This is an optimization exercise on Yosys and OpenROAD, whose aim is small area, a short achievable clock period and few clock cycles per item, not a production implementation.
Where RTL was checked, it was by simulation tests only, not by an equivalence proof against the original.
Not every run is shown, and edits may drop behaviour that the tests do not exercise.
No functional check of the RTL was part of runs 1 and 9 to 11.
Power is estimated from default activity; no workload was simulated.

## flow/design.v in outline (module list and top-level ports)
// module divider: 6840 lines
module divider #
(
    parameter N = 32
)
(
    input wire [N-1:0] dividend,
    input wire [N-1:0] divisor,
    input wire start,
    input wire rst,
    input wire clk,
    output wire [N-1:0] quotient,
    output wire [N-1:0] remainder,
    output wire done
);
  // ...
==> flow/run.sh <==
#!/bin/bash
# synth_recipe.tcl (not shown) runs the flow's synth.tcl, then flattens the netlist and writes it again
# the make line also repeats each setting of config.mk as NAME=value (left out here)
make -C /OpenROAD-flow-scripts/flow DESIGN_CONFIG=/design/flow/config.mk WORK_HOME=/design/flow/orfs CLKGATE_MAP_FILE= SYNTH_SCRIPT=/design/flow/synth_recipe.tcl finish
==> flow/config.mk <==
export PLATFORM = sky130hd
export DESIGN_NAME = divider
export DESIGN_NICKNAME = divider
export VERILOG_FILES = /design/flow/design.v
export SDC_FILE = /design/flow/constraint.sdc
export NUM_CORES = 4
export LEC_CHECK = 0
export ABC_AREA = 1
export CAP_MARGIN = 20
export CORE_MARGIN = 2
export CORE_UTILIZATION = 60
export CTS_CLUSTER_DIAMETER = 100
export CTS_CLUSTER_SIZE = 25
export SETUP_SLACK_MARGIN = 2.6
export SLEW_MARGIN = 20
==> flow/constraint.sdc <==
create_clock -name core_clock -period 4.5 [get_ports {clk}]
set_input_delay 0.9000 -clock core_clock [delete_from_list [all_inputs] [get_ports {clk}]]
set_output_delay 0.9000 -clock core_clock [all_outputs]
set_load 0.01 [all_outputs]
run_1/layer_met1.png
Drawn at 1 px/um.
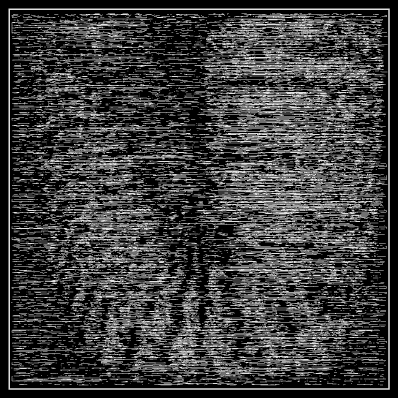
The longest straight run is 71.3 um. The layer holds 43% of the routed length. The layer carries 88.0 mm of wire. 10204 nets have wire on it. The wires run mostly horizontal.

run_1/layer_met2.png
Drawn at 2 px/um. Cells faint in the background.
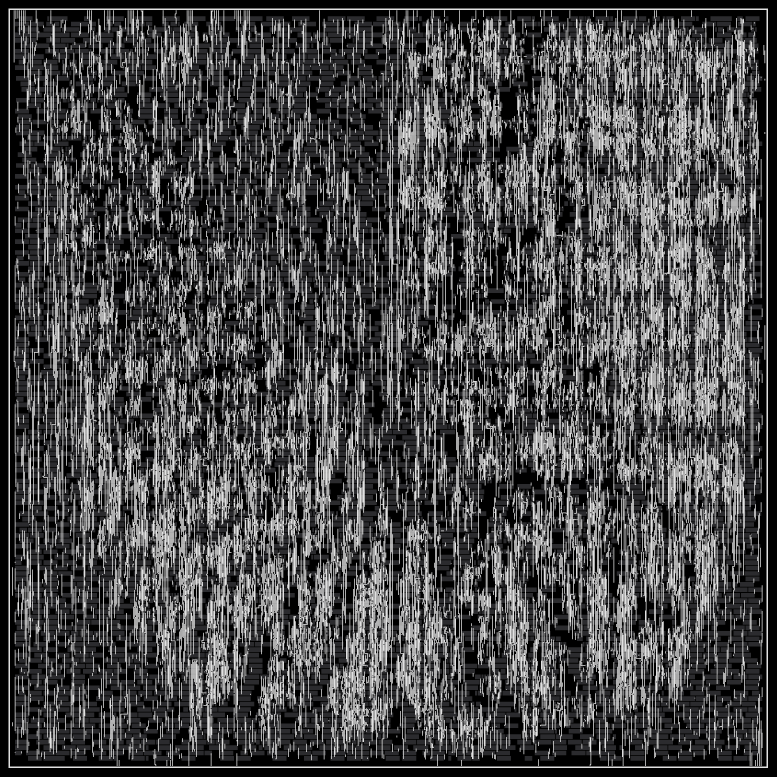
The wires run mostly vertical. The layer carries 98.7 mm of wire. 9232 nets have wire on it.
DR vias: 63.5k
GR Util met2: 43.8%
final WL: 203000 um

run_1/layer_met3.png
Drawn at 2 px/um.
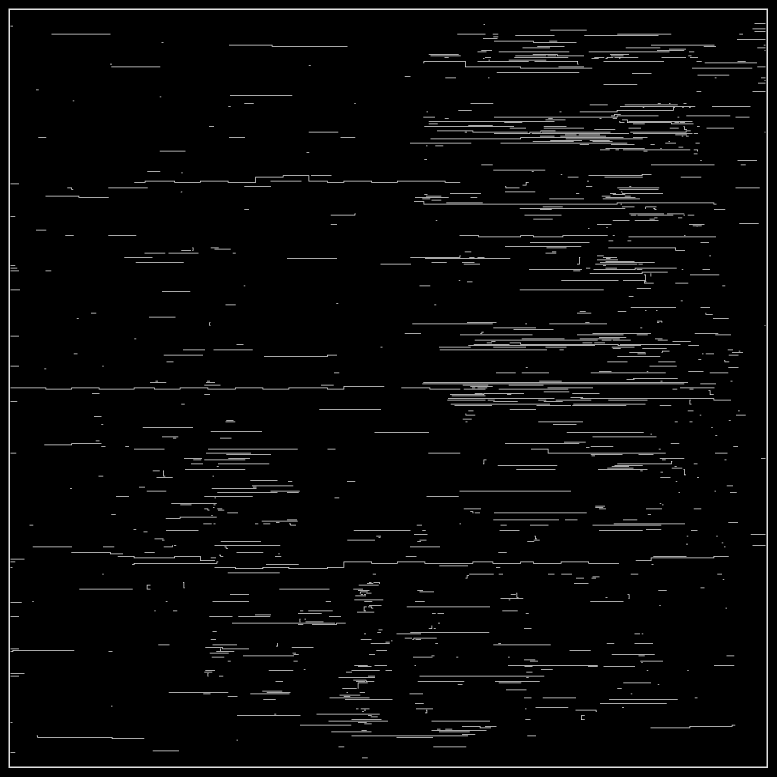
The layer holds 5.3% of the routed length. 650 nets have wire on it.
GR Layer Usage met3: 3.82%

==> results by group, run 1 <==
Timing
  – Relative slew slack: 50.5%
  – RSZ-0062 raised after global routing: yes
  – Worst slew pin tran: 740 ps
  – Hold_ws: 295 ps
  – Fmax: 455 MHz
  – Tcrit/Tclk final: 48.8%
  – Setup_tns: 0 ps

Clocking
  – CTS buffer count: 113
  – CTS max path bufs: 3
  – Root buf cell: clkbuf_16

Global route
  – Initial antenna violation count: 5
  – First-pass GRT wire length: 296000 um
  – Vias in the first global route: 57.9k
  – Gr ovfl total: 0

Setup path
  – R2R Setup Slk: 2300 ps

Power and ir drop
  – Power share of the combinational group: 16.8%
  – Psw: 12200 uW
  – Switch share: 27.8%
  – VDD IR-drop max: 0.527 mV
  – Power Density: 409 nW/um2
  – Sequential Power Share: 57.0%

Die
  – Rows: 137
  – I/O pins: 132

Logic synthesis
  – Largest family of logic cells by synthesized area: simple AND/OR/NAND/NOR gates
  – Post-Synthesis Cells: 9544
  – Total number of yosys warnings: 1
  – Synthesized area: 84100 um2
  – Synth Area in Simple Gates: 22.3%
  – Seq/Total Area, Yosys: 61.5%
  – Xor-xnor portion of the synthesized cell area: 5.19%
  – Yosys cell types: 66

Min path
  – Worst Hold Depth: 0
  – Worst min-delay path class: register to register

Outcome
  – Status: timing/DRC/antenna clean

Detailed routing
  – DRT Pass-1 Iters: 6
  – Vias per cell: 5.13

Finish
  – Post-route cell area: 107000 um2
  – Antenna Cells: 0

Place
  – Hpwl dp: 124000 um
  – Final GP Congestion: 0.880
  – # port buffers: 131
[run 1: power groups by stage]
stage | logic (uW) | registers, uW | clock network, uW
2_1_floorplan | 3290 | 25100 | 0
3_3_place_gp | 4370 | 25300 | 0
3_5_place_dp | 4470 | 25300 | 0
4_1_cts | 5500 | 24900 | 11800
5_1_grt | 8000 | 25100 | 12600
6_report | 7390 | 25000 | 11500
[run 1: synth_stat cells, types with 32 or more instances]
| master | count | area share (%) |
|---|---|---|
| nand2_2 | 39 | 0.29 |
| a21oi_1 | 142 | 0.85 |
| o21bai_1 | 34 | 0.30 |
| nand2_1 | 2660 | 12 |
| nand3_1 | 485 | 2.9 |
| nor4_1 | 106 | 0.79 |
| or2_2 | 54 | 0.40 |
| o21ai_0 | 402 | 2.4 |
| xor2_1 | 444 | 4.6 |
| dfxtp_1 | 2544 | 61 |
| nand4_1 | 151 | 1.1 |
| xnor2_1 | 52 | 0.54 |
| o21ai_1 | 89 | 0.53 |
| dfrtp_1 | 32 | 0.95 |
| nor3_1 | 48 | 0.29 |
| nor2_1 | 736 | 3.3 |
| inv_1 | 1248 | 5.6 |
[run 1: timing repair]
item,CTS,global route
setup buffers,356,333
gates resized for setup,1664,2248
gates cloned,64,4
pin swaps,355,783
hold endpoints to repair,0,0
hold buffers,0,0
setup endpoints to repair,594,605
[run 1: routing by layer]
layer / part of all wire (%) / wire length [um] / vias up
met5: 0.0074 / 15 / -
met4: 2.8 / 5680 / 2
met1: 43 / 88000 / 30000
met2: 49 / 98700 / 1570
li1: - / - / 31500
met3: 5.3 / 10800 / 387
[run 1: cell type report]
type | count | area [um2] | share of cell area, %
sequential | 2576 | 52800 | 49.2
timing repair buffer | 838 | 7590 | 7.07
tap | 1876 | 2350 | 2.19
clock buffer | 121 | 2860 | 2.66
multi-input combinational | 5687 | 36400 | 33.9
inverter | 1271 | 4940 | 4.61
timing repair inverter | 9 | 133 | 0.124
clock inverter | 11 | 243 | 0.226
[run 1: logic make-up after synthesis]
| group | after synthesis |
|---|---|
| xor+xnor | 497 |
| compound gates | 731 |
| simple gates | 4414 |
| buf+inv | 1326 |
| flops | 2576 |
[run 1: stage by stage]
stage | std cells | power (uW) | util, %
after floorplan | 9544 | 28400 | -
after global placement | 11500 | 29700 | 62.6
after detailed placement | 11500 | 29800 | 62.6
after CTS | 12100 | 42100 | 70.1
after global routing | 12400 | 45700 | 77.0
final | 12400 | 43800 | 77.0
[run 1: worst max-delay path, stage by stage, from the launching register on]
cell,delay (ps)
dfxtp_2,390
inv_1,90
nand2_2,70
nand2_2,70
nand2_4,90
o21ai_4,80
a21o_1,210
nand2_2,90
nand3_4,170
nand2_8,170
nand4_1,390
nand2_1,180
nand2_1,70
--- run 2 (diff from run 1) ---
--- a/flow/design.v
+++ b/flow/design.v
@@ -29,2 +29,3 @@
     reg [N-1:0] d1_q;
+    reg z1_q;
     reg v1_q;
@@ -34,2 +35,3 @@
         d1_q <= d1;
+        z1_q <= ~|d1[N-1:2];
     end
@@ -48,3 +50,3 @@
     wire [1:0] bi1 = {g1_1[0:0], 1'b0};
-    wire ge1 = ~g1_1[1] & ~|d1_q[N-1:2];
+    wire ge1 = ~g1_1[1] & z1_q;
     wire [1:0] r2 = c1 ^ ({2{ge1}} & (d1_q[1:0] ^ bi1));
@@ -56,2 +58,3 @@
     reg [N-1:0] d2_q;
+    reg z2_q;
     reg v2_q;
@@ -61,2 +64,3 @@
         d2_q <= d2;
+        z2_q <= ~|d2[N-1:3];
     end
@@ -91,3 +95,3 @@
     wire [2:0] bi2 = {g2_3[1:0], 1'b0};
-    wire ge2 = ~g2_3[2] & ~|d2_q[N-1:3];
+    wire ge2 = ~g2_3[2] & z2_q;
     wire [2:0] r3 = c2 ^ ({3{ge2}} & (d2_q[2:0] ^ bi2));
@@ -99,2 +103,3 @@
     reg [N-1:0] d3_q;
+    reg z3_q;
     reg v3_q;
@@ -104,2 +109,3 @@
         d3_q <= d3;
+        z3_q <= ~|d3[N-1:4];
     end
@@ -140,3 +146,3 @@
     wire [3:0] bi3 = {g3_3[2:0], 1'b0};
-    wire ge3 = ~g3_3[3] & ~|d3_q[N-1:4];
+    wire ge3 = ~g3_3[3] & z3_q;
     wire [3:0] r4 = c3 ^ ({4{ge3}} & (d3_q[3:0] ^ bi3));
@@ -148,2 +154,3 @@
     reg [N-1:0] d4_q;
+    reg z4_q;
     reg v4_q;
@@ -153,2 +160,3 @@
         d4_q <= d4;
+        z4_q <= ~|d4[N-1:5];
     end
@@ -206,3 +214,3 @@
     wire [4:0] bi4 = {g4_4[3:0], 1'b0};
-    wire ge4 = ~g4_4[4] & ~|d4_q[N-1:5];
+    wire ge4 = ~g4_4[4] & z4_q;
     wire [4:0] r5 = c4 ^ ({5{ge4}} & (d4_q[4:0] ^ bi4));
@@ -214,2 +222,3 @@
     reg [N-1:0] d5_q;
+    reg z5_q;
     reg v5_q;
@@ -219,2 +228,3 @@
         d5_q <= d5;
+        z5_q <= ~|d5[N-1:6];
     end
@@ -280,3 +290,3 @@
     wire [5:0] bi5 = {g5_4[4:0], 1'b0};
-    wire ge5 = ~g5_4[5] & ~|d5_q[N-1:6];
+    wire ge5 = ~g5_4[5] & z5_q;
     wire [5:0] r6 = c5 ^ ({6{ge5}} & (d5_q[5:0] ^ bi5));
@@ -288,2 +298,3 @@
     reg [N-1:0] d6_q;
+    reg z6_q;
     reg v6_q;
@@ -293,2 +304,3 @@
         d6_q <= d6;
+        z6_q <= ~|d6[N-1:7];
     end
@@ -362,3 +374,3 @@
     wire [6:0] bi6 = {g6_4[5:0], 1'b0};
-    wire ge6 = ~g6_4[6] & ~|d6_q[N-1:7];
+    wire ge6 = ~g6_4[6] & z6_q;
     wire [6:0] r7 = c6 ^ ({7{ge6}} & (d6_q[6:0] ^ bi6));
@@ -370,2 +382,3 @@
     reg [N-1:0] d7_q;
+    reg z7_q;
     reg v7_q;
@@ -375,2 +388,3 @@
         d7_q <= d7;
+        z7_q <= ~|d7[N-1:8];
     end
@@ -452,3 +466,3 @@
     wire [7:0] bi7 = {g7_4[6:0], 1'b0};
-    wire ge7 = ~g7_4[7] & ~|d7_q[N-1:8];
+    wire ge7 = ~g7_4[7] & z7_q;
     wire [7:0] r8 = c7 ^ ({8{ge7}} & (d7_q[7:0] ^ bi7));
@@ -460,2 +474,3 @@
     reg [N-1:0] d8_q;
+    reg z8_q;
     reg v8_q;
@@ -465,2 +480,3 @@
         d8_q <= d8;
+        z8_q <= ~|d8[N-1:9];
     end
@@ -569,3 +585,3 @@
     wire [8:0] bi8 = {g8_5[7:0], 1'b0};
-    wire ge8 = ~g8_5[8] & ~|d8_q[N-1:9];
+    wire ge8 = ~g8_5[8] & z8_q;
     wire [8:0] r9 = c8 ^ ({9{ge8}} & (d8_q[8:0] ^ bi8));
@@ -577,2 +593,3 @@
     reg [N-1:0] d9_q;
+    reg z9_q;
     reg v9_q;
@@ -582,2 +599,3 @@
         d9_q <= d9;
+        z9_q <= ~|d9[N-1:10];
     end
@@ -696,3 +714,3 @@
     wire [9:0] bi9 = {g9_5[8:0], 1'b0};
-    wire ge9 = ~g9_5[9] & ~|d9_q[N-1:10];
+    wire ge9 = ~g9_5[9] & z9_q;
     wire [9:0] r10 = c9 ^ ({10{ge9}} & (d9_q[9:0] ^ bi9));
@@ -704,2 +722,3 @@
     reg [N-1:0] d10_q;
+    reg z10_q;
     reg v10_q;
@@ -709,2 +728,3 @@
         d10_q <= d10;
+        z10_q <= ~|d10[N-1:11];
     end
@@ -833,3 +853,3 @@
     wire [10:0] bi10 = {g10_5[9:0], 1'b0};
-    wire ge10 = ~g10_5[10] & ~|d10_q[N-1:11];
+    wire ge10 = ~g10_5[10] & z10_q;
     wire [10:0] r11 = c10 ^ ({11{ge10}} & (d10_q[10:0] ^ bi10));
@@ -841,2 +861,3 @@
     reg [N-1:0] d11_q;
+    reg z11_q;
     reg v11_q;
@@ -846,2 +867,3 @@
         d11_q <= d11;
+        z11_q <= ~|d11[N-1:12];
     end
@@ -980,3 +1002,3 @@
     wire [11:0] bi11 = {g11_5[10:0], 1'b0};
-    wire ge11 = ~g11_5[11] & ~|d11_q[N-1:12];
+    wire ge11 = ~g11_5[11] & z11_q;
     wire [11:0] r12 = c11 ^ ({12{ge11}} & (d11_q[11:0] ^ bi11));
@@ -988,2 +1010,3 @@
     reg [N-1:0] d12_q;
+    reg z12_q;
     reg v12_q;
@@ -993,2 +1016,3 @@
         d12_q <= d12;
+        z12_q <= ~|d12[N-1:13];
     end
@@ -1137,3 +1161,3 @@
     wire [12:0] bi12 = {g12_5[11:0], 1'b0};
-    wire ge12 = ~g12_5[12] & ~|d12_q[N-1:13];
+    wire ge12 = ~g12_5[12] & z12_q;
     wire [12:0] r13 = c12 ^ ({13{ge12}} & (d12_q[12:0] ^ bi12));
@@ -1145,2 +1169,3 @@
     reg [N-1:0] d13_q;
+    reg z13_q;
     reg v13_q;
@@ -1150,2 +1175,3 @@
         d13_q <= d13;
+        z13_q <= ~|d13[N-1:14];
     end
@@ -1304,3 +1330,3 @@
     wire [13:0] bi13 = {g13_5[12:0], 1'b0};
-    wire ge13 = ~g13_5[13] & ~|d13_q[N-1:14];
+    wire ge13 = ~g13_5[13] & z13_q;
     wire [13:0] r14 = c13 ^ ({14{ge13}} & (d13_q[13:0] ^ bi13));
@@ -1312,2 +1338,3 @@
     reg [N-1:0] d14_q;
+    reg z14_q;
     reg v14_q;
@@ -1317,2 +1344,3 @@
         d14_q <= d14;
+        z14_q <= ~|d14[N-1:15];
     end
@@ -1481,3 +1509,3 @@
     wire [14:0] bi14 = {g14_5[13:0], 1'b0};
-    wire ge14 = ~g14_5[14] & ~|d14_q[N-1:15];
+    wire ge14 = ~g14_5[14] & z14_q;
     wire [14:0] r15 = c14 ^ ({15{ge14}} & (d14_q[14:0] ^ bi14));
@@ -1489,2 +1517,3 @@
     reg [N-1:0] d15_q;
+    reg z15_q;
     reg v15_q;
@@ -1494,2 +1523,3 @@
         d15_q <= d15;
+        z15_q <= ~|d15[N-1:16];
     end
@@ -1668,3 +1698,3 @@
     wire [15:0] bi15 = {g15_5[14:0], 1'b0};
-    wire ge15 = ~g15_5[15] & ~|d15_q[N-1:16];
+    wire ge15 = ~g15_5[15] & z15_q;
     wire [15:0] r16 = c15 ^ ({16{ge15}} & (d15_q[15:0] ^ bi15));
@@ -1676,2 +1706,3 @@
     reg [N-1:0] d16_q;
+    reg z16_q;
     reg v16_q;
@@ -1681,2 +1712,3 @@
         d16_q <= d16;
+        z16_q <= ~|d16[N-1:17];
     end
@@ -1900,3 +1932,3 @@
     wire [16:0] bi16 = {g16_6[15:0], 1'b0};
-    wire ge16 = ~g16_6[16] & ~|d16_q[N-1:17];
+    wire ge16 = ~g16_6[16] & z16_q;
     wire [16:0] r17 = c16 ^ ({17{ge16}} & (d16_q[16:0] ^ bi16));
@@ -1908,2 +1940,3 @@
     reg [N-1:0] d17_q;
+    reg z17_q;
     reg v17_q;
@@ -1913,2 +1946,3 @@
         d17_q <= d17;
+        z17_q <= ~|d17[N-1:18];
     end
@@ -2144,3 +2178,3 @@
     wire [17:0] bi17 = {g17_6[16:0], 1'b0};
-    wire ge17 = ~g17_6[17] & ~|d17_q[N-1:18];
+    wire ge17 = ~g17_6[17] & z17_q;
     wire [17:0] r18 = c17 ^ ({18{ge17}} & (d17_q[17:0] ^ bi17));
@@ -2152,2 +2186,3 @@
     reg [N-1:0] d18_q;
+    reg z18_q;
     reg v18_q;
@@ -2157,2 +2192,3 @@
         d18_q <= d18;
+        z18_q <= ~|d18[N-1:19];
     end
@@ -2400,3 +2436,3 @@
     wire [18:0] bi18 = {g18_6[17:0], 1'b0};
-    wire ge18 = ~g18_6[18] & ~|d18_q[N-1:19];
+    wire ge18 = ~g18_6[18] & z18_q;
     wire [18:0] r19 = c18 ^ ({19{ge18}} & (d18_q[18:0] ^ bi18));
@@ -2408,2 +2444,3 @@
     reg [N-1:0] d19_q;
+    reg z19_q;
     reg v19_q;
@@ -2413,2 +2450,3 @@
         d19_q <= d19;
+        z19_q <= ~|d19[N-1:20];
     end
@@ -2668,3 +2706,3 @@
     wire [19:0] bi19 = {g19_6[18:0], 1'b0};
-    wire ge19 = ~g19_6[19] & ~|d19_q[N-1:20];
+    wire ge19 = ~g19_6[19] & z19_q;
     wire [19:0] r20 = c19 ^ ({20{ge19}} & (d19_q[19:0] ^ bi19));
@@ -2676,2 +2714,3 @@
     reg [N-1:0] d20_q;
+    reg z20_q;
     reg v20_q;
@@ -2681,2 +2720,3 @@
         d20_q <= d20;
+        z20_q <= ~|d20[N-1:21];
     end
@@ -2948,3 +2988,3 @@
     wire [20:0] bi20 = {g20_6[19:0], 1'b0};
-    wire ge20 = ~g20_6[20] & ~|d20_q[N-1:21];
+    wire ge20 = ~g20_6[20] & z20_q;
     wire [20:0] r21 = c20 ^ ({21{ge20}} & (d20_q[20:0] ^ bi20));
@@ -2956,2 +2996,3 @@
     reg [N-1:0] d21_q;
+    reg z21_q;
     reg v21_q;
@@ -2961,2 +3002,3 @@
         d21_q <= d21;
+        z21_q <= ~|d21[N-1:22];
     end
@@ -3240,3 +3282,3 @@
     wire [21:0] bi21 = {g21_6[20:0], 1'b0};
-    wire ge21 = ~g21_6[21] & ~|d21_q[N-1:22];
+    wire ge21 = ~g21_6[21] & z21_q;
     wire [21:0] r22 = c21 ^ ({22{ge21}} & (d21_q[21:0] ^ bi21));
@@ -3248,2 +3290,3 @@
     reg [N-1:0] d22_q;
+    reg z22_q;
     reg v22_q;
@@ -3253,2 +3296,3 @@
         d22_q <= d22;
+        z22_q <= ~|d22[N-1:23];
     end
@@ -3544,3 +3588,3 @@
     wire [22:0] bi22 = {g22_6[21:0], 1'b0};
-    wire ge22 = ~g22_6[22] & ~|d22_q[N-1:23];
+    wire ge22 = ~g22_6[22] & z22_q;
     wire [22:0] r23 = c22 ^ ({23{ge22}} & (d22_q[22:0] ^ bi22));
@@ -3552,2 +3596,3 @@
     reg [N-1:0] d23_q;
+    reg z23_q;
     reg v23_q;
@@ -3557,2 +3602,3 @@
         d23_q <= d23;
+        z23_q <= ~|d23[N-1:24];
     end
@@ -3860,3 +3906,3 @@
     wire [23:0] bi23 = {g23_6[22:0], 1'b0};
-    wire ge23 = ~g23_6[23] & ~|d23_q[N-1:24];
+    wire ge23 = ~g23_6[23] & z23_q;
     wire [23:0] r24 = c23 ^ ({24{ge23}} & (d23_q[23:0] ^ bi23));
@@ -3868,2 +3914,3 @@
     reg [N-1:0] d24_q;
+    reg z24_q;
     reg v24_q;
@@ -3873,2 +3920,3 @@
         d24_q <= d24;
+        z24_q <= ~|d24[N-1:25];
     end
@@ -4188,3 +4236,3 @@
     wire [24:0] bi24 = {g24_6[23:0], 1'b0};
-    wire ge24 = ~g24_6[24] & ~|d24_q[N-1:25];
+    wire ge24 = ~g24_6[24] & z24_q;
     wire [24:0] r25 = c24 ^ ({25{ge24}} & (d24_q[24:0] ^ bi24));
@@ -4196,2 +4244,3 @@
     reg [N-1:0] d25_q;
+    reg z25_q;
     reg v25_q;
@@ -4201,2 +4250,3 @@
         d25_q <= d25;
+        z25_q <= ~|d25[N-1:26];
     end
@@ -4528,3 +4578,3 @@
     wire [25:0] bi25 = {g25_6[24:0], 1'b0};
-    wire ge25 = ~g25_6[25] & ~|d25_q[N-1:26];
+    wire ge25 = ~g25_6[25] & z25_q;
     wire [25:0] r26 = c25 ^ ({26{ge25}} & (d25_q[25:0] ^ bi25));
@@ -4536,2 +4586,3 @@
     reg [N-1:0] d26_q;
+    reg z26_q;
     reg v26_q;
@@ -4541,2 +4592,3 @@
         d26_q <= d26;
+        z26_q <= ~|d26[N-1:27];
     end
@@ -4880,3 +4932,3 @@
     wire [26:0] bi26 = {g26_6[25:0], 1'b0};
-    wire ge26 = ~g26_6[26] & ~|d26_q[N-1:27];
+    wire ge26 = ~g26_6[26] & z26_q;
     wire [26:0] r27 = c26 ^ ({27{ge26}} & (d26_q[26:0] ^ bi26));
@@ -4888,2 +4940,3 @@
     reg [N-1:0] d27_q;
+    reg z27_q;
     reg v27_q;
@@ -4893,2 +4946,3 @@
         d27_q <= d27;
+        z27_q <= ~|d27[N-1:28];
     end
@@ -5244,3 +5298,3 @@
     wire [27:0] bi27 = {g27_6[26:0], 1'b0};
-    wire ge27 = ~g27_6[27] & ~|d27_q[N-1:28];
+    wire ge27 = ~g27_6[27] & z27_q;
     wire [27:0] r28 = c27 ^ ({28{ge27}} & (d27_q[27:0] ^ bi27));
@@ -5252,2 +5306,3 @@
     reg [N-1:0] d28_q;
+    reg z28_q;
     reg v28_q;
@@ -5257,2 +5312,3 @@
         d28_q <= d28;
+        z28_q <= ~|d28[N-1:29];
     end
@@ -5620,3 +5676,3 @@
     wire [28:0] bi28 = {g28_6[27:0], 1'b0};
-    wire ge28 = ~g28_6[28] & ~|d28_q[N-1:29];
+    wire ge28 = ~g28_6[28] & z28_q;
     wire [28:0] r29 = c28 ^ ({29{ge28}} & (d28_q[28:0] ^ bi28));
@@ -5628,2 +5684,3 @@
     reg [N-1:0] d29_q;
+    reg z29_q;
     reg v29_q;
@@ -5633,2 +5690,3 @@
         d29_q <= d29;
+        z29_q <= ~|d29[N-1:30];
     end
@@ -6008,3 +6066,3 @@
     wire [29:0] bi29 = {g29_6[28:0], 1'b0};
-    wire ge29 = ~g29_6[29] & ~|d29_q[N-1:30];
+    wire ge29 = ~g29_6[29] & z29_q;
     wire [29:0] r30 = c29 ^ ({30{ge29}} & (d29_q[29:0] ^ bi29));
@@ -6016,2 +6074,3 @@
     reg [N-1:0] d30_q;
+    reg z30_q;
     reg v30_q;
@@ -6021,2 +6080,3 @@
         d30_q <= d30;
+        z30_q <= ~|d30[N-1:31];
     end
@@ -6408,3 +6468,3 @@
     wire [30:0] bi30 = {g30_6[29:0], 1'b0};
-    wire ge30 = ~g30_6[30] & ~|d30_q[N-1:31];
+    wire ge30 = ~g30_6[30] & z30_q;
     wire [30:0] r31 = c30 ^ ({31{ge30}} & (d30_q[30:0] ^ bi30));
run_2/layer_met2.png
Drawn at 2 px/um. Cells faint in the background.
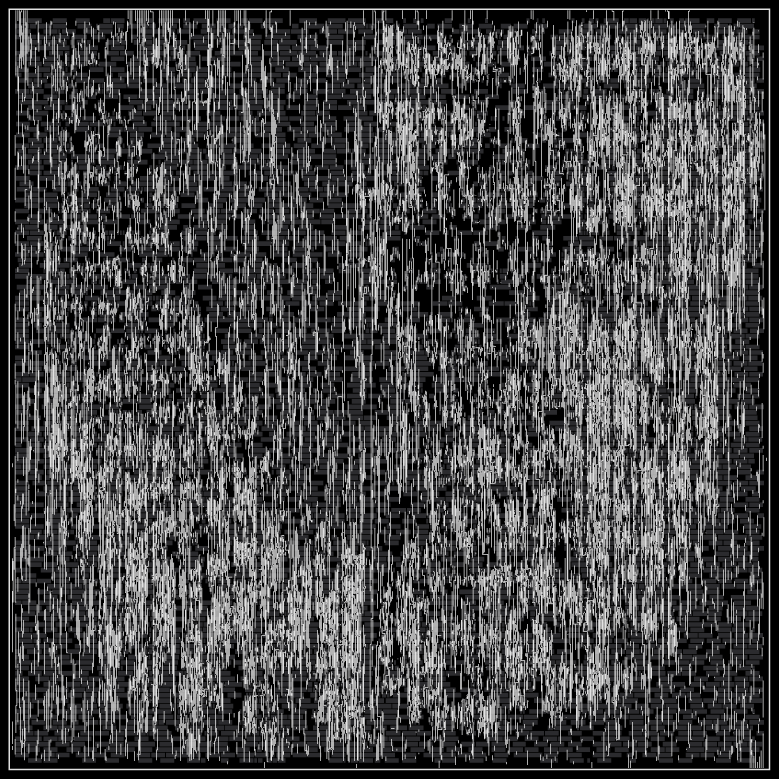
The layer carries 99.0 mm of wire. The layer holds 48% of the routed length. The wires run mostly vertical. 9219 nets have wire on it.

run_2/layer_met1.png
Drawn at 1 px/um.
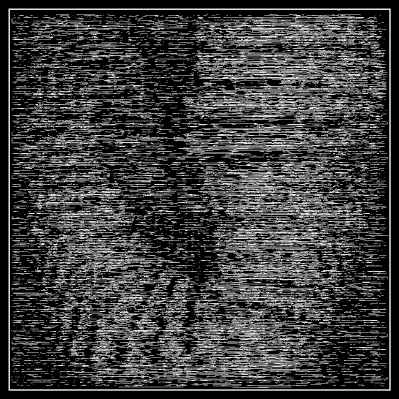
The layer holds 43% of the routed length. The wires run mostly horizontal. 10151 nets have wire on it. The longest straight run is 79.6 um.
DR vias: 63.5k
final WL: 204000 um
M1 GR Usage: 34.2%

run_2/layer_met3.png
Drawn at 2 px/um.
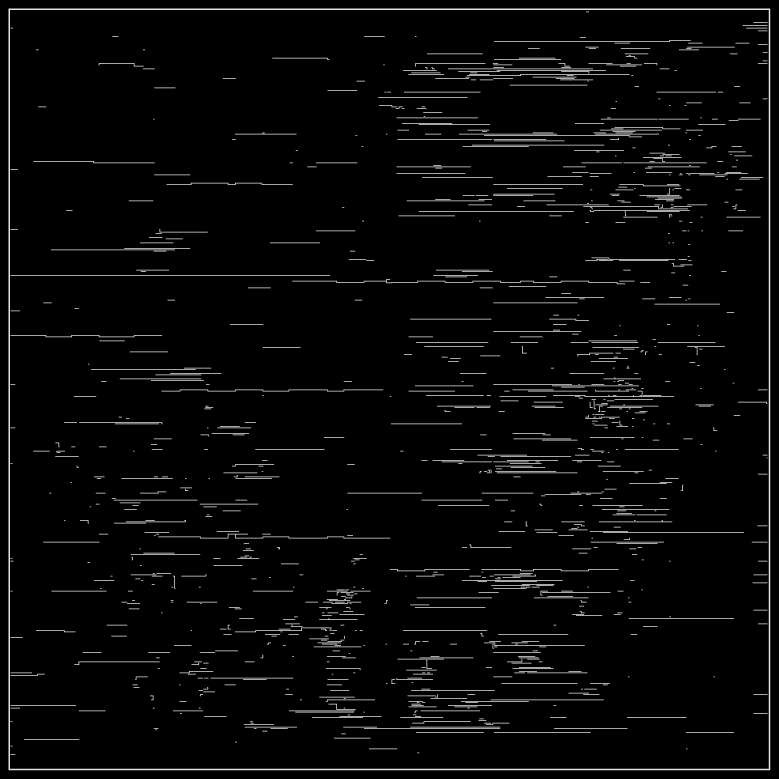
The longest straight run is 159 um. The layer carries 11000 um of wire. 710 nets have wire on it. The wires run mostly horizontal.

==> run 2 against run 1 <==
Net effect:
- largest power group unchanged
- sequential cell count is 30 higher
- cell count is 0.47% lower
- still clean
- critical path type unchanged
- combinational power is 0.9% higher
==> results by group, run 2 <==
Outcome
  – Status: timing/DRC/antenna clean

Timing
  – Setup_tns: 0 ps (unchanged)
  – Fmax: 457 MHz (+0.30%)
  – Tcrit/Tclk final: 48.7% (-0.14 points)
  – Worst slew pin tran: 961 ps (+221 ps)
  – Hold_ws: 299 ps (+3.23 ps)
  – Relative slew slack: 35.9% (-15 points)
  – RSZ-0062 raised after global routing: yes
  – Slew Limit Fails: 0

Setup path
  – Crit-path max FO: 8
  – R2R Setup Slk: 2310 ps (about the same)
  – Startpoint types: register

Finish
  – Share of cells above drive strength 1: 34.5%
  – Sequential Area: 53300 um2 (+0.91%)
  – Post-route cell area: 108000 um2 (+0.39%)
  – Multi-input gate area: 36300 um2 (-0.19%)
  – Post-Layout Cell Count: 12.3k (-0.47%)
  – Antenna Cells: 0 (unchanged)
  – Most frequent cells in the layout: 1992 x dfxtp_1, 1930 x nand2_1, 983 x inv_1

Logic synthesis
  – Total number of yosys warnings: 1 (unchanged)
  – Top cells by area, synth: dfxtp_1 61%, nand2_1 12%, inv_1 5.4%
  – FFs w/ async S/R, synth: 1.23%
  – Post-Synthesis Cells: 9481 (-0.66%)
  – Most used DFF post-synth: dfxtp_1
  – Synth top area share: 61.0% (+0.38 points)
  – Seq/Total Area, Yosys: 61.9% (+0.38 points)
  – Most common cell in the netlist: nand2_1
  – Yosys cell types: 60 (-9.1%)
  – Synthesized area: 84500 um2 (+0.54%)
  – Commonest cells in the netlist: 2601 x nand2_1, 2574 x dfxtp_1, 1218 x inv_1
  – Post-Syn Nets: 9548
  – Leading area contributor after synthesis: dfxtp_1

Power and ir drop
  – VDD IR-drop max: 0.513 mV (-2.7%)
  – Sequential Power Share: 57.0% (about the same)
  – Power share of the combinational group: 16.8% (about the same)
  – Psw: 12300 uW (+0.45%)
  – Power Density: 411 nW/um2 (+0.58%)
  – Switch share: 27.7% (-0.15 points)

Detailed routing
  – Vias per cell: 5.15 (+0.44%)

Clocking
  – H-tree level count: 3
  – Root buf cell: clkbuf_16
  – CTS max path bufs: 3 (unchanged)
  – CTS buffer count: 115 (+1.8%)

Global route
  – First-pass GRT wire length: 293000 um (-0.98%)
  – Gr ovfl total: 0 (unchanged)
  – Initial antenna violation count: 1 (-4)
  – Vias in the first global route: 58.2k (+0.40%)

Job
  – Max-cap violations: 0

Die
  – Rows: 137 (unchanged)
  – I/O pins: 132 (unchanged)

Min path
  – Worst Hold Depth: 0 (unchanged)
  – Worst min-delay path class: register to register

Place
  – Cells after DPL: 11.4k (-0.60%)
  – Hpwl dp: 123000 um (-0.59%)
  – Final GP Congestion: 0.894 (+1.7%)
  – # port buffers: 131 (unchanged)
Testbench counts for the RTL of run 2, summed over its fixed seeds: cycles 2,296, items 2,048.
run 2: logic make-up after synthesis:
kind of cell | Yosys count | share of synthesized area [%]
flip-flops | 2606 | 61.9
AO/OA/AOI/OAI | 734 | 4.70
XOR/XNOR | 523 | 5.43
buffers and inverters | 1309 | 6.18
AND/OR/NAND/NOR | 4309 | 21.8
run 2: through the flow:
step           power (uW)  utilization [%]
4_1_cts             42500             70.1
3_3_place_gp        29900             62.8
2_1_floorplan       28600                -
6_report            44300             77.1
5_1_grt             46100             77.1
3_5_place_dp        30000             62.8
run 2: power groups by stage:
stage,clock network (uW),logic [uW],registers [uW]
after floorplan,0,3270,25300
after global placement,0,4330,25600
after detailed placement,0,4430,25600
after CTS,11800,5500,25100
after global routing,12700,8070,25400
final,11600,7460,25200
run 2: layout make-up:
cell class,instances,area share [%]
inverters,1250,4.56
repair inverters,17,0.203
clock inverters,11,0.227
clock buffers,118,2.68
well taps,1876,2.18
flip-flops and latches,2606,49.4
repair buffers,838,6.98
multi-input cells,5615,33.7
run 2: worst max-delay path, stage by stage, from the launching register on:
cell and delay [ps]:
dfxtp_2 360, inv_2 50, nor2_1 140, nand2_1 110, nand2_2 130, nand2_2 80, nand3_4 90, nand2_2 70
nand2_2 100, nand2_4 80, nand2_4 120, nand2_8 70, nand3_4 90, buf_12 190, buf_12 130, inv_12 50
nand3b_1 110, nand2_1 70
run 2: per-layer routing:
metal  share of wire [%]  global-route usage, %  vias to the layer above  wire length (um)
met2                  48                   43.3                     1777             99000
met3                 5.4                   3.30                      464             11000
met4                 2.8                   6.18                        0              5690
met1                  43                   34.2                    29900             88800
met5                   0                      0                        -                 0
li1                    -                      -                    31300                 -
run 2: timing repair:
| item | CTS | global route |
|---|---|---|
| resized for setup | 1594 | 2236 |
| cloned | 63 | 12 |
| pin swaps | 341 | 745 |
| buffers inserted | 360 | 336 |
| setup endpoints to repair | 585 | 594 |
--- run 3 (diff from run 2) ---
--- a/flow/config.mk
+++ b/flow/config.mk
@@ -13,3 +13,3 @@
 export CTS_CLUSTER_SIZE = 25
-export SETUP_SLACK_MARGIN = 2.6
+export SETUP_SLACK_MARGIN = 2.15
 export SLEW_MARGIN = 20
run_3/layer_met1.png
Drawn at 1 px/um.
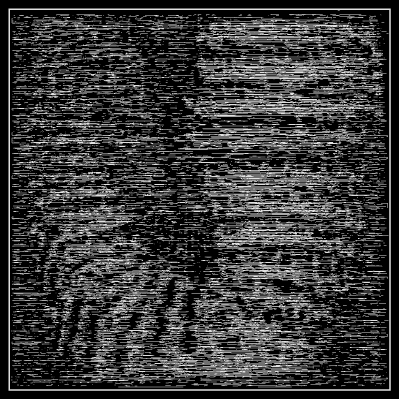
The wires run mostly horizontal. The layer holds 47% of the routed length. 9472 nets have wire on it. The longest straight run is 75.0 um.
DR vias: 57.6k
final WL: 171000 um
M1 GR Usage: 31.1%

run_3/layer_met4.png
Drawn at 1.5 px/um.
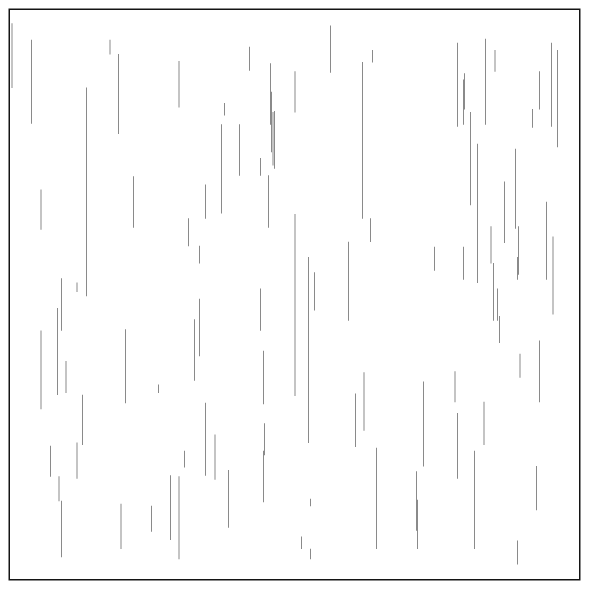
The layer holds 2.1% of the routed length. The wires run mostly vertical.

run_3/layer_met2.png
Drawn at 2 px/um. Cells faint in the background.
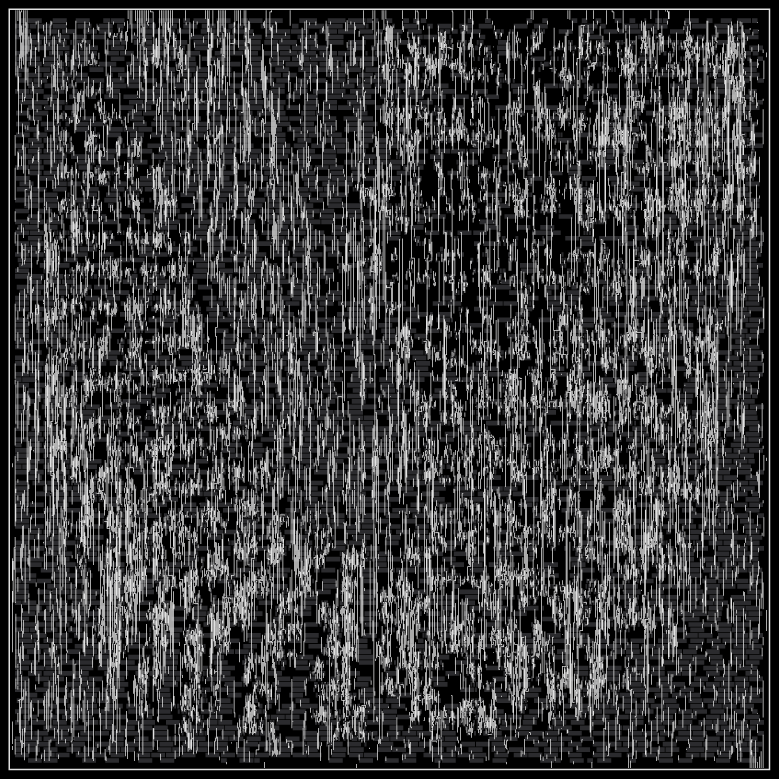
The layer holds 46% of the routed length. The wires run mostly vertical.
GR Util met2: 38.7%

==> run 3 against run 2 <==
Net effect:
- still clean
- sequential power about the same
- die area unchanged
- synthesized cell count unchanged
- fmax down 3.8%
- hold slack worse by 2.7 ps
- first-iteration DRC count down 14%
- sequential share of layout area up 7.4 points
- clock power about the same
- clock skew down 5.2 ps
- register-to-register slack worse by 80 ps
- clock-buffer cell count unchanged
- worst setup slack worse by 86 ps
- critical path type is now register to output pin
- largest cell class unchanged
==> results by group, run 3 <==
Outcome
  – Status: timing/DRC/antenna clean

Detailed routing
  – Vias per cell: 4.95 (-3.9%)
  – DRT Pass-1 Iters: 6
  – WL per Instance: 14.7 um

Logic synthesis
  – Most used DFF post-synth: dfxtp_1
  – Post-Synthesis Cells: 9481 (unchanged)
  – Synth top area share: 61.0% (unchanged)
  – Post-Syn Nets: 9548 (unchanged)
  – Total number of yosys warnings: 1 (unchanged)
  – Top cells by area, synth: dfxtp_1 61%, nand2_1 12%, inv_1 5.4%
  – FFs w/ async S/R, synth: 1.23% (unchanged)
  – Seq/Total Area, Yosys: 61.9% (unchanged)
  – Synthesized area: 84500 um2 (unchanged)
  – Most common cell in the netlist: nand2_1
  – Commonest cells in the netlist: 2601 x nand2_1, 2574 x dfxtp_1, 1218 x inv_1
  – Leading area contributor after synthesis: dfxtp_1
  – Yosys cell types: 60 (unchanged)

Power and ir drop
  – Leak: 0.0443 uW
  – Power Density: 447 nW/um2 (+8.8%)
  – VDD IR-drop max: 0.513 mV (about the same)
  – Power consumption: 41200 uW (-7.0%)

Setup path
  – Worst path bufs/invs: 1 (-3)
  – Critical Path Max Stage Delay: 330 ps (-30 ps)
  – R2R Setup Slk: 2230 ps (-80 ps)
  – Crit-path max FO: 1 (-7)
  – Crit path depth: 1 (-16)
  – CP top delay family: flip-flops
  – Critical-path cell list: dlygate4sd2_1
  – Slowest cell on crit path: dfxtp_1

Place
  – Hpwl dp: 123000 um (unchanged)
  – Final GP Congestion: 0.894 (unchanged)
  – # port buffers: 131 (unchanged)

Timing
  – Setup_tns: 0 ps (unchanged)
  – Slew Limit Fails: 0 (unchanged)
  – Worst slew pin tran: 858 ps (-103 ps)
  – Tcrit/Tclk final: 50.6% (+1.9 points)
  – RSZ-0062 raised after global routing: yes
  – Clock skew: 68.7 ps
  – Relative slew slack: 42.7% (+6.8 points)
  – Fmax: 439 MHz (-3.8%)

Global route
  – Initial antenna violation count: 3 (+2)
  – Vias in the first global route: 53.5k (-8.0%)
  – First-pass GRT wire length: 266000 um (-9.3%)
  – Gr ovfl total: 0 (unchanged)

Clocking
  – Root buf cell: clkbuf_16
  – CTS max path bufs: 3 (unchanged)
  – H-tree level count: 3 (unchanged)

Die
  – I/O pins: 132 (unchanged)

Job
  – Max-cap violations: 0 (unchanged)

Finish
  – Most frequent cells in the layout: 2567 x nand2_1, 2560 x dfxtp_1, 1213 x inv_1
  – Share of cells above drive strength 1: 5.41% (-29 points)

Min path
  – Worst Hold Depth: 0 (unchanged)
run 3: changes by cell type in the layout (fill, tap and decap cells not counted), sizes merged, moves of 6 or more:
cell           change
buf              -726
clkdlybuf4s15     +15
clkinv            -14
dlygate4sd2       +46
nand2              -6
nand3             -14
run 3: final cells by class:
| class | count | area [um2] |
|---|---|---|
| flip-flops and latches | 2606 | 52400 |
| diodes | 1 | 2.50 |
| fillers | 11200 | 47600 |
| repair buffers | 173 | 1640 |
| clock inverters | 11 | 244 |
| clock buffers | 118 | 2890 |
| inverters | 1250 | 4760 |
| well taps | 1876 | 2350 |
| multi-input cells | 5593 | 27900 |
| repair inverters | 2 | 15.0 |
run 3: cell families after synthesis:
group | count (synthesis) | synth area share (%)
and+or+nand+nor | 4309 | 21.8
DFF | 2606 | 61.9
buffers and inverters | 1309 | 6.18
AOI/OAI and AO/OA | 734 | 4.70
xor gates and xnor gates | 523 | 5.43
run 3: report_power, final:
group	total, uW	internal (uW)	switching [uW]
clock	11500	4720	6780
sequential	25100	24300	782
combinational	4650	1610	3030
run 3: timing repair:
item                                    4_1_cts  5_1_grt
buffers inserted                             11       28
endpoints found under the setup margin      290      374
gates resized for setup                     111      179
cloned                                       10       20
hold buffers                                  0        0
pin swaps                                     2       30
run 3: stage by stage:
step                instance area (um2)  cells  hold slack [ps]  util, %  worst slack, ps
finish                            92100  11600              296     65.9             2220
CTS                               91100  11600              291     65.2             1980
global route                      92100  11600              287     65.9             2130
detailed placement                87700  11400              312     62.8             1790
floorplan                         84500   9481              310        -             2730
global placement                  87700  11400              310     62.8             1850
run 3: per-layer routing:
layer | vias up | global-route usage (%) | part of all wire, %
met3 | 236 | 2.85 | 4.7
met1 | 26300 | 31.1 | 47
met5 | - | 0 | 0
met2 | 1153 | 38.7 | 46
li1 | 29900 | - | -
met4 | 0 | 5.30 | 2.1
--- run 4 (diff from run 3) ---
--- a/flow/config.mk
+++ b/flow/config.mk
@@ -13,3 +13,3 @@
 export CTS_CLUSTER_SIZE = 25
-export SETUP_SLACK_MARGIN = 2.15
+export SETUP_SLACK_MARGIN = 2.3
 export SLEW_MARGIN = 20
run_4/layer_met4.png
Drawn at 1.5 px/um.
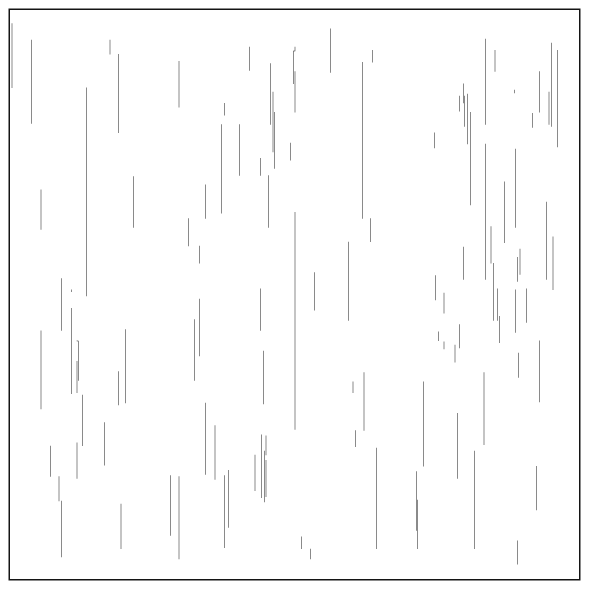
The longest straight run is 145 um. 63 nets have wire on it.
final WL: 176000 um
DR vias: 58.5k

run_4/layer_met2.png
Drawn at 2 px/um. Cells faint in the background.
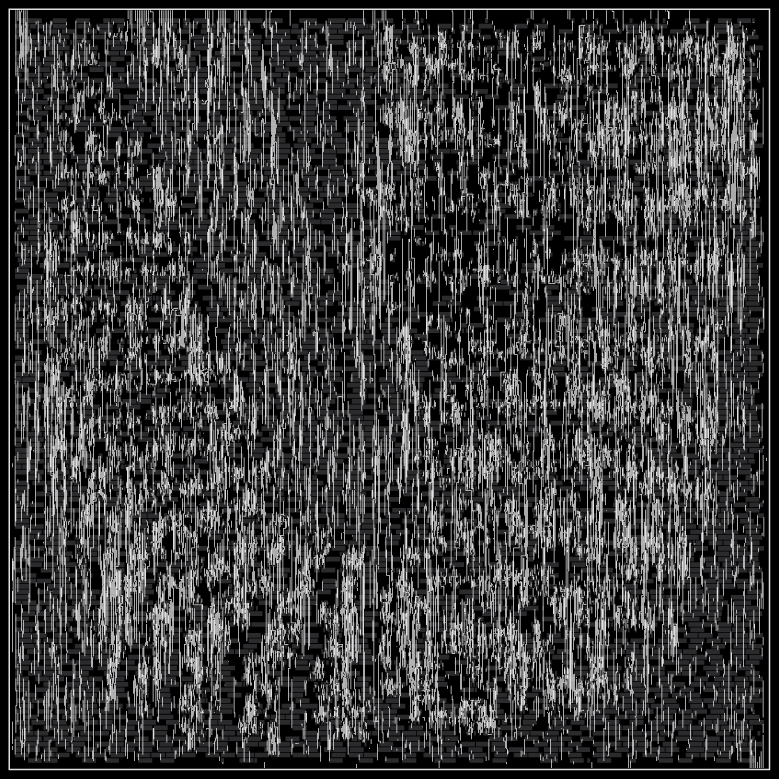
The layer holds 46% of the routed length. The wires run mostly vertical. 8317 nets have wire on it. The layer carries 81.7 mm of wire. The longest straight run is 112 um.
GR Util met2: 39.6%

run_4/clocks.png
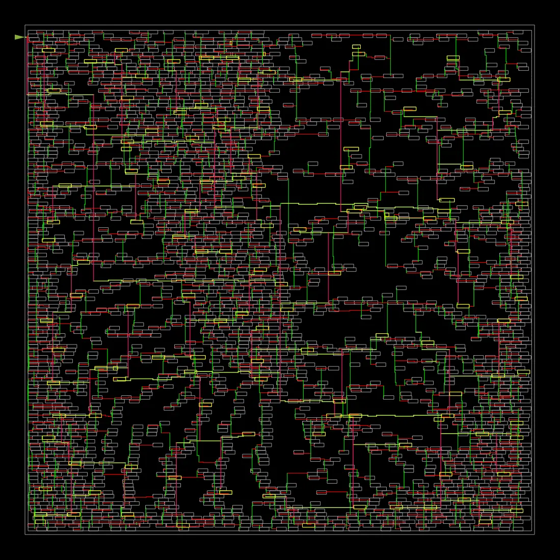
clock skew: 72.8 ps
CTS buffer count: 115
CLK BUF: 118
sequential cell count: 2606

==> run 4 against run 3 <==
Net effect:
- fmax rose by 4.0%
- non-clock buffer count rose by 94
- clock power about the same
- critical path type is now register to register
- worst setup slack improved by 88 ps
- clock-buffer cell count unchanged
- sequential share of layout area is 1.0 points lower
- first-iteration DRC count up 7.6%
- core utilization rose by 1.4 points
- sequential cell count stayed put
- routed wire length up 3.0%
- critical path depth up 15
- design area grew 2.2%
==> results by group, run 4 <==
Outcome
  – Status: timing/DRC/antenna clean

Finish
  – Share of cells above drive strength 1: 10.6% (+5.1 points)
  – Most frequent cells in the layout: 2470 x nand2_1, 2449 x dfxtp_1, 1184 x inv_1
  – Fin util: 67.4% (+1.4 points)

Timing
  – Worst slew pin tran: 1020 ps (+158 ps)
  – RSZ-0062 raised after global routing: yes
  – Tcrit/Tclk final: 48.6% (-1.9 points)
  – Slew Limit Fails: 0 (unchanged)
  – Setup_tns: 0 ps (unchanged)
  – Relative slew slack: 32.2% (-11 points)

Power and ir drop
  – VDD IR-drop max: 0.513 mV (about the same)
  – Leak: 0.0450 uW (+1.5%)

Global route
  – First-pass GRT wire length: 272000 um (+2.1%)

Detailed routing
  – Vias per cell: 4.99 (+0.76%)

Logic synthesis
  – Post-Synthesis Cells: 9481 (unchanged)
  – Seq/Total Area, Yosys: 61.9% (unchanged)
  – Post-Syn Nets: 9548 (unchanged)
  – Most common cell in the netlist: nand2_1
  – Most used DFF post-synth: dfxtp_1
  – Synthesized area: 84500 um2 (unchanged)
  – Top cells by area, synth: dfxtp_1 61%, nand2_1 12%, inv_1 5.4%

Place
  – Hpwl dp: 123000 um (unchanged)

Clocking
  – CTS max path bufs: 3 (unchanged)
  – H-tree level count: 3 (unchanged)
  – CTS Hold Buffers Added: 0 (unchanged)

Setup path
  – Critical Path Max Stage Delay: 360 ps (+30 ps)
  – Critical-path cell list: inv_1, nand2_1, nand2_2, inv_1, nand2_1, nand2_2, a21oi_2, nand2_2, nand2_4, nand2_4, nand2_8, nand3_4, buf_12, buf_6, o21ai_1, nand2_1

Die
  – I/O pins: 132 (unchanged)

Min path
  – Worst Hold Depth: 0 (unchanged)
-- run 4: cell count changes in the layout (fill, tap and decap cells not counted), moves of 34 or more --
cell           delta
buf_2            +56
buf_4            +82
dfxtp_1         -111
dfxtp_2         +105
dlygate4sd2_1    -46
nand2_1          -97
nand2_2          +81
nor2_1           -46
nor2_2           +34
o21ai_0          -45
-- run 4: logic make-up (layout without fill, tap and decap cells) --
| logic type | count (synthesis) | in the layout | synth area share, % |
|---|---|---|---|
| AND/OR/NAND/NOR | 4309 | 4347 | 21.8 |
| flip-flops | 2606 | 2606 | 61.9 |
| buffers and inverters | 1309 | 1650 | 6.18 |
| AO/OA/AOI/OAI | 734 | 734 | 4.70 |
| XOR/XNOR | 523 | 523 | 5.43 |
-- run 4: cell type report --
type | count | area, um2 | share of cell area, %
inverters | 1250 | 4820 | 5.12
flip-flops and latches | 2606 | 52500 | 55.8
repair inverters | 4 | 28.8 | 0.0306
clock buffers | 118 | 2890 | 3.07
repair buffers | 267 | 2330 | 2.48
multi-input cells | 5604 | 28900 | 30.8
well taps | 1876 | 2350 | 2.49
clock inverters | 11 | 244 | 0.259
-- run 4: metrics by stage --
stage	area, um2	worst slack, ps	hold WS (ps)	total power [uW]
2_1_floorplan	84500	2730	310	28600
3_3_place_gp	87700	1850	310	29900
3_5_place_dp	87700	1790	312	30000
4_1_cts	91700	2210	291	41400
5_1_grt	94100	2200	287	43500
6_report	94100	2310	297	41600
-- run 4: report_power, final --
part / internal, uW / switching [uW] / leakage, uW
Sequential: 24300 / 793 / 0.0219
Combinational: 1770 / 3220 / 0.0216
Clock: 4720 / 6790 / 0.00153
Total: 30800 / 10800 / 0.0450
-- run 4: routing by layer --
metal	up-vias	GRT usage, %	part of all wire (%)
li1	30100	-	-
met4	0	5.29	2.1
met2	1287	39.6	46
met5	-	0	0
met3	263	2.82	5.2
met1	26900	32.2	46
-- run 4: critical path, delay by kind of cell, from the launching register on --
kind | cells | cell delay [ps]
AND/OR/NAND/NOR | 10 | 990
flip-flops | 1 | 360
buffers and inverters | 4 | 460
AO/OA/AOI/OAI | 2 | 260
-- run 4: timing repair --
action	in CTS	in global routing
resized for setup	410	527
pin swaps	29	108
setup buffers	29	100
setup endpoints to repair	450	491
endpoints found under the hold margin	0	0
gates cloned	26	21
--- run 5 (diff from run 4) ---
--- a/flow/design.v
+++ b/flow/design.v
@@ -26,20 +26,5 @@
     wire v1 = v0;
-    reg [0:0] r1_q;
-    reg [N-1:0] xq1_q;
-    reg [N-1:0] d1_q;
-    reg z1_q;
-    reg v1_q;
-    always @(posedge clk) begin
-        r1_q <= r1;
-        xq1_q <= xq1;
-        d1_q <= d1;
-        z1_q <= ~|d1[N-1:2];
-    end
-    always @(posedge clk, posedge rst) begin
-        if (rst) v1_q <= 1'b0;
-        else v1_q <= v1;
-    end
-    wire [1:0] c1 = {r1_q, xq1_q[N-1]};
-    wire [1:0] g1_0 = ~c1 & d1_q[1:0];
-    wire [1:0] p1_0 = ~c1 | d1_q[1:0];
+    wire [1:0] c1 = {r1, xq1[N-1]};
+    wire [1:0] g1_0 = ~c1 & d1[1:0];
+    wire [1:0] p1_0 = ~c1 | d1[1:0];
     wire [1:0] g1_1, p1_1;
@@ -50,7 +35,7 @@
     wire [1:0] bi1 = {g1_1[0:0], 1'b0};
-    wire ge1 = ~g1_1[1] & z1_q;
-    wire [1:0] r2 = c1 ^ ({2{ge1}} & (d1_q[1:0] ^ bi1));
-    wire [N-1:0] xq2 = {xq1_q[N-2:0], ge1};
-    wire [N-1:0] d2 = d1_q;
-    wire v2 = v1_q;
+    wire ge1 = ~g1_1[1] & ~|d1[N-1:2];
+    wire [1:0] r2 = c1 ^ ({2{ge1}} & (d1[1:0] ^ bi1));
+    wire [N-1:0] xq2 = {xq1[N-2:0], ge1};
+    wire [N-1:0] d2 = d1;
+    wire v2 = v1;
     reg [1:0] r2_q;
run_5/layer_met4.png
Drawn at 1.5 px/um.
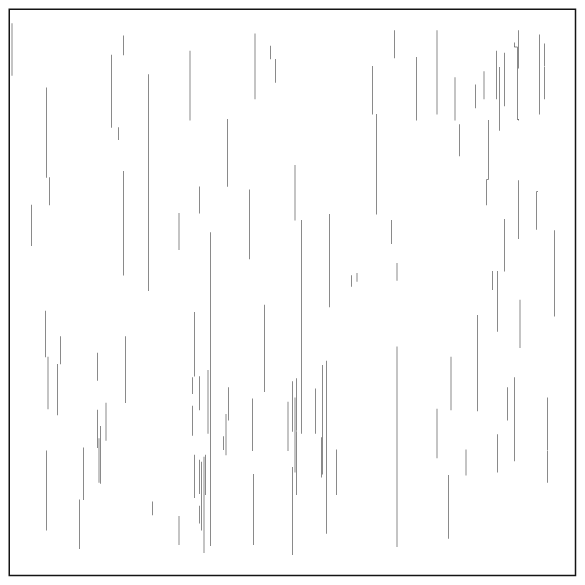
The wires run mostly vertical. 63 nets have wire on it. The layer holds 2.3% of the routed length. The layer carries 4020 um of wire.
DR vias: 58.1k
final WL: 174000 um

run_5/layer_met2.png
Drawn at 2 px/um. Cells faint in the background.
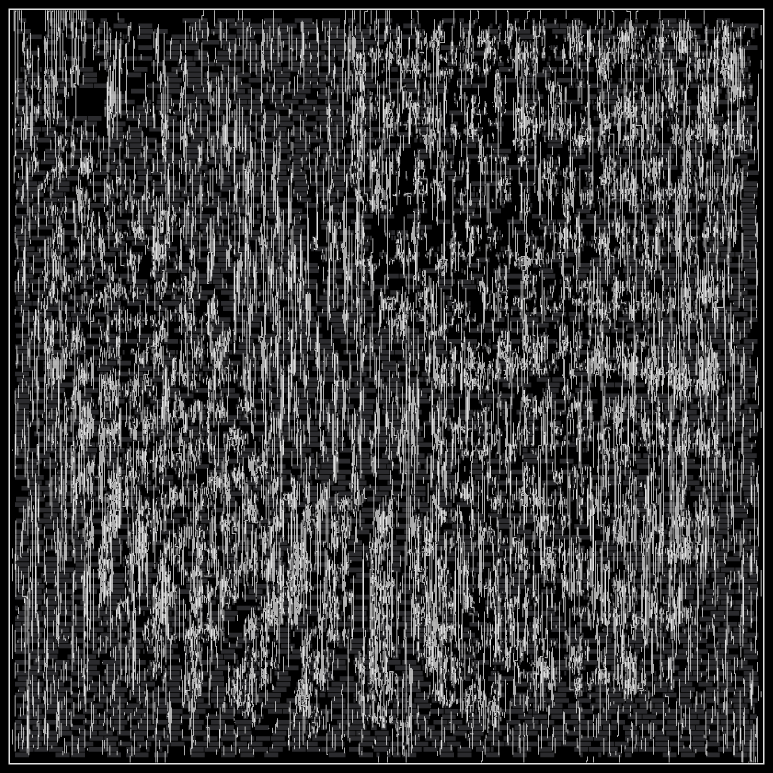
The layer holds 47% of the routed length. 8193 nets have wire on it. The layer carries 81.1 mm of wire. The wires run mostly vertical. The longest straight run is 72.1 um.

run_5/clocks.png
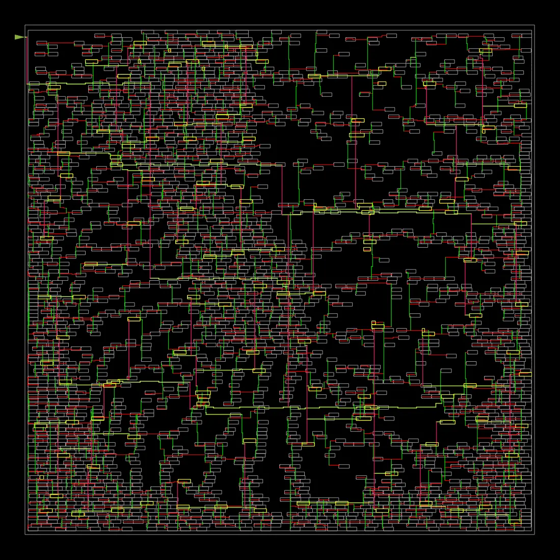
Power Clock: 11200 uW
CTS buffer count: 112

==> run 5 against run 4 <==
Net effect:
- first-iteration DRC count is 1.2% lower
- hold slack got worse by 9.3 ps
- area after synthesis down 1.5%
- power shrank 2.4%
- register-to-register slack improved by 20 ps
- design area decreased by 2.1%
- cell count fell by 1.5%
- via count down 0.77%
- critical path type is now register to output pin
- largest cell class unchanged
- largest power group unchanged
==> results by group, run 5 <==
Logic synthesis
  – Post-Synthesis Cells: 9432 (-0.52%)
  – Synthesized area: 83300 um2 (-1.5%)
  – Seq/Total Area, Yosys: 61.2% (-0.68 points)
  – Post-Syn Nets: 9499 (-0.51%)
  – Top cells by area, synth: dfxtp_1 60%, nand2_1 12%, inv_1 5.5%
  – Most used DFF post-synth: dfxtp_1

Detailed routing
  – Initial DRC Count: 3901
  – Vias per cell: 5.02 (+0.73%)

Setup path
  – Critical Path Max Stage Delay: 370 ps (about the same)
  – CP top delay family: flip-flops
  – Worst path bufs/invs: 1 (-3)

Power and ir drop
  – VDD IR-drop max: 0.512 mV (-0.27%)

Min path
  – Worst Hold Depth: 0 (unchanged)
  – Worst min-delay path class: register to register

Finish
  – Most frequent cells in the layout: 2519 x nand2_1, 2402 x dfxtp_1, 1210 x inv_1
  – Post-route cell area: 92100 um2 (-2.1%)

Timing
  – RSZ-0062 raised after global routing: yes
  – Tcrit/Tclk final: 48.5% (-0.19 points)
  – Setup_tns: 0 ps (unchanged)
  – Final WS setup: 2320 ps (+8.65 ps)
  – Relative slew slack: 32.6% (+0.50 points)
  – Hold_ws: 288 ps (-9.29 ps)
  – Worst slew pin tran: 1010 ps (-6.70 ps)

Clocking
  – CTS Hold Buffers Added: 0 (unchanged)
  – H-tree level count: 3 (unchanged)
  – CTS max path bufs: 3 (unchanged)

Global route
  – First-pass GRT wire length: 273000 um (+0.56%)
  – Gr ovfl total: 0

Die
  – I/O pins: 132 (unchanged)

Outcome
  – Status: timing/DRC/antenna clean

Place
  – DP Area: 86300 um2 (-1.5%)
  – Pre-CTS setup slack: 1670 ps (-113 ps)
  – Hpwl dp: 122000 um (-0.32%)
Testbench counts for the RTL of run 5, summed over its fixed seeds: cycles 2,288, items 2,048.
==> run 5: cell types whose count changed after synthesis, sizes merged, moves of 2 or more <==
cell,before,now
or2,69,82
dfxtp,2574,2508
nand2,2664,2673
xor2,461,459
nor2,739,745
nor4,108,103
nand3b,33,35
nand3,484,482
==> run 5: metal layers <==
layer	GRT usage (%)	share of wire, %
met5	0	0
met4	5.87	2.3
met3	3.14	5.0
met2	40.5	47
met1	31.9	46
==> run 5: stage by stage <==
step / instances / power (uW)
2_1_floorplan: 9432 / 27900
3_3_place_gp: 11300 / 29200
3_5_place_dp: 11300 / 29400
4_1_cts: 11500 / 40500
5_1_grt: 11600 / 42400
6_report: 11600 / 40600
==> run 5: repair_timing <==
item,4_1_cts,5_1_grt
endpoints found under the setup margin,383,453
resized for setup,374,460
gates cloned,28,17
hold endpoints to repair,0,0
buffers inserted,24,57
pin swaps,15,75
==> run 5: kinds of logic after synthesis <==
family,count (synthesis),synth area share (%)
compound gates,732,4.80
xor+xnor,520,5.47
buf+inv,1308,6.26
flops,2539,61.2
simple gates,4333,22.2
==> run 5: cell type report <==
type | count | area [um2]
sequential | 2539 | 51100
fill | 11000 | 45500
multi-input combinational | 5620 | 28800
inverter | 1250 | 4790
clock buffer | 118 | 2840
tap | 1794 | 2240
timing repair buffer | 219 | 1960
clock inverter | 13 | 246
timing repair inverter | 7 | 65.1
antenna | 1 | 2.50
==> run 5: power breakdown <==
group	leakage (uW)	switching [uW]	internal (uW)
Clock	0.00149	6610	4620
Sequential	0.0213	775	23700
Combinational	0.0214	3210	1700
--- run 6 (diff from run 5) ---
--- a/flow/config.mk
+++ b/flow/config.mk
@@ -13,2 +13,3 @@
 export CTS_CLUSTER_SIZE = 25
+export PLACE_DENSITY = 0.82
 export SETUP_SLACK_MARGIN = 2.3
run_6/layer_met1.png
Drawn at 1 px/um.
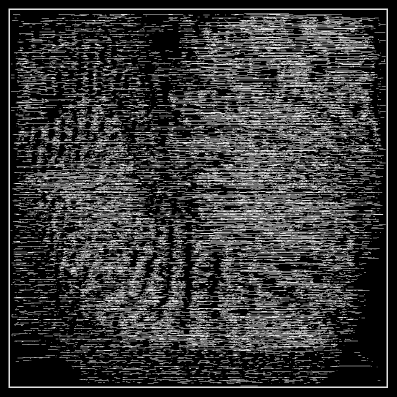
The layer holds 43% of the routed length. The longest straight run is 75.0 um. The wires run mostly horizontal. 9463 nets have wire on it.
final WL: 181000 um
DR vias: 59.3k
M1 GR Usage: 31.3%

run_6/layer_met4.png
Drawn at 1.5 px/um.
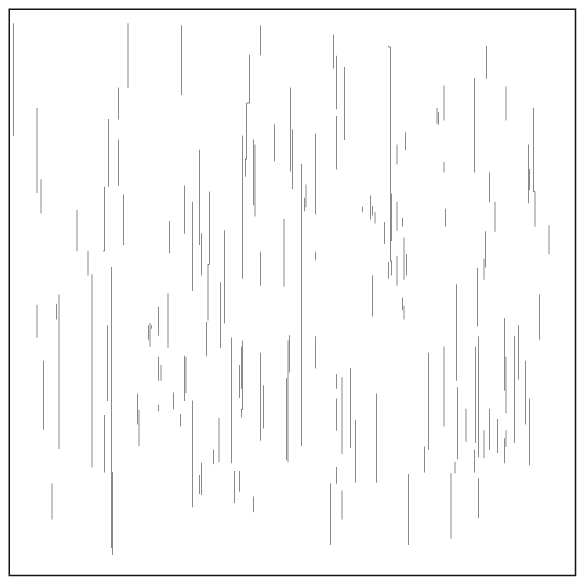
108 nets have wire on it. The wires run mostly vertical. The layer holds 3.0% of the routed length.

run_6/layer_met2.png
Drawn at 2 px/um. Cells faint in the background.
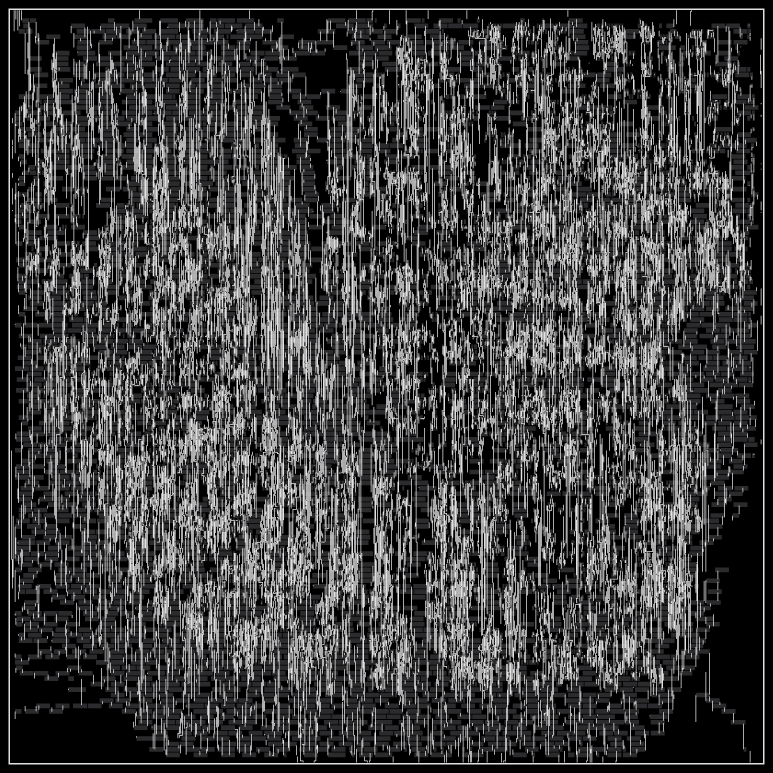
The layer holds 48% of the routed length. 8333 nets have wire on it. The longest straight run is 117 um. The layer carries 87.2 mm of wire. The wires run mostly vertical.

==> run 6 against run 5 <==
Net effect:
- die area stayed put
- global-route usage is 0.70 points higher
- combinational power is 2% higher
- hold slack better by 9.3 ps
- design area is 0.40% higher
- register-to-register slack worse by 40 ps
- cell count is 0.15% higher
- synthesized cell count stayed put
- highest routed layer unchanged
==> results by group, run 6 <==
Outcome
  – Status: timing/DRC/antenna clean

Die
  – Core area: 138000 um2
  – Die X: 377 um
  – I/O pins: 132 (unchanged)
  – Starting Density: 60.5%

Setup path
  – R2R Setup Slk: 2290 ps
  – Critical-path cell list: inv_1, nand2_1, nand2_1, o21ai_1, a21o_1, nand2_1, nand3_4, nand2_4, nand4_1, nand2_1, nand2_1
  – Critical Path Max Stage Delay: 360 ps (about the same)
  – Kind of critical path: register to register
  – R2R cell count: 11

Timing
  – Setup_tns: 0 ps (unchanged)
  – RSZ-0062 raised after global routing: yes
  – Tcrit/Tclk final: 49.1% (+0.62 points)
  – Hold_ws: 297 ps (+9.28 ps)
  – Clock skew: 73.4 ps
  – Worst slew pin tran: 980 ps (-28.6 ps)
  – Fmax: 453 MHz
  – Slew Limit Fails: 0
  – Final min period: 2210 ps
  – Relative slew slack: 34.6% (+1.9 points)

Finish
  – Synth-to-Final Area Change: 11.1%
  – Post-Layout Cell Count: 11.6k (+0.15%)
  – Most frequent cells in the layout: 2515 x nand2_1, 2406 x dfxtp_1, 1203 x inv_1

Global route
  – Gr ovfl total: 0 (unchanged)
  – First-pass GRT wire length: 281000 um (+2.9%)
  – Initial antenna violation count: 2

Clocking
  – H-tree level count: 3 (unchanged)
  – CTS max path bufs: 3 (unchanged)
  – CTS Hold Buffers Added: 0 (unchanged)
  – CTS buffer count: 112 (unchanged)

Logic synthesis
  – Seq/Total Area, Yosys: 61.2% (unchanged)
  – Synthesized area: 83300 um2 (unchanged)
  – Most used DFF post-synth: dfxtp_1
  – Xor-xnor portion of the synthesized cell area: 5.47% (unchanged)
  – Commonest cells in the netlist: 2611 x nand2_1, 2508 x dfxtp_1, 1230 x inv_1
  – Top cells by area, synth: dfxtp_1 60%, nand2_1 12%, inv_1 5.5%
  – Synth Area in Compound Gates: 4.80% (unchanged)
  – Mux cell area share after synthesis: 0% (unchanged)
  – FFs w/ async S/R, synth: 1.22%
  – Largest family of logic cells by synthesized area: simple AND/OR/NAND/NOR gates
  – Synth Area in Simple Gates: 22.2% (unchanged)
  – Post-Syn Nets: 9499 (unchanged)
  – Post-Synthesis Cells: 9432 (unchanged)
  – Synth Area in Adders: 0% (unchanged)

Place
  – Final GP Congestion: 0.910
  – Hpwl dp: 127000 um (+3.9%)
  – Cells after DPL: 11.3k (-0.027%)

Detailed routing
  – Vias per cell: 5.12 (+2.0%)
  – Initial DRC Count: 4205 (+7.8%)
  – Drt drc: 0

Min path
  – Worst min-delay path class: register to register
  – Worst Hold Depth: 0 (unchanged)

Power and ir drop
  – VDD IR-drop max: 0.489 mV (-4.4%)
==> run 6: cell types whose count changed in the layout (fill, tap and decap cells not counted), moves of 8 or more <==
cell     delta
buf_4      +15
nor2_1     -10
nand3_1     -9
nor2_2      +9
o21ai_0     -8
xor2_1      -8
xor2_2      +8
==> run 6: area by class of cell <==
type	count	area, um2
Antenna cell	1	2.50
Clock buffer	119	2870
Clock inverter	9	173
Fill cell	10300	45200
Inverter	1250	4800
Multi-Input combinational cell	5624	29100
Sequential cell	2539	51100
Tap cell	1794	2240
Timing Repair Buffer	237	2080
Timing Repair inverter	5	40.0
==> run 6: stage by stage <==
step                      util (%)  setup WS (ps)  power, uW  instance area [um2]
after floorplan                  -           2300      27900                83300
after global placement        62.7           1590      29200                86300
after detailed placement      62.7           1640      29400                86300
after CTS                     65.5           2160      40500                90100
after global routing          67.2           2240      42400                92500
final                         67.2           2290      40700                92500
==> run 6: logic make-up (layout without fill, tap and decap cells) <==
kind of cell	after synthesis	count (layout)
AOI/OAI and AO/OA	732	732
xor gates and xnor gates	520	520
buffers and inverters	1308	1620
DFF	2539	2539
other	0	1
and+or+nand+nor	4333	4372
==> run 6: critical path, delay by kind of cell (launching register included) <==
| family | cells | cell delay (ps) |
|---|---|---|
| compound gates | 2 | 360 |
| flops | 1 | 360 |
| simple gates | 8 | 1310 |
| buf+inv | 1 | 100 |
==> run 6: power by group <==
part           leakage (uW)  switching (uW)  internal [uW]  total (uW)
registers            0.0213             812          23700       24500
clock network       0.00149            6610           4610       11200
logic                0.0215            3260           1740        5000
==> run 6: repair_timing <==
item	4_1_cts	5_1_grt
setup buffers	30	72
pin swaps	20	80
gates resized for setup	376	512
gates cloned	28	19
endpoints found under the setup margin	446	476
==> run 6: per-layer routing <==
layer	share of wire [%]	track usage, %	up-vias	wire length, um
met5	0	0	-	0
met1	43	31.3	27500	78600
met2	48	43.1	1589	87200
met4	3.0	7.18	0	5390
li1	-	-	29900	-
met3	5.3	3.10	347	9660
--- run 7 (diff from run 6) ---
--- a/flow/config.mk
+++ b/flow/config.mk
@@ -13,3 +13,3 @@
 export CTS_CLUSTER_SIZE = 25
-export PLACE_DENSITY = 0.82
+export PLACE_DENSITY = 0.72
 export SETUP_SLACK_MARGIN = 2.3
run_7/layer_met3.png
Drawn at 2 px/um.
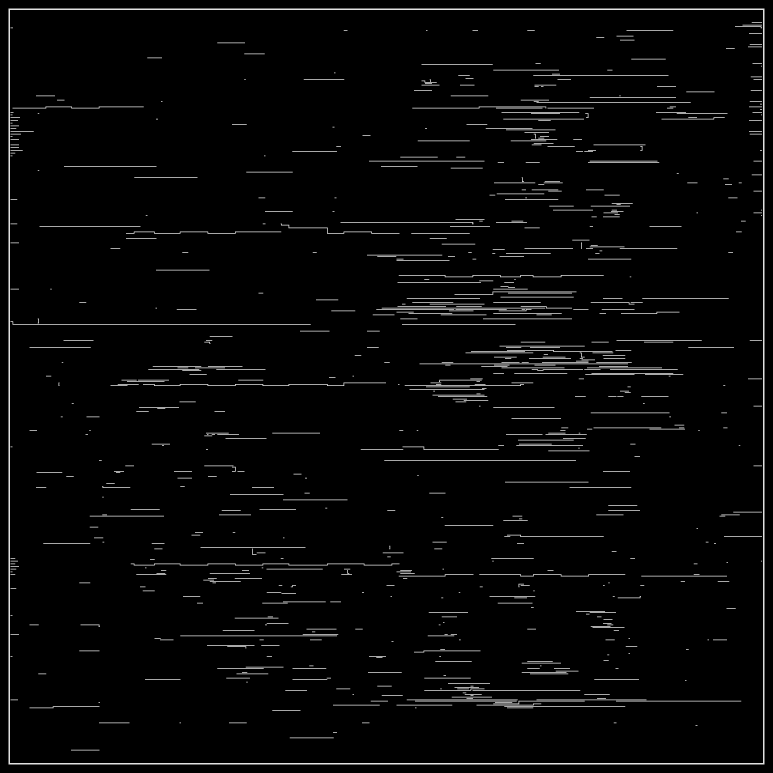
The wires run mostly horizontal. 525 nets have wire on it. The layer carries 8840 um of wire.

run_7/layer_met1.png
Drawn at 1 px/um.
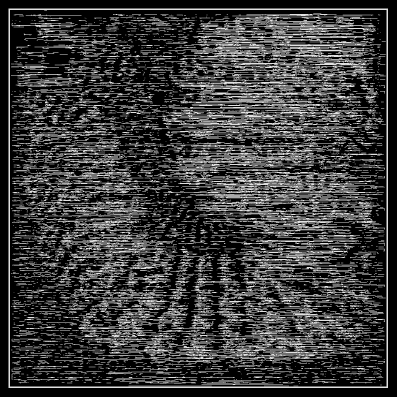
The wires run mostly horizontal. The layer carries 83.6 mm of wire. 9516 nets have wire on it. The layer holds 46% of the routed length.
final WL: 181000 um
DR vias: 58.8k
M1 GR Usage: 33.7%

run_7/layer_met2.png
Drawn at 2 px/um. Cells faint in the background.
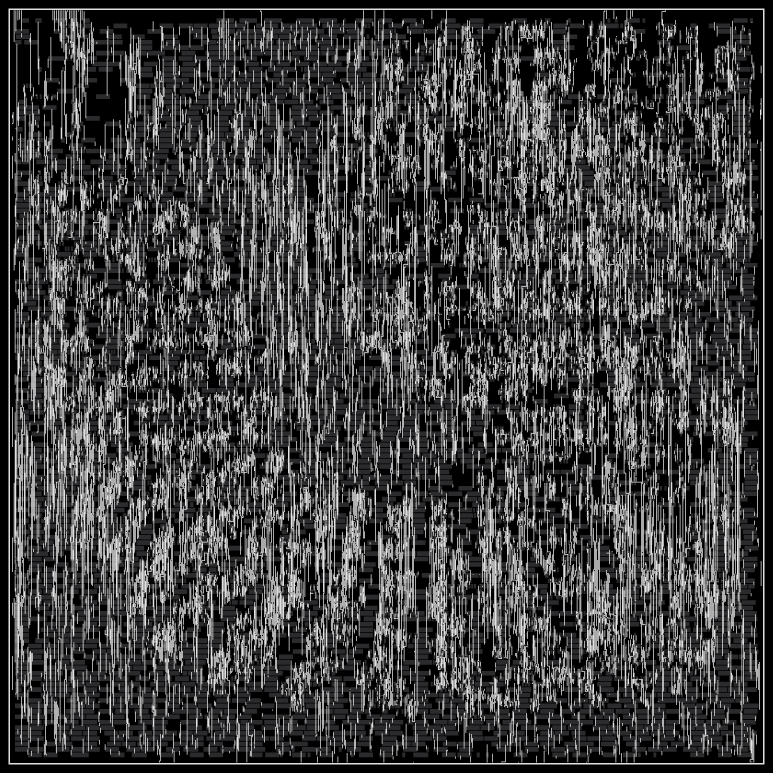
8315 nets have wire on it. The layer carries 85.0 mm of wire. The longest straight run is 125 um. The layer holds 47% of the routed length. The wires run mostly vertical.

==> run 7 against run 6 <==
Net effect:
- area after synthesis unchanged
- sequential power about the same
- still clean
- design area increased by 0.50%
==> results by group, run 7 <==
Logic synthesis
  – Post-Syn Nets: 9499 (unchanged)
  – Post-Synthesis Cells: 9432 (unchanged)
  – Synthesized area: 83300 um2 (unchanged)
  – Commonest cells in the netlist: 2611 x nand2_1, 2508 x dfxtp_1, 1230 x inv_1
  – Top cells by area, synth: dfxtp_1 60%, nand2_1 12%, inv_1 5.5%
  – Most used DFF post-synth: dfxtp_1
  – Seq/Total Area, Yosys: 61.2% (unchanged)

Clocking
  – CTS max path bufs: 3 (unchanged)
  – CTS buffer count: 112 (unchanged)
  – H-tree level count: 3 (unchanged)

Place
  – DP Area: 86300 um2 (about the same)
  – Hpwl dp: 128000 um (+0.41%)
  – Final GP Congestion: 0.912 (+0.20%)

Setup path
  – R2R Setup Slk: 2350 ps (+60 ps)
  – Worst path bufs/invs: 1 (unchanged)
  – Crit path depth: 1 (-10)
  – Kind of critical path: register to output pin
  – Critical Path Max Stage Delay: 360 ps (about the same)
  – Critical-path cell list: buf_2
  – R2R cell count: 15 (+4)

Global route
  – First-pass GRT wire length: 281000 um (-0.13%)
  – Gr ovfl total: 0 (unchanged)
  – Initial antenna violation count: 5 (+3)

Timing
  – Slew Limit Fails: 0 (unchanged)
  – Setup_tns: 0 ps (unchanged)
  – Final min period: 2180 ps (-29.4 ps)
  – Clock skew: 84.0 ps (+10.6 ps)
  – Hold_ws: 279 ps (-17.9 ps)
  – RSZ-0062 raised after global routing: yes
  – Relative slew slack: 44.6% (+10 points)
  – Tcrit/Tclk final: 48.4% (-0.65 points)
  – Fmax: 459 MHz (+1.4%)

Power and ir drop
  – Clock share of power: 27.6% (about the same)
  – Power share of the combinational group: 12.4% (about the same)
  – Psw: 10800 uW (+0.65%)
  – Power consumption: 40800 uW (+0.30%)
  – Internal: 30100 uW (+0.17%)
  – Switch share: 26.3% (+0.093 points)
  – VDD IR-drop max: 0.470 mV (-3.9%)

Outcome
  – Status: timing/DRC/antenna clean

Min path
  – Worst Hold Depth: 0 (unchanged)
  – Worst min-delay path class: register to register

Detailed routing
  – Drt drc: 0 (unchanged)
  – Vias per cell: 5.06 (-1.3%)

Finish
  – Filler instances: 10.6k (+2.6%)
  – Most frequent cells in the layout: 2503 x nand2_1, 2366 x dfxtp_1, 1193 x inv_1
  – Post-route cell area: 92900 um2 (+0.50%)
  – Multi-input gate area: 29100 um2 (-0.13%)
  – Fin util: 67.5% (+0.34 points)
run 7: layout make-up:
class                           instances  share of cell area (%)
Sequential cell                      2539                    55.1
Multi-Input combinational cell       5621                    31.3
Inverter                             1250                    5.17
Clock buffer                          118                    3.05
Timing Repair Buffer                  273                    2.60
Tap cell                             1794                    2.41
Clock inverter                         11                   0.280
Timing Repair inverter                 10                  0.0915
Antenna cell                            3                 0.00808
run 7: metrics by stage:
stage                     cells  setup slack [ps]
after floorplan            9432              2300
after global placement    11300              1380
after detailed placement  11300              1470
after CTS                 11500              2250
after global routing      11600              2230
final                     11600              2320
run 7: timing repair:
action / CTS / global route
buffers inserted: 37 / 97
pin swaps: 17 / 108
setup endpoints to repair: 426 / 468
cloned: 25 / 26
hold buffers: 0 / 0
gates resized for setup: 404 / 573
run 7: per-layer routing:
metal | track usage [%] | vias to the layer above | part of all wire, %
met5 | 0 | - | 0.0072
met4 | 5.87 | 2 | 2.2
met3 | 2.99 | 263 | 4.9
met2 | 41.3 | 1231 | 47
met1 | 33.7 | 27300 | 46
li1 | - | 30000 | -
run 7: logic make-up (layout without fill, tap and decap cells):
logic type,count (synthesis),in the layout,share of synthesized area (%)
AOI/OAI and AO/OA,732,732,4.80
xor gates and xnor gates,520,520,5.47
and+or+nand+nor,4333,4369,22.2
buffers and inverters,1308,1662,6.26
other,0,3,0
DFF,2539,2539,61.2
run 7: power groups by stage:
stage	logic [uW]	clock network (uW)	registers, uW
floorplan	3250	0	24700
CTS	4580	11600	24500
detailed placement	4460	0	25000
global route	5650	12400	24600
finish	5050	11300	24500
global placement	4350	0	24900
--- run 8 (diff from run 7) ---
--- a/flow/config.mk
+++ b/flow/config.mk
@@ -14,3 +14,3 @@
 export PLACE_DENSITY = 0.72
-export SETUP_SLACK_MARGIN = 2.3
+export SETUP_SLACK_MARGIN = 2.4
 export SLEW_MARGIN = 20
run_8/layer_met2.png
Drawn at 2 px/um. Cells faint in the background.
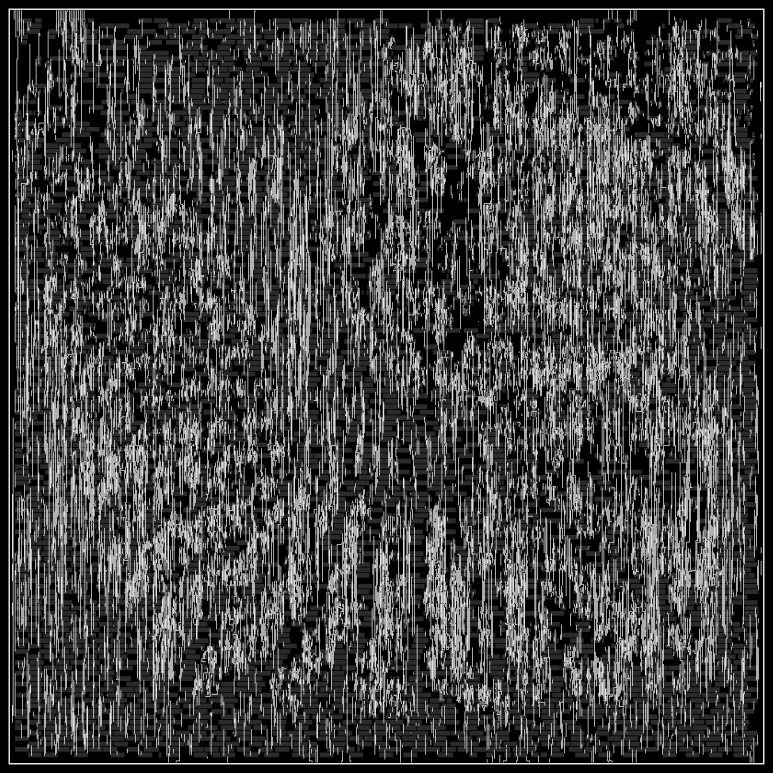
The wires run mostly vertical. The longest straight run is 149 um. The layer holds 47% of the routed length. 8528 nets have wire on it. The layer carries 88.4 mm of wire.
DR vias: 59.8k
GR Util met2: 42.4%
final WL: 188000 um

run_8/layer_met1.png
Drawn at 1 px/um.
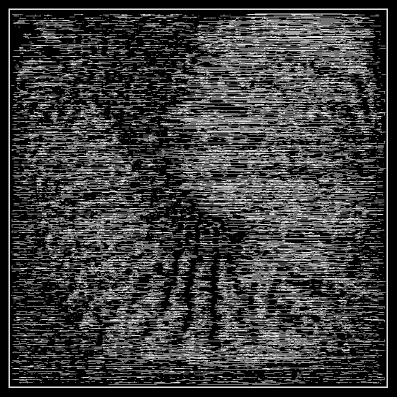
The wires run mostly horizontal. 9694 nets have wire on it. The longest straight run is 112 um. The layer carries 85.9 mm of wire. The layer holds 46% of the routed length.

run_8/layer_met4.png
Drawn at 1.5 px/um.
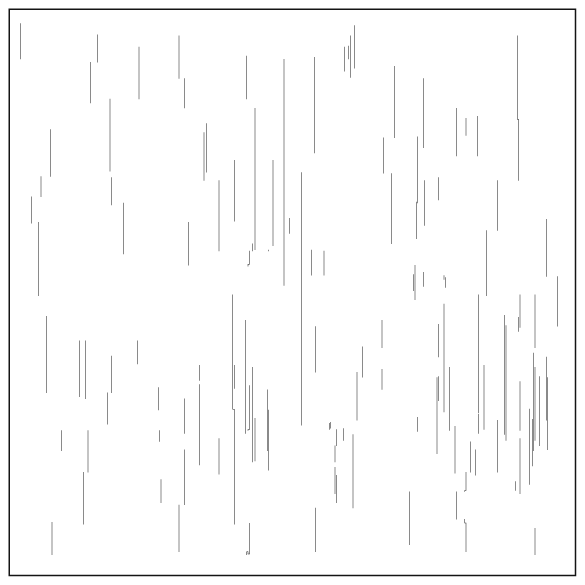
84 nets have wire on it. The wires run mostly vertical. The longest straight run is 169 um.

==> run 8 against run 7 <==
Net effect:
- sequential power about the same
- synthesized cell count unchanged
- sequential share of layout area is 1.7 points lower
- area after synthesis is the same
- fmax is 0.81% lower
- worst setup slack worse by 18 ps
- design area grew 3.8%
- clock power about the same
- non-clock buffer count up 162
- power grew 1.9%
- critical path type unchanged
- largest power group unchanged
- highest routed layer unchanged
==> results by group, run 8 <==
Detailed routing
  – Initial DRC Count: 3816
  – Drt drc: 0 (unchanged)
  – Vias per cell: 5.07 (+0.30%)

Setup path
  – Kind of critical path: register to output pin
  – Crit path depth: 1 (unchanged)
  – CP top delay family: flip-flops
  – R2R cell count: 15 (unchanged)
  – Slowest cell on crit path: dfrtp_1
  – Critical Path Max Stage Delay: 370 ps (about the same)
  – R2R Setup Slk: 2380 ps (+30 ps)
  – Worst path bufs/invs: 1 (unchanged)

Finish
  – Filler instances: 10.3k (-2.5%)
  – Most common cell after layout, fill and taps aside: nand2_1
  – Most frequent cells in the layout: 2331 x nand2_1, 2176 x dfxtp_1, 1137 x inv_1
  – Post-Layout Cell Count: 11.8k (+1.4%)
  – Share of cells above drive strength 1: 18.3%

Logic synthesis
  – Synth Area in Compound Gates: 4.80% (unchanged)
  – Largest family of logic cells by synthesized area: simple AND/OR/NAND/NOR gates
  – Synth Area in Adders: 0% (unchanged)
  – Synth Area in Simple Gates: 22.2% (unchanged)
  – Top cells by area, synth: dfxtp_1 60%, nand2_1 12%, inv_1 5.5%
  – Most used DFF post-synth: dfxtp_1
  – Commonest cells in the netlist: 2611 x nand2_1, 2508 x dfxtp_1, 1230 x inv_1
  – Xor-xnor portion of the synthesized cell area: 5.47% (unchanged)
  – Post-Syn Nets: 9499 (unchanged)
  – Synthesized area: 83300 um2 (unchanged)
  – Post-Synthesis Cells: 9432 (unchanged)
  – Seq/Total Area, Yosys: 61.2% (unchanged)

Global route
  – GR Layer Usage met3: 2.79% (-0.20 points)
  – GR peak layer: met2
  – Gr ovfl total: 0 (unchanged)
  – First-pass GRT wire length: 286000 um (+1.8%)
  – M1 GR Usage: 34.3% (+0.63 points)
  – GRT Total Usage: 25.0%

Power and ir drop
  – Clock share of power: 27.2% (-0.4 points)
  – Switch share: 26.8% (+0.41 points)
  – Psw: 11100 uW (+3.5%)
  – Internal: 30500 uW (+1.3%)

Clocking
  – CTS Hold Buffers Added: 0 (unchanged)
  – CTS tree: done
  – CTS buffer count: 112 (unchanged)

Die
  – I/O pins: 132
  – Rows: 136

Place
  – Hpwl dp: 128000 um (about the same)
  – Cells after DPL: 11.3k (-0.0088%)
  – Final GP Congestion: 0.898 (-1.6%)

Timing
  – Slew Limit Fails: 0 (unchanged)
  – Clock skew: 66.4 ps (-17.6 ps)
  – Relative slew slack: 33.3% (-11 points)
  – Tcrit/Tclk final: 48.8% (+0.40 points)
  – RSZ-0062 raised after global routing: yes
  – Setup_tns: 0 ps (unchanged)
  – Final min period: 2200 ps (+17.9 ps)

Outcome
  – Status: timing/DRC/antenna clean

Min path
  – Worst Hold Depth: 0 (unchanged)
[run 8: power by group through the flow]
stage	sequential, uW	combinational, uW	clock [uW]
floorplan	24700	3250	0
global placement	24900	4360	0
detailed placement	25000	4470	0
CTS	24500	4820	11600
global route	24700	6330	12400
finish	24500	5720	11300
[run 8: final cells by class]
class,count,area [um2],share of cell area [%]
Tap cell,1794,2240,2.33
Inverter,1250,4850,5.03
Multi-Input combinational cell,5624,30700,31.8
Timing Repair inverter,12,108,0.112
Timing Repair Buffer,435,3930,4.08
Antenna cell,1,2.50,0.00259
Clock buffer,120,2850,2.96
Clock inverter,11,251,0.261
Sequential cell,2539,51500,53.4
[run 8: cell families after synthesis]
logic type | count (synthesis)
AND/OR/NAND/NOR | 4333
flip-flops | 2539
buffers and inverters | 1308
AO/OA/AOI/OAI | 732
XOR/XNOR | 520
[run 8: metrics by stage]
stage | hold slack, ps | total power [uW] | area (um2) | setup WS [ps] | utilization [%]
6_report | 284 | 41600 | 96500 | 2300 | 70.1
5_1_grt | 297 | 43400 | 96500 | 2240 | 70.1
4_1_cts | 286 | 40900 | 91700 | 2240 | 66.6
3_5_place_dp | 312 | 29400 | 86300 | 1540 | 62.7
3_3_place_gp | 310 | 29300 | 86300 | 1480 | 62.7
2_1_floorplan | 310 | 27900 | 83300 | 2340 | -
[run 8: timing repair]
| item | 4_1_cts | 5_1_grt |
|---|---|---|
| cloned | 34 | 19 |
| buffers inserted | 105 | 195 |
| gates resized for setup | 618 | 1180 |
| setup endpoints to repair | 497 | 578 |
| pin swaps | 67 | 281 |
[run 8: per-layer routing]
metal	routed length, um	part of all wire, %
met4	4330	2.3
met2	88400	47
met1	85900	46
met3	9340	5.0
met5	11	0.0059
--- run 9 (diff from run 8) ---
--- a/flow/design.v
+++ b/flow/design.v
@@ -40,20 +40,5 @@
     wire v2 = v1;
-    reg [1:0] r2_q;
-    reg [N-1:0] xq2_q;
-    reg [N-1:0] d2_q;
-    reg z2_q;
-    reg v2_q;
-    always @(posedge clk) begin
-        r2_q <= r2;
-        xq2_q <= xq2;
-        d2_q <= d2;
-        z2_q <= ~|d2[N-1:3];
-    end
-    always @(posedge clk, posedge rst) begin
-        if (rst) v2_q <= 1'b0;
-        else v2_q <= v2;
-    end
-    wire [2:0] c2 = {r2_q, xq2_q[N-1]};
-    wire [2:0] g2_0 = ~c2 & d2_q[2:0];
-    wire [2:0] p2_0 = ~c2 | d2_q[2:0];
+    wire [2:0] c2 = {r2, xq2[N-1]};
+    wire [2:0] g2_0 = ~c2 & d2[2:0];
+    wire [2:0] p2_0 = ~c2 | d2[2:0];
     wire [2:0] g2_1, p2_1;
@@ -80,7 +65,7 @@
     wire [2:0] bi2 = {g2_3[1:0], 1'b0};
-    wire ge2 = ~g2_3[2] & z2_q;
-    wire [2:0] r3 = c2 ^ ({3{ge2}} & (d2_q[2:0] ^ bi2));
-    wire [N-1:0] xq3 = {xq2_q[N-2:0], ge2};
-    wire [N-1:0] d3 = d2_q;
-    wire v3 = v2_q;
+    wire ge2 = ~g2_3[2] & ~|d2[N-1:3];
+    wire [2:0] r3 = c2 ^ ({3{ge2}} & (d2[2:0] ^ bi2));
+    wire [N-1:0] xq3 = {xq2[N-2:0], ge2};
+    wire [N-1:0] d3 = d2;
+    wire v3 = v2;
     reg [2:0] r3_q;
--- a/flow/config.mk
+++ b/flow/config.mk
@@ -13,4 +13,3 @@
 export CTS_CLUSTER_SIZE = 25
-export PLACE_DENSITY = 0.72
-export SETUP_SLACK_MARGIN = 2.4
+export SETUP_SLACK_MARGIN = 2.3
 export SLEW_MARGIN = 20
run_9/layer_met3.png
Drawn at 2 px/um.
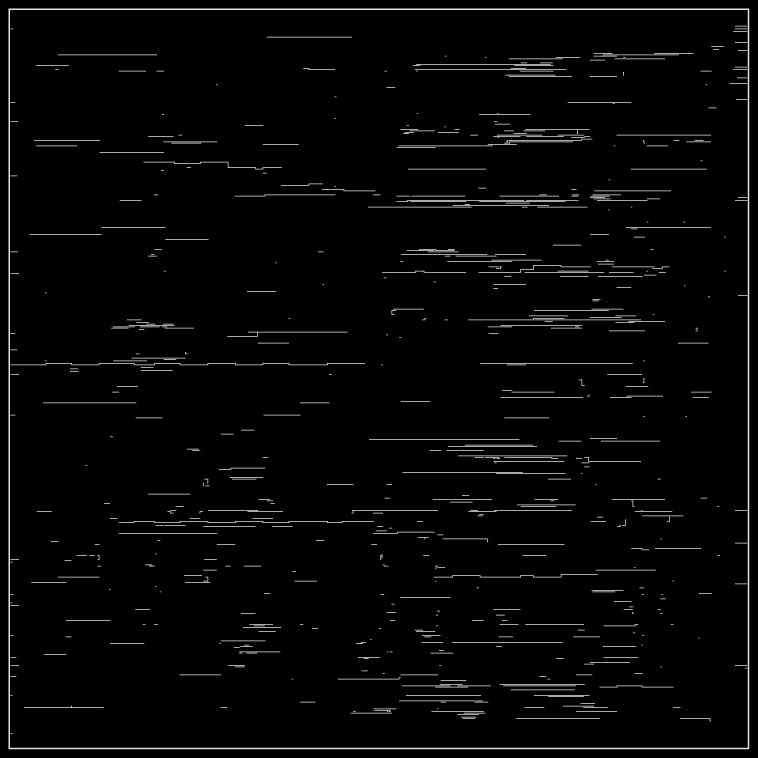
423 nets have wire on it. The layer carries 7020 um of wire. The layer holds 4.2% of the routed length.
DR vias: 54.8k
GR Layer Usage met3: 3.09%

run_9/layer_met1.png
Drawn at 1 px/um.
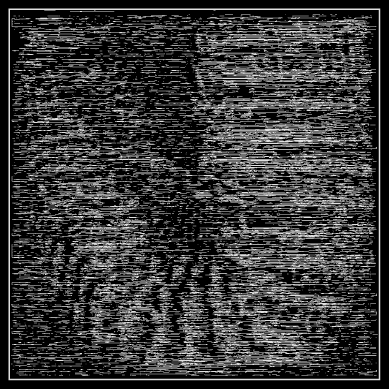
The layer holds 46% of the routed length. The longest straight run is 93.4 um. The wires run mostly horizontal. The layer carries 75.8 mm of wire.
M1 GR Usage: 31.0%
final WL: 167000 um

run_9/layer_met4.png
Drawn at 1.5 px/um.
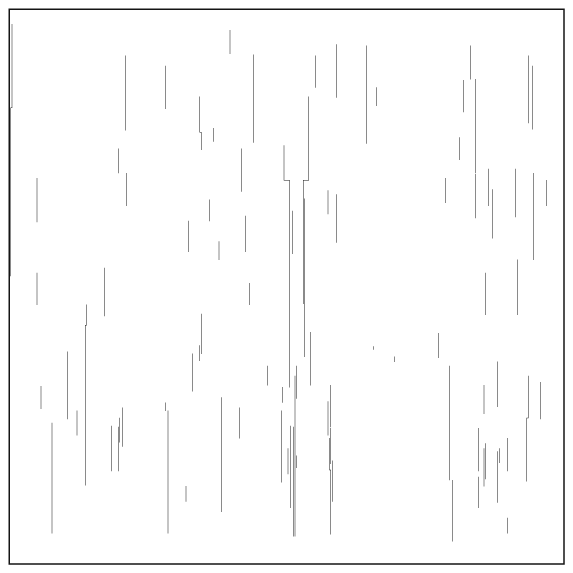
The longest straight run is 138 um. The wires run mostly vertical. The layer holds 2.0% of the routed length. The layer carries 3340 um of wire. 57 nets have wire on it.

==> run 9 against run 8 <==
Net effect:
- still clean on timing, DRC and antenna
- worst setup slack worse by 18 ps
- core utilization is 0.97 points lower
- clock power is 4% lower
- combinational power is 12% lower
- first-iteration DRC count is 2.6% lower
- largest power group unchanged
==> results by group, run 9 <==
Place
  – Hpwl dp: 117000 um (-8.4%)
  – Final GP Congestion: 0.889 (-0.90%)
  – Pre-CTS setup slack: 1420 ps (-119 ps)

Detailed routing
  – Vias per cell: 5.00 (-1.4%)
  – Initial DRC Count: 3716 (-2.6%)
  – WL met3: 7020 um (-25%)
  – WL met1: 75800 um (-12%)
  – Max Used Layer: met5
  – Drt drc: 0 (unchanged)
  – Met2 Routed Length: 80400 um (-9.0%)

Outcome
  – Status: timing/DRC/antenna clean

Global route
  – First-pass GRT wire length: 258000 um (-9.8%)
  – GRT Total Usage: 23.2% (-1.8 points)
  – Gr ovfl total: 0 (unchanged)

Timing
  – Setup_tns: 0 ps (unchanged)
  – Tcrit/Tclk final: 49.2% (+0.40 points)
  – Clock skew: 57.2 ps (-9.23 ps)
  – Final WS setup: 2290 ps (-18.2 ps)
  – Final min period: 2210 ps (+18.2 ps)
  – Slew Limit Fails: 0 (unchanged)
  – Relative slew slack: 58.3% (+25 points)

Finish
  – Post-Layout Cell Count: 11.0k (-6.9%)
  – Most common cell after layout, fill and taps aside: dfxtp_1
  – Most frequent cells in the layout: 2231 x dfxtp_1, 1847 x nand2_1, 1016 x inv_1

Clocking
  – CTS buffer count: 109 (-2.7%)
  – CTS tree: done

Power and ir drop
  – Power consumption: 39800 uW (-4.3%)

Setup path
  – Kind of critical path: register to register
  – R2R cell count: 17 (+2)
  – R2R Setup Slk: 2290 ps (-90 ps)
  – Worst path bufs/invs: 5 (+4)
  – Slowest cell on crit path: dfxtp_2

Logic synthesis
  – Commonest cells in the netlist: 2441 x dfxtp_1, 2030 x nand2_1, 1081 x inv_1
  – Post-Synthesis Cells: 8743 (-7.3%)
  – Seq/Total Area, Yosys: 62.1% (+0.89 points)
  – Top cells by area, synth: dfxtp_1 61%, nand2_1 9.5%, xor2_1 5.8%
  – Most used DFF post-synth: dfxtp_1

Min path
  – Worst Hold Depth: 0 (unchanged)
run 9: cell count changes after synthesis, moves of 21 or more:
cell / delta
inv_1: -149
a21oi_1: +42
nand2_1: -581
dfxtp_1: -67
xnor2_1: +33
nand3_1: -21
nand4_1: -23
xor2_1: +70
o21ai_1: -35
o21ai_0: +64
run 9: cells by family (layout without fill, tap and decap cells):
kind of cell	after synthesis	count (layout)	synth area share (%)
adders and majority gates	3	3	0.0392
buffers and inverters	1144	1605	5.66
AOI/OAI and AO/OA	817	817	5.57
DFF	2471	2471	62.1
and+or+nand+nor	3682	3689	19.7
other	0	1	0
xor gates and xnor gates	626	626	6.89
run 9: metrics by stage:
step           utilization, %  hold slack, ps  instance area [um2]
3_3_place_gp             63.0             310                83000
3_5_place_dp             63.0             312                83000
2_1_floorplan               -             310                79900
5_1_grt                  69.1             275                91100
4_1_cts                  66.2             289                87300
6_report                 69.1             302                91100
run 9: layer usage:
layer | vias up | track usage, %
met3 | 224 | 3.09
met1 | 25500 | 31.0
li1 | 28100 | -
met2 | 992 | 40.0
met5 | - | 0
met4 | 2 | 5.49
run 9: layout make-up:
type | count | area [um2]
sequential | 2471 | 49900
fill | 10200 | 40700
multi-input combinational | 5135 | 28300
inverter | 1097 | 4300
timing repair buffer | 376 | 3300
clock buffer | 113 | 2740
tap | 1755 | 2200
clock inverter | 9 | 213
timing repair inverter | 10 | 124
antenna | 1 | 2.50
run 9: worst reg2reg max path, stage by stage (launching register included):
cell	delay [ps]
dfxtp_2	380
inv_2	70
o21ai_1	140
o21ai_1	110
inv_1	100
nand2_2	70
nand2_2	70
nand3_2	110
nand3b_1	130
nand2_2	110
o21ai_2	100
nand3_4	150
buf_12	190
buf_6	120
clkinvlp_4	100
nand2_1	60
nand2_1	60
nand2_1	40
run 9: power breakdown:
part           switching, uW  internal, uW
logic                   3130          1910
clock network           6480          4420
registers                784         23100
total                  10400         29400
run 9: repair_timing:
item | 4_1_cts | 5_1_grt
endpoints found under the hold margin | 0 | 0
pin swaps | 47 | 202
endpoints found under the setup margin | 479 | 475
buffers inserted | 71 | 158
cloned | 13 | 12
resized for setup | 551 | 879
--- run 10 (diff from run 9) ---
--- a/flow/config.mk
+++ b/flow/config.mk
@@ -13,2 +13,3 @@
 export CTS_CLUSTER_SIZE = 25
+export PLACE_DENSITY = 0.72
 export SETUP_SLACK_MARGIN = 2.3
run_10/layer_met4.png
Drawn at 1.5 px/um.
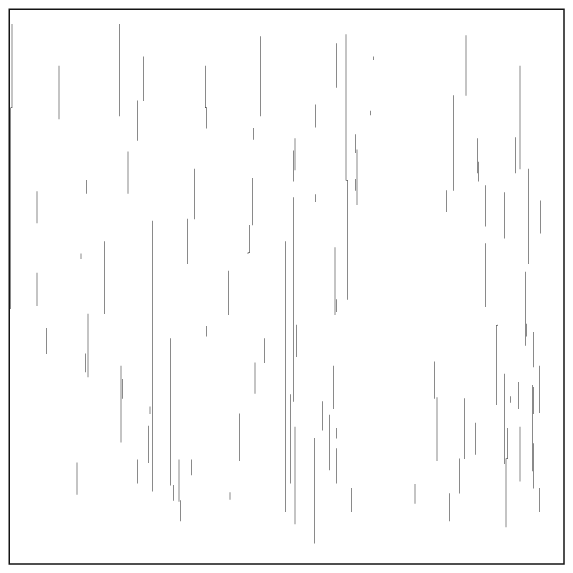
The layer carries 3470 um of wire. The wires run mostly vertical.

run_10/layer_met3.png
Drawn at 2 px/um.
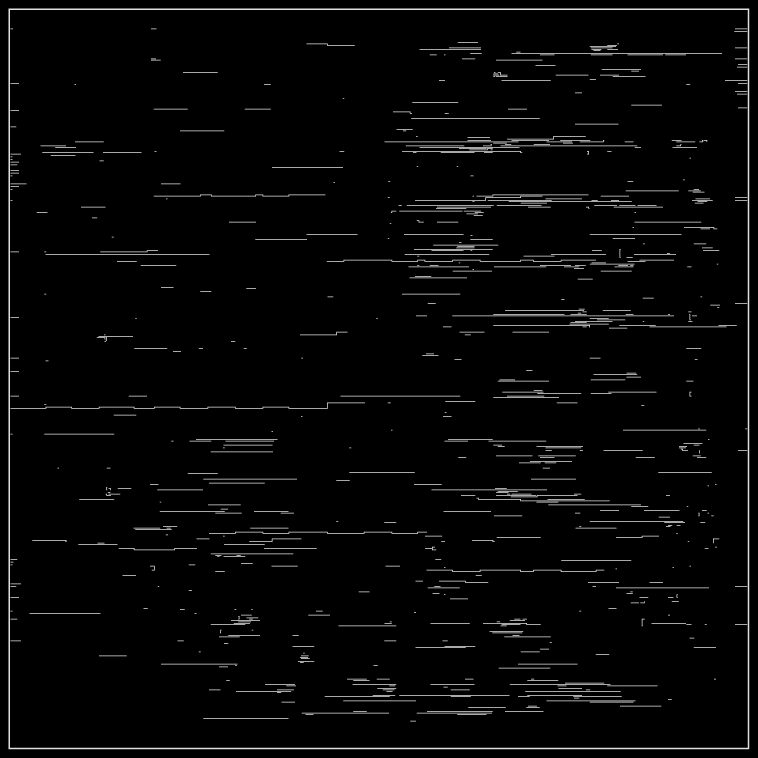
The layer holds 4.6% of the routed length. 487 nets have wire on it.
GR Layer Usage met3: 2.78%
final WL: 170000 um
DR vias: 55.5k

run_10/layer_met2.png
Drawn at 2 px/um. Cells faint in the background.
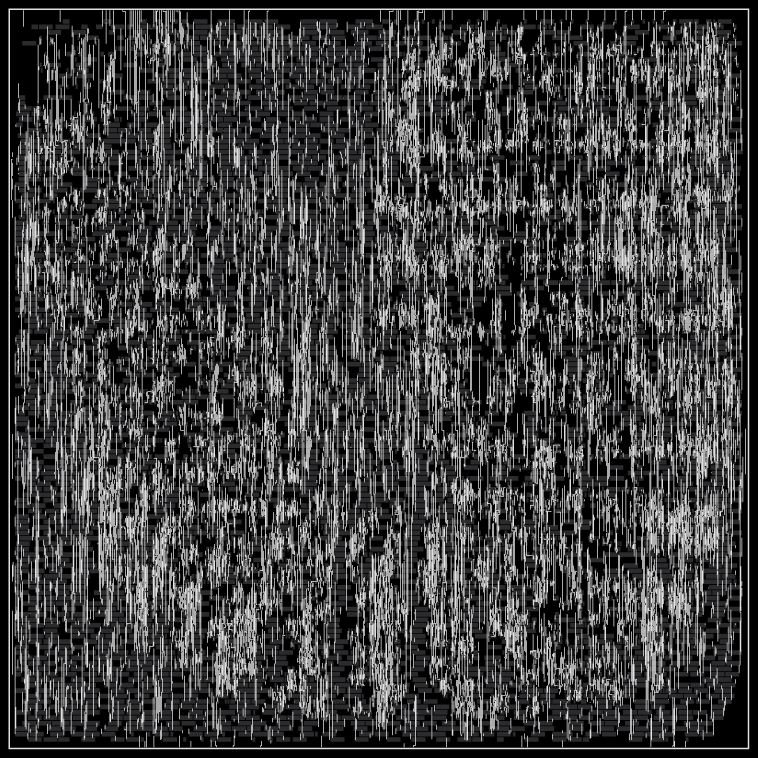
The wires run mostly vertical. The layer holds 48% of the routed length. 7952 nets have wire on it.

==> run 10 against run 9 <==
Net effect:
- sequential power about the same
- non-clock buffer count increased by 20
- synthesized cell count unchanged
- design area increased by 0.51%
- routed wire length increased by 2.3%
- sequential cell count unchanged
- power increased by 0.18%
- largest power group unchanged
==> results by group, run 10 <==
Outcome
  – Status: timing/DRC/antenna clean

Die
  – Starting Density: 60.6%
  – Die area: 136000 um2
  – I/O pins: 132

Setup path
  – Critical Path Max Stage Delay: 370 ps
  – Startpoint types: register
  – CP top delay family: simple AND/OR/NAND/NOR gates
  – CP Data Required Time: 5130 ps
  – Critical-path cell list: inv_2, o21ai_2, o21ai_2, a21oi_2, nand3_2, nand3b_1, nand2_2, o21ai_2, nand3_4, buf_12, clkinvlp_4, nand2_2, nand2_2, nand2_1
  – Worst path bufs/invs: 3 (-2)
  – R2R Setup Slk: 2310 ps (+30 ps)
  – Slowest cell on crit path: dfxtp_2
  – Kind of critical path: register to register
  – Crit-path max FO: 7
  – R2R cell count: 14 (-3)

Global route
  – Pin count of the biggest net entering global routing: 31
  – Gr ovfl total: 0 (unchanged)
  – GRT Total Usage: 23.7% (+0.43 points)
  – First-pass GRT wire length: 262000 um (+1.5%)
  – Initial antenna violation count: 4

Logic synthesis
  – FFs w/ async S/R, synth: 1.21%
  – Top cells by area, synth: dfxtp_1 61%, nand2_1 9.5%, xor2_1 5.8%
  – Seq/Total Area, Yosys: 62.1% (unchanged)
  – Synthesized area: 79900 um2
  – Synth top area share: 61.2%
  – Most used DFF post-synth: dfxtp_1
  – Commonest cells in the netlist: 2441 x dfxtp_1, 2030 x nand2_1, 1081 x inv_1
  – Post-Synthesis Cells: 8743 (unchanged)

Power and ir drop
  – Power consumption: 39900 uW (+0.18%)

Finish
  – Most common cell after layout, fill and taps aside: dfxtp_1
  – Antenna Cells: 0 (-1)
  – Synth-to-Final Area Change: 14.6%
  – Most frequent cells in the layout: 2237 x dfxtp_1, 1834 x nand2_1, 1015 x inv_1
  – # nets final: 9301
  – Post-Layout Cell Count: 11.0k (+0.36%)

Detailed routing
  – Drt drc: 0 (unchanged)
  – ANT nets after route: 0
  – Vias per cell: 5.04 (+0.84%)
  – Initial DRC Count: 3605 (-3.0%)

Min path
  – Worst Hold Depth: 0 (unchanged)
  – Worst min-delay path class: register to register

Timing
  – Clock skew: 67.6 ps (+10.4 ps)
  – Tcrit/Tclk final: 48.6% (-0.65 points)
  – Final min period: 2190 ps (-29.3 ps)
  – Slew Limit Fails: 0 (unchanged)
  – Hold_ws: 299 ps (-2.96 ps)
  – Setup_tns: 0 ps (unchanged)
  – Relative slew slack: 60.6% (+2.3 points)
  – Hold Fails Final Rpt: 0
  – Worst slew pin tran: 590 ps

Clocking
  – CTS tree: done
  – CTS buffer count: 109 (unchanged)
  – Clk slew on worst S/H paths: 100 ps
  – H-tree level count: 3
  – CTS Hold Buffers Added: 0

Place
  – Hpwl dp: 118000 um (+1.1%)
  – Final GP Congestion: 0.903 (+1.5%)
## run 10: per-layer routing
| metal | vias up | routed length [um] | global-route usage, % |
|---|---|---|---|
| li1 | 28200 | - | - |
| met1 | 25900 | 77700 | 32.1 |
| met2 | 1138 | 81300 | 40.5 |
| met3 | 231 | 7870 | 2.78 |
| met4 | 2 | 3470 | 5.60 |
| met5 | - | 12 | 0 |
## run 10: metrics by stage
stage	setup WS, ps	cell area, um2	util [%]
2_1_floorplan	2330	79900	-
3_3_place_gp	1280	83000	63.0
3_5_place_dp	1340	83000	63.0
4_1_cts	2220	87500	66.4
5_1_grt	2150	91500	69.4
6_report	2310	91500	69.4
## run 10: cell type report
type	instances	area, um2
clock buffer	118	2770
fill	10200	40300
timing repair buffer	396	3410
tap	1755	2200
timing repair inverter	18	184
clock inverter	10	213
inverter	1097	4290
multi-input combinational	5141	28500
sequential	2471	49900
## run 10: timing repair
item,CTS,global route
buffers inserted,91,160
gates cloned,21,16
endpoints found under the setup margin,498,493
gates resized for setup,541,949
pin swaps,55,242
## run 10: power breakdown
group          switching, uW  total [uW]  internal (uW)  leakage (uW)
logic                   3200        5110           1910        0.0201
clock network           6460       10900           4450       0.00145
registers                798       23800          23000        0.0207
total                  10400       39900          29400        0.0423
## run 10: logic make-up after synthesis
kind of cell,synth area share (%)
and+or+nand+nor,19.7
buffers and inverters,5.66
adders and majority gates,0.0392
DFF,62.1
AOI/OAI and AO/OA,5.57
xor gates and xnor gates,6.89
--- run 11 (diff from run 10) ---
--- a/flow/design.v
+++ b/flow/design.v
@@ -70,20 +70,5 @@
     wire v3 = v2;
-    reg [2:0] r3_q;
-    reg [N-1:0] xq3_q;
-    reg [N-1:0] d3_q;
-    reg z3_q;
-    reg v3_q;
-    always @(posedge clk) begin
-        r3_q <= r3;
-        xq3_q <= xq3;
-        d3_q <= d3;
-        z3_q <= ~|d3[N-1:4];
-    end
-    always @(posedge clk, posedge rst) begin
-        if (rst) v3_q <= 1'b0;
-        else v3_q <= v3;
-    end
-    wire [3:0] c3 = {r3_q, xq3_q[N-1]};
-    wire [3:0] g3_0 = ~c3 & d3_q[3:0];
-    wire [3:0] p3_0 = ~c3 | d3_q[3:0];
+    wire [3:0] c3 = {r3, xq3[N-1]};
+    wire [3:0] g3_0 = ~c3 & d3[3:0];
+    wire [3:0] p3_0 = ~c3 | d3[3:0];
     wire [3:0] g3_1, p3_1;
@@ -116,7 +101,7 @@
     wire [3:0] bi3 = {g3_3[2:0], 1'b0};
-    wire ge3 = ~g3_3[3] & z3_q;
-    wire [3:0] r4 = c3 ^ ({4{ge3}} & (d3_q[3:0] ^ bi3));
-    wire [N-1:0] xq4 = {xq3_q[N-2:0], ge3};
-    wire [N-1:0] d4 = d3_q;
-    wire v4 = v3_q;
+    wire ge3 = ~g3_3[3] & ~|d3[N-1:4];
+    wire [3:0] r4 = c3 ^ ({4{ge3}} & (d3[3:0] ^ bi3));
+    wire [N-1:0] xq4 = {xq3[N-2:0], ge3};
+    wire [N-1:0] d4 = d3;
+    wire v4 = v3;
     reg [3:0] r4_q;
--- a/flow/config.mk
+++ b/flow/config.mk
@@ -13,3 +13,2 @@
 export CTS_CLUSTER_SIZE = 25
-export PLACE_DENSITY = 0.72
 export SETUP_SLACK_MARGIN = 2.3
run_11/clocks.png
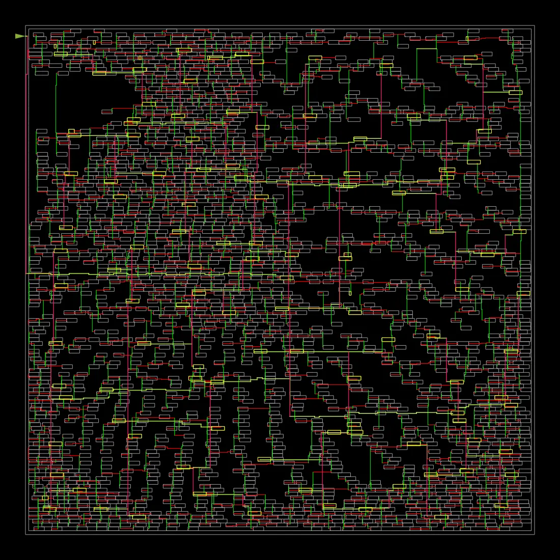
CLK BUF: 116
clock latency (worst-skew pair): 760 ps

run_11/layer_met2.png
Drawn at 2 px/um. Cells faint in the background.
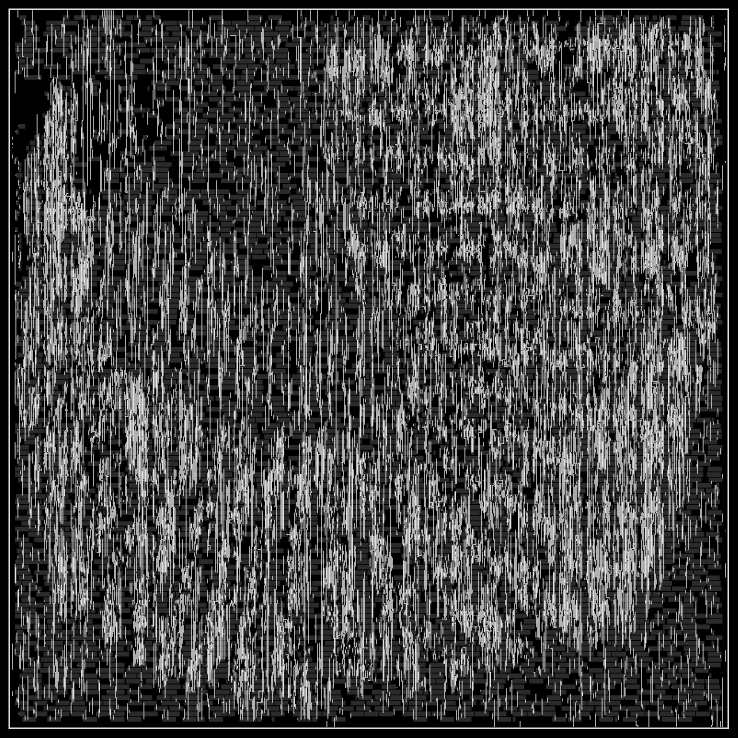
The longest straight run is 149 um. The wires run mostly vertical. 7798 nets have wire on it.
DR vias: 51.8k
GR Util met2: 41.1%
final WL: 159000 um

run_11/layer_met3.png
Drawn at 2 px/um.
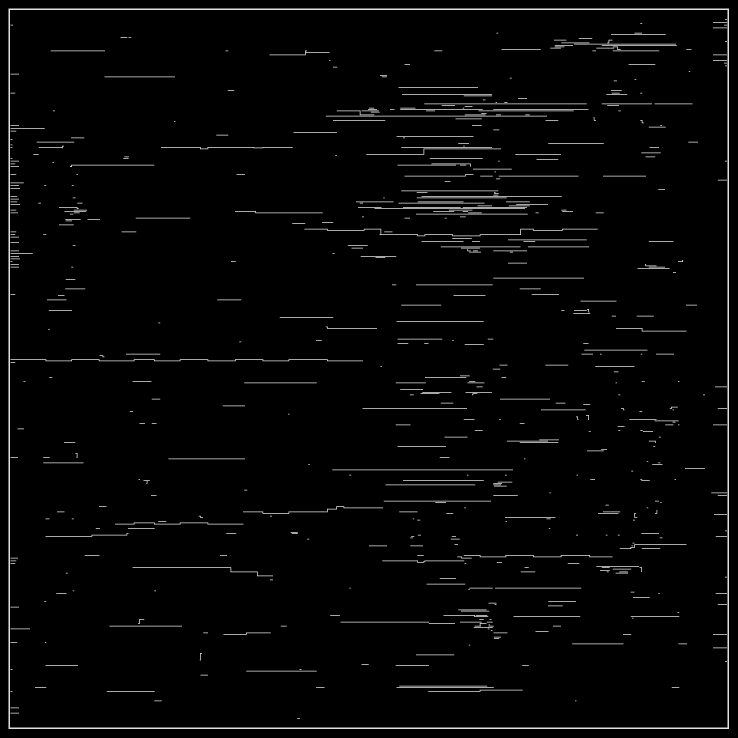
The longest straight run is 110 um. The wires run mostly horizontal. 393 nets have wire on it. The layer holds 3.8% of the routed length. The layer carries 6010 um of wire.

==> run 11 against run 10 <==
Net effect:
- still clean
- highest routed layer is now met4
- power hardly changed
- die area is 5.4% lower
- global-route usage is 0.78 points lower
- core utilization is 7.0 points higher
- register-to-register slack worse by 450 ps
- fmax is 17% lower
- critical path depth is 4 higher
- routed wire length is 6.4% lower
- sequential power is 3% lower
- clock-buffer cell count is 2 lower
- critical endpoint is now r31_q[2]
- first-iteration DRC count is 23% lower
==> results by group, run 11 <==
Logic synthesis
  – Most used DFF post-synth: dfxtp_1
  – Register bit count reported by yosys: 2402
  – Synth top area share: 62.9% (+1.7 points)
  – Seq/Total Area, Yosys: 63.9% (+1.7 points)
  – Synthesized area: 75500 um2 (-5.5%)
  – Post-Synthesis Cells: 7775 (-11%)
  – Commonest cells in the netlist: 2373 x dfxtp_1, 1172 x nand2_1, 1087 x inv_1
  – FFs w/ async S/R, synth: 1.21% (-0.0068 points)
  – Top cells by area, synth: dfxtp_1 63%, xor2_1 6.5%, nand2_1 5.8%

Die
  – Starting Density: 60.3% (-0.31 points)
  – Die area: 129000 um2 (-5.4%)
  – I/O pins: 132 (unchanged)

Timing
  – Hold_ws: 259 ps (-39.6 ps)
  – Tcrit/Tclk final: 58.5% (+10 points)
  – Relative slew slack: 31.9% (-29 points)
  – Hold Fails Final Rpt: 0 (unchanged)
  – Clock skew: 35.6 ps (-32.0 ps)
  – Slew Limit Fails: 0 (unchanged)
  – Final min period: 2630 ps (+449 ps)
  – Fmax: 380 MHz
  – Final setup fails: 0
  – Worst slew pin tran: 1020 ps (+432 ps)

Finish
  – # nets final: 8789 (-5.5%)
  – Synth-to-Final Area Change: 26.9%
  – Post-route cell area: 95800 um2 (+4.7%)
  – Most common cell after layout, fill and taps aside: dfxtp_1
  – Most frequent cells in the layout: 2147 x dfxtp_1, 941 x inv_1, 843 x nand2_1

Global route
  – First-pass GRT wire length: 241000 um (-7.9%)
  – Pin count of the biggest net entering global routing: 30 (-3.2%)
  – Initial antenna violation count: 2 (-2)
  – GRT Total Usage: 22.9% (-0.78 points)
  – Gr ovfl total: 0 (unchanged)

Detailed routing
  – Vias per cell: 4.99 (-1.0%)
  – DRT Pass-1 Iters: 6
  – Initial DRC Count: 2787 (-23%)
  – Drt drc: 0 (unchanged)

Clocking
  – CTS max path bufs: 3
  – CTS tree: done
  – H-tree level count: 3 (unchanged)
  – Clk slew on worst S/H paths: 100 ps (about the same)
  – CTS buffer count: 106 (-2.8%)
  – CTS Hold Buffers Added: 0 (unchanged)

Setup path
  – Crit-path max FO: 8 (+1)
  – R2R Setup Slk: 1870 ps (-450 ps)
  – Startpoint types: register
  – Kind of critical path: register to register
  – R2R cell count: 18 (+4)
  – CP Data Required Time: 5120 ps (about the same)

Outcome
  – Status: timing/DRC/antenna clean

Place
  – DP Area: 78700 um2 (-5.3%)
  – Final GP Congestion: 0.876 (-3.0%)
  – Hpwl dp: 95400 um (-19%)

Min path
  – Worst min-delay path class: primary input to register
  – Worst Hold Depth: 1 (+1)
[run 11: changes by cell type after synthesis, moves of 19 or more]
cell	previous run	this run
nor2_1	723	833
nand3_1	426	236
o21ai_0	484	417
dfxtp_1	2441	2373
a31oi_1	18	37
xor2_1	529	563
xnor2_1	94	139
nand4_1	116	39
nand2_2	41	22
nand2_1	2030	1172
nor2_2	31	9
maj3_1	2	32
[run 11: area by class of cell]
class / count / area [um2]
Tap cell: 1650 / 2060
Multi-Input combinational cell: 4229 / 30000
Fill cell: 8092 / 29400
Sequential cell: 2402 / 48600
Inverter: 1117 / 4460
Timing Repair inverter: 19 / 269
Clock inverter: 6 / 133
Clock buffer: 116 / 2740
Timing Repair Buffer: 847 / 7560
[run 11: per-stage QoR]
step	std cells	total power (uW)	util [%]	setup slack [ps]
finish	10400	39900	76.5	1870
global route	10400	41600	76.5	1760
CTS	10200	38900	71.7	1860
detailed placement	9527	27400	62.8	779
global placement	9527	27200	62.8	682
floorplan	7775	26200	-	1780
[run 11: critical path, cell delays in order (launching register included)]
cell and delay [ps]:
dfxtp_2 360, inv_2 60, nor2_4 90, o21ai_2 70, o21ai_2 80, nand2_2 90
o21ai_4 120, a21oi_2 90, o21ai_2 270, nand3_2 140, nand3_4 120, a21oi_4 80
o21ai_4 180, o21ai_4 100, nand3_4 170, buf_12 210, inv_16 60, nand4_1 100
nand2_1 90
[run 11: layer usage]
metal	track usage [%]	up-vias	routed length, um	part of all wire, %
li1	-	26000	-	-
met1	28.8	24700	68100	43
met2	41.1	889	81300	51
met3	3.08	271	6010	3.8
met4	6.23	0	4020	2.5
met5	0	-	0	0
[run 11: report_power, final]
part           total (uW)  switching [uW]  internal (uW)
Clock               10600            6200           4380
Sequential          23200             764          22400
Combinational        6080            3490           2590
Total               39900           10500          29400
[run 11: cells by family after synthesis]
| family | Yosys count | share of synthesized area [%] |
|---|---|---|
| xor gates and xnor gates | 702 | 8.14 |
| and+or+nand+nor | 2614 | 14.9 |
| buffers and inverters | 1155 | 5.96 |
| DFF | 2402 | 63.9 |
| AOI/OAI and AO/OA | 866 | 6.65 |
| adders and majority gates | 36 | 0.484 |
[run 11: what timing repair did]
action / 4_1_cts / 5_1_grt
gates cloned: 35 / 5
pin swaps: 474 / 539
buffers inserted: 493 / 204
endpoints found under the setup margin: 599 / 543
gates resized for setup: 1736 / 1194

## Gallery

The clock network.
shot_01.png
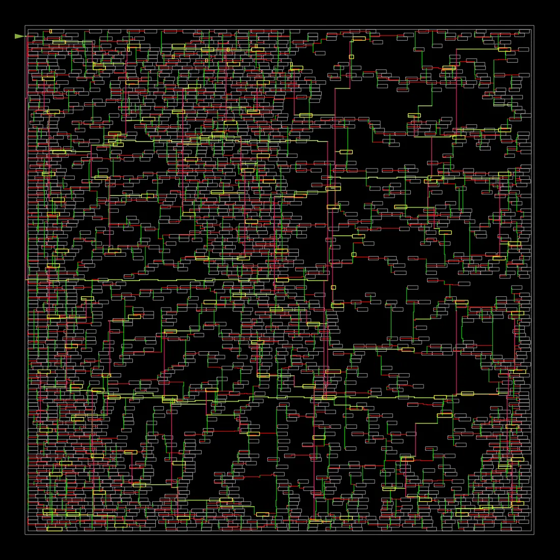
shot_02.png
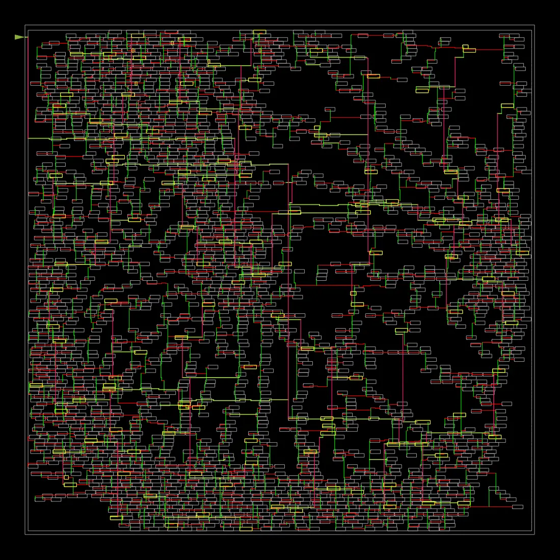
shot_01.png: run 1
shot_02.png: run 6

re-timing with driven ports:
The flow's constraints put no driver on any port. The routed layouts listed below were extracted and timed again, unchanged, in two steps.
Step 1: set_driving_cell puts a clkbuf_16 on clk and a buf_2 on each other input, an assumption about the parent block.
Step 2 also shifts input and output timing later by t, the mid clock arrival at the registers, as if the neighbouring blocks saw the same clock.
a / b / c = no drivers / after step 1 / after step 2; a / b = the first two.
run | shift t [ns] | setup slack, ns | hold WS [ns] | slew at the worst register clock pin (ns)
run 1 | 0.842 | 2.303 / 2.238 / 1.917 | 0.295 / 0.295 / 0.295 | 0.11 / 0.11
run 2 | 0.836 | 2.310 / 2.246 / 2.137 | 0.299 / 0.299 / 0.299 | 0.11 / 0.11
run 3 | 0.832 | 2.223 / 2.145 / 2.136 | 0.296 / 0.296 / 0.296 | 0.11 / 0.11
run 4 | 0.833 | 2.311 / 2.242 / 2.139 | 0.297 / 0.297 / 0.297 | 0.11 / 0.11
run 5 | 0.828 | 2.320 / 2.240 / 1.704 | 0.288 / 0.288 / 0.288 | 0.10 / 0.10
run 6 | 0.837 | 2.292 / 2.254 / 1.684 | 0.297 / 0.297 / 0.297 | 0.11 / 0.11
run 7 | 0.838 | 2.321 / 2.243 / 1.665 | 0.279 / 0.279 / 0.279 | 0.10 / 0.10
run 8 | 0.848 | 2.303 / 2.221 / 1.752 | 0.284 / 0.284 / 0.284 | 0.11 / 0.11
run 9 | 0.823 | 2.285 / 2.266 / 1.635 | 0.302 / 0.274 / 0.302 | 0.11 / 0.11
run 10 | 0.820 | 2.314 / 2.260 / 1.627 | 0.299 / 0.264 / 0.299 | 0.11 / 0.11
run 11 | 0.813 | 1.865 / 1.865 / 1.348 | 0.259 / 0.217 / 0.315 | 0.11 / 0.11
After both steps setup and hold are still met in every run listed. The setup slack of run 10, which loses most, moves by -0.054 ns with the drivers and by -0.687 ns with both steps.
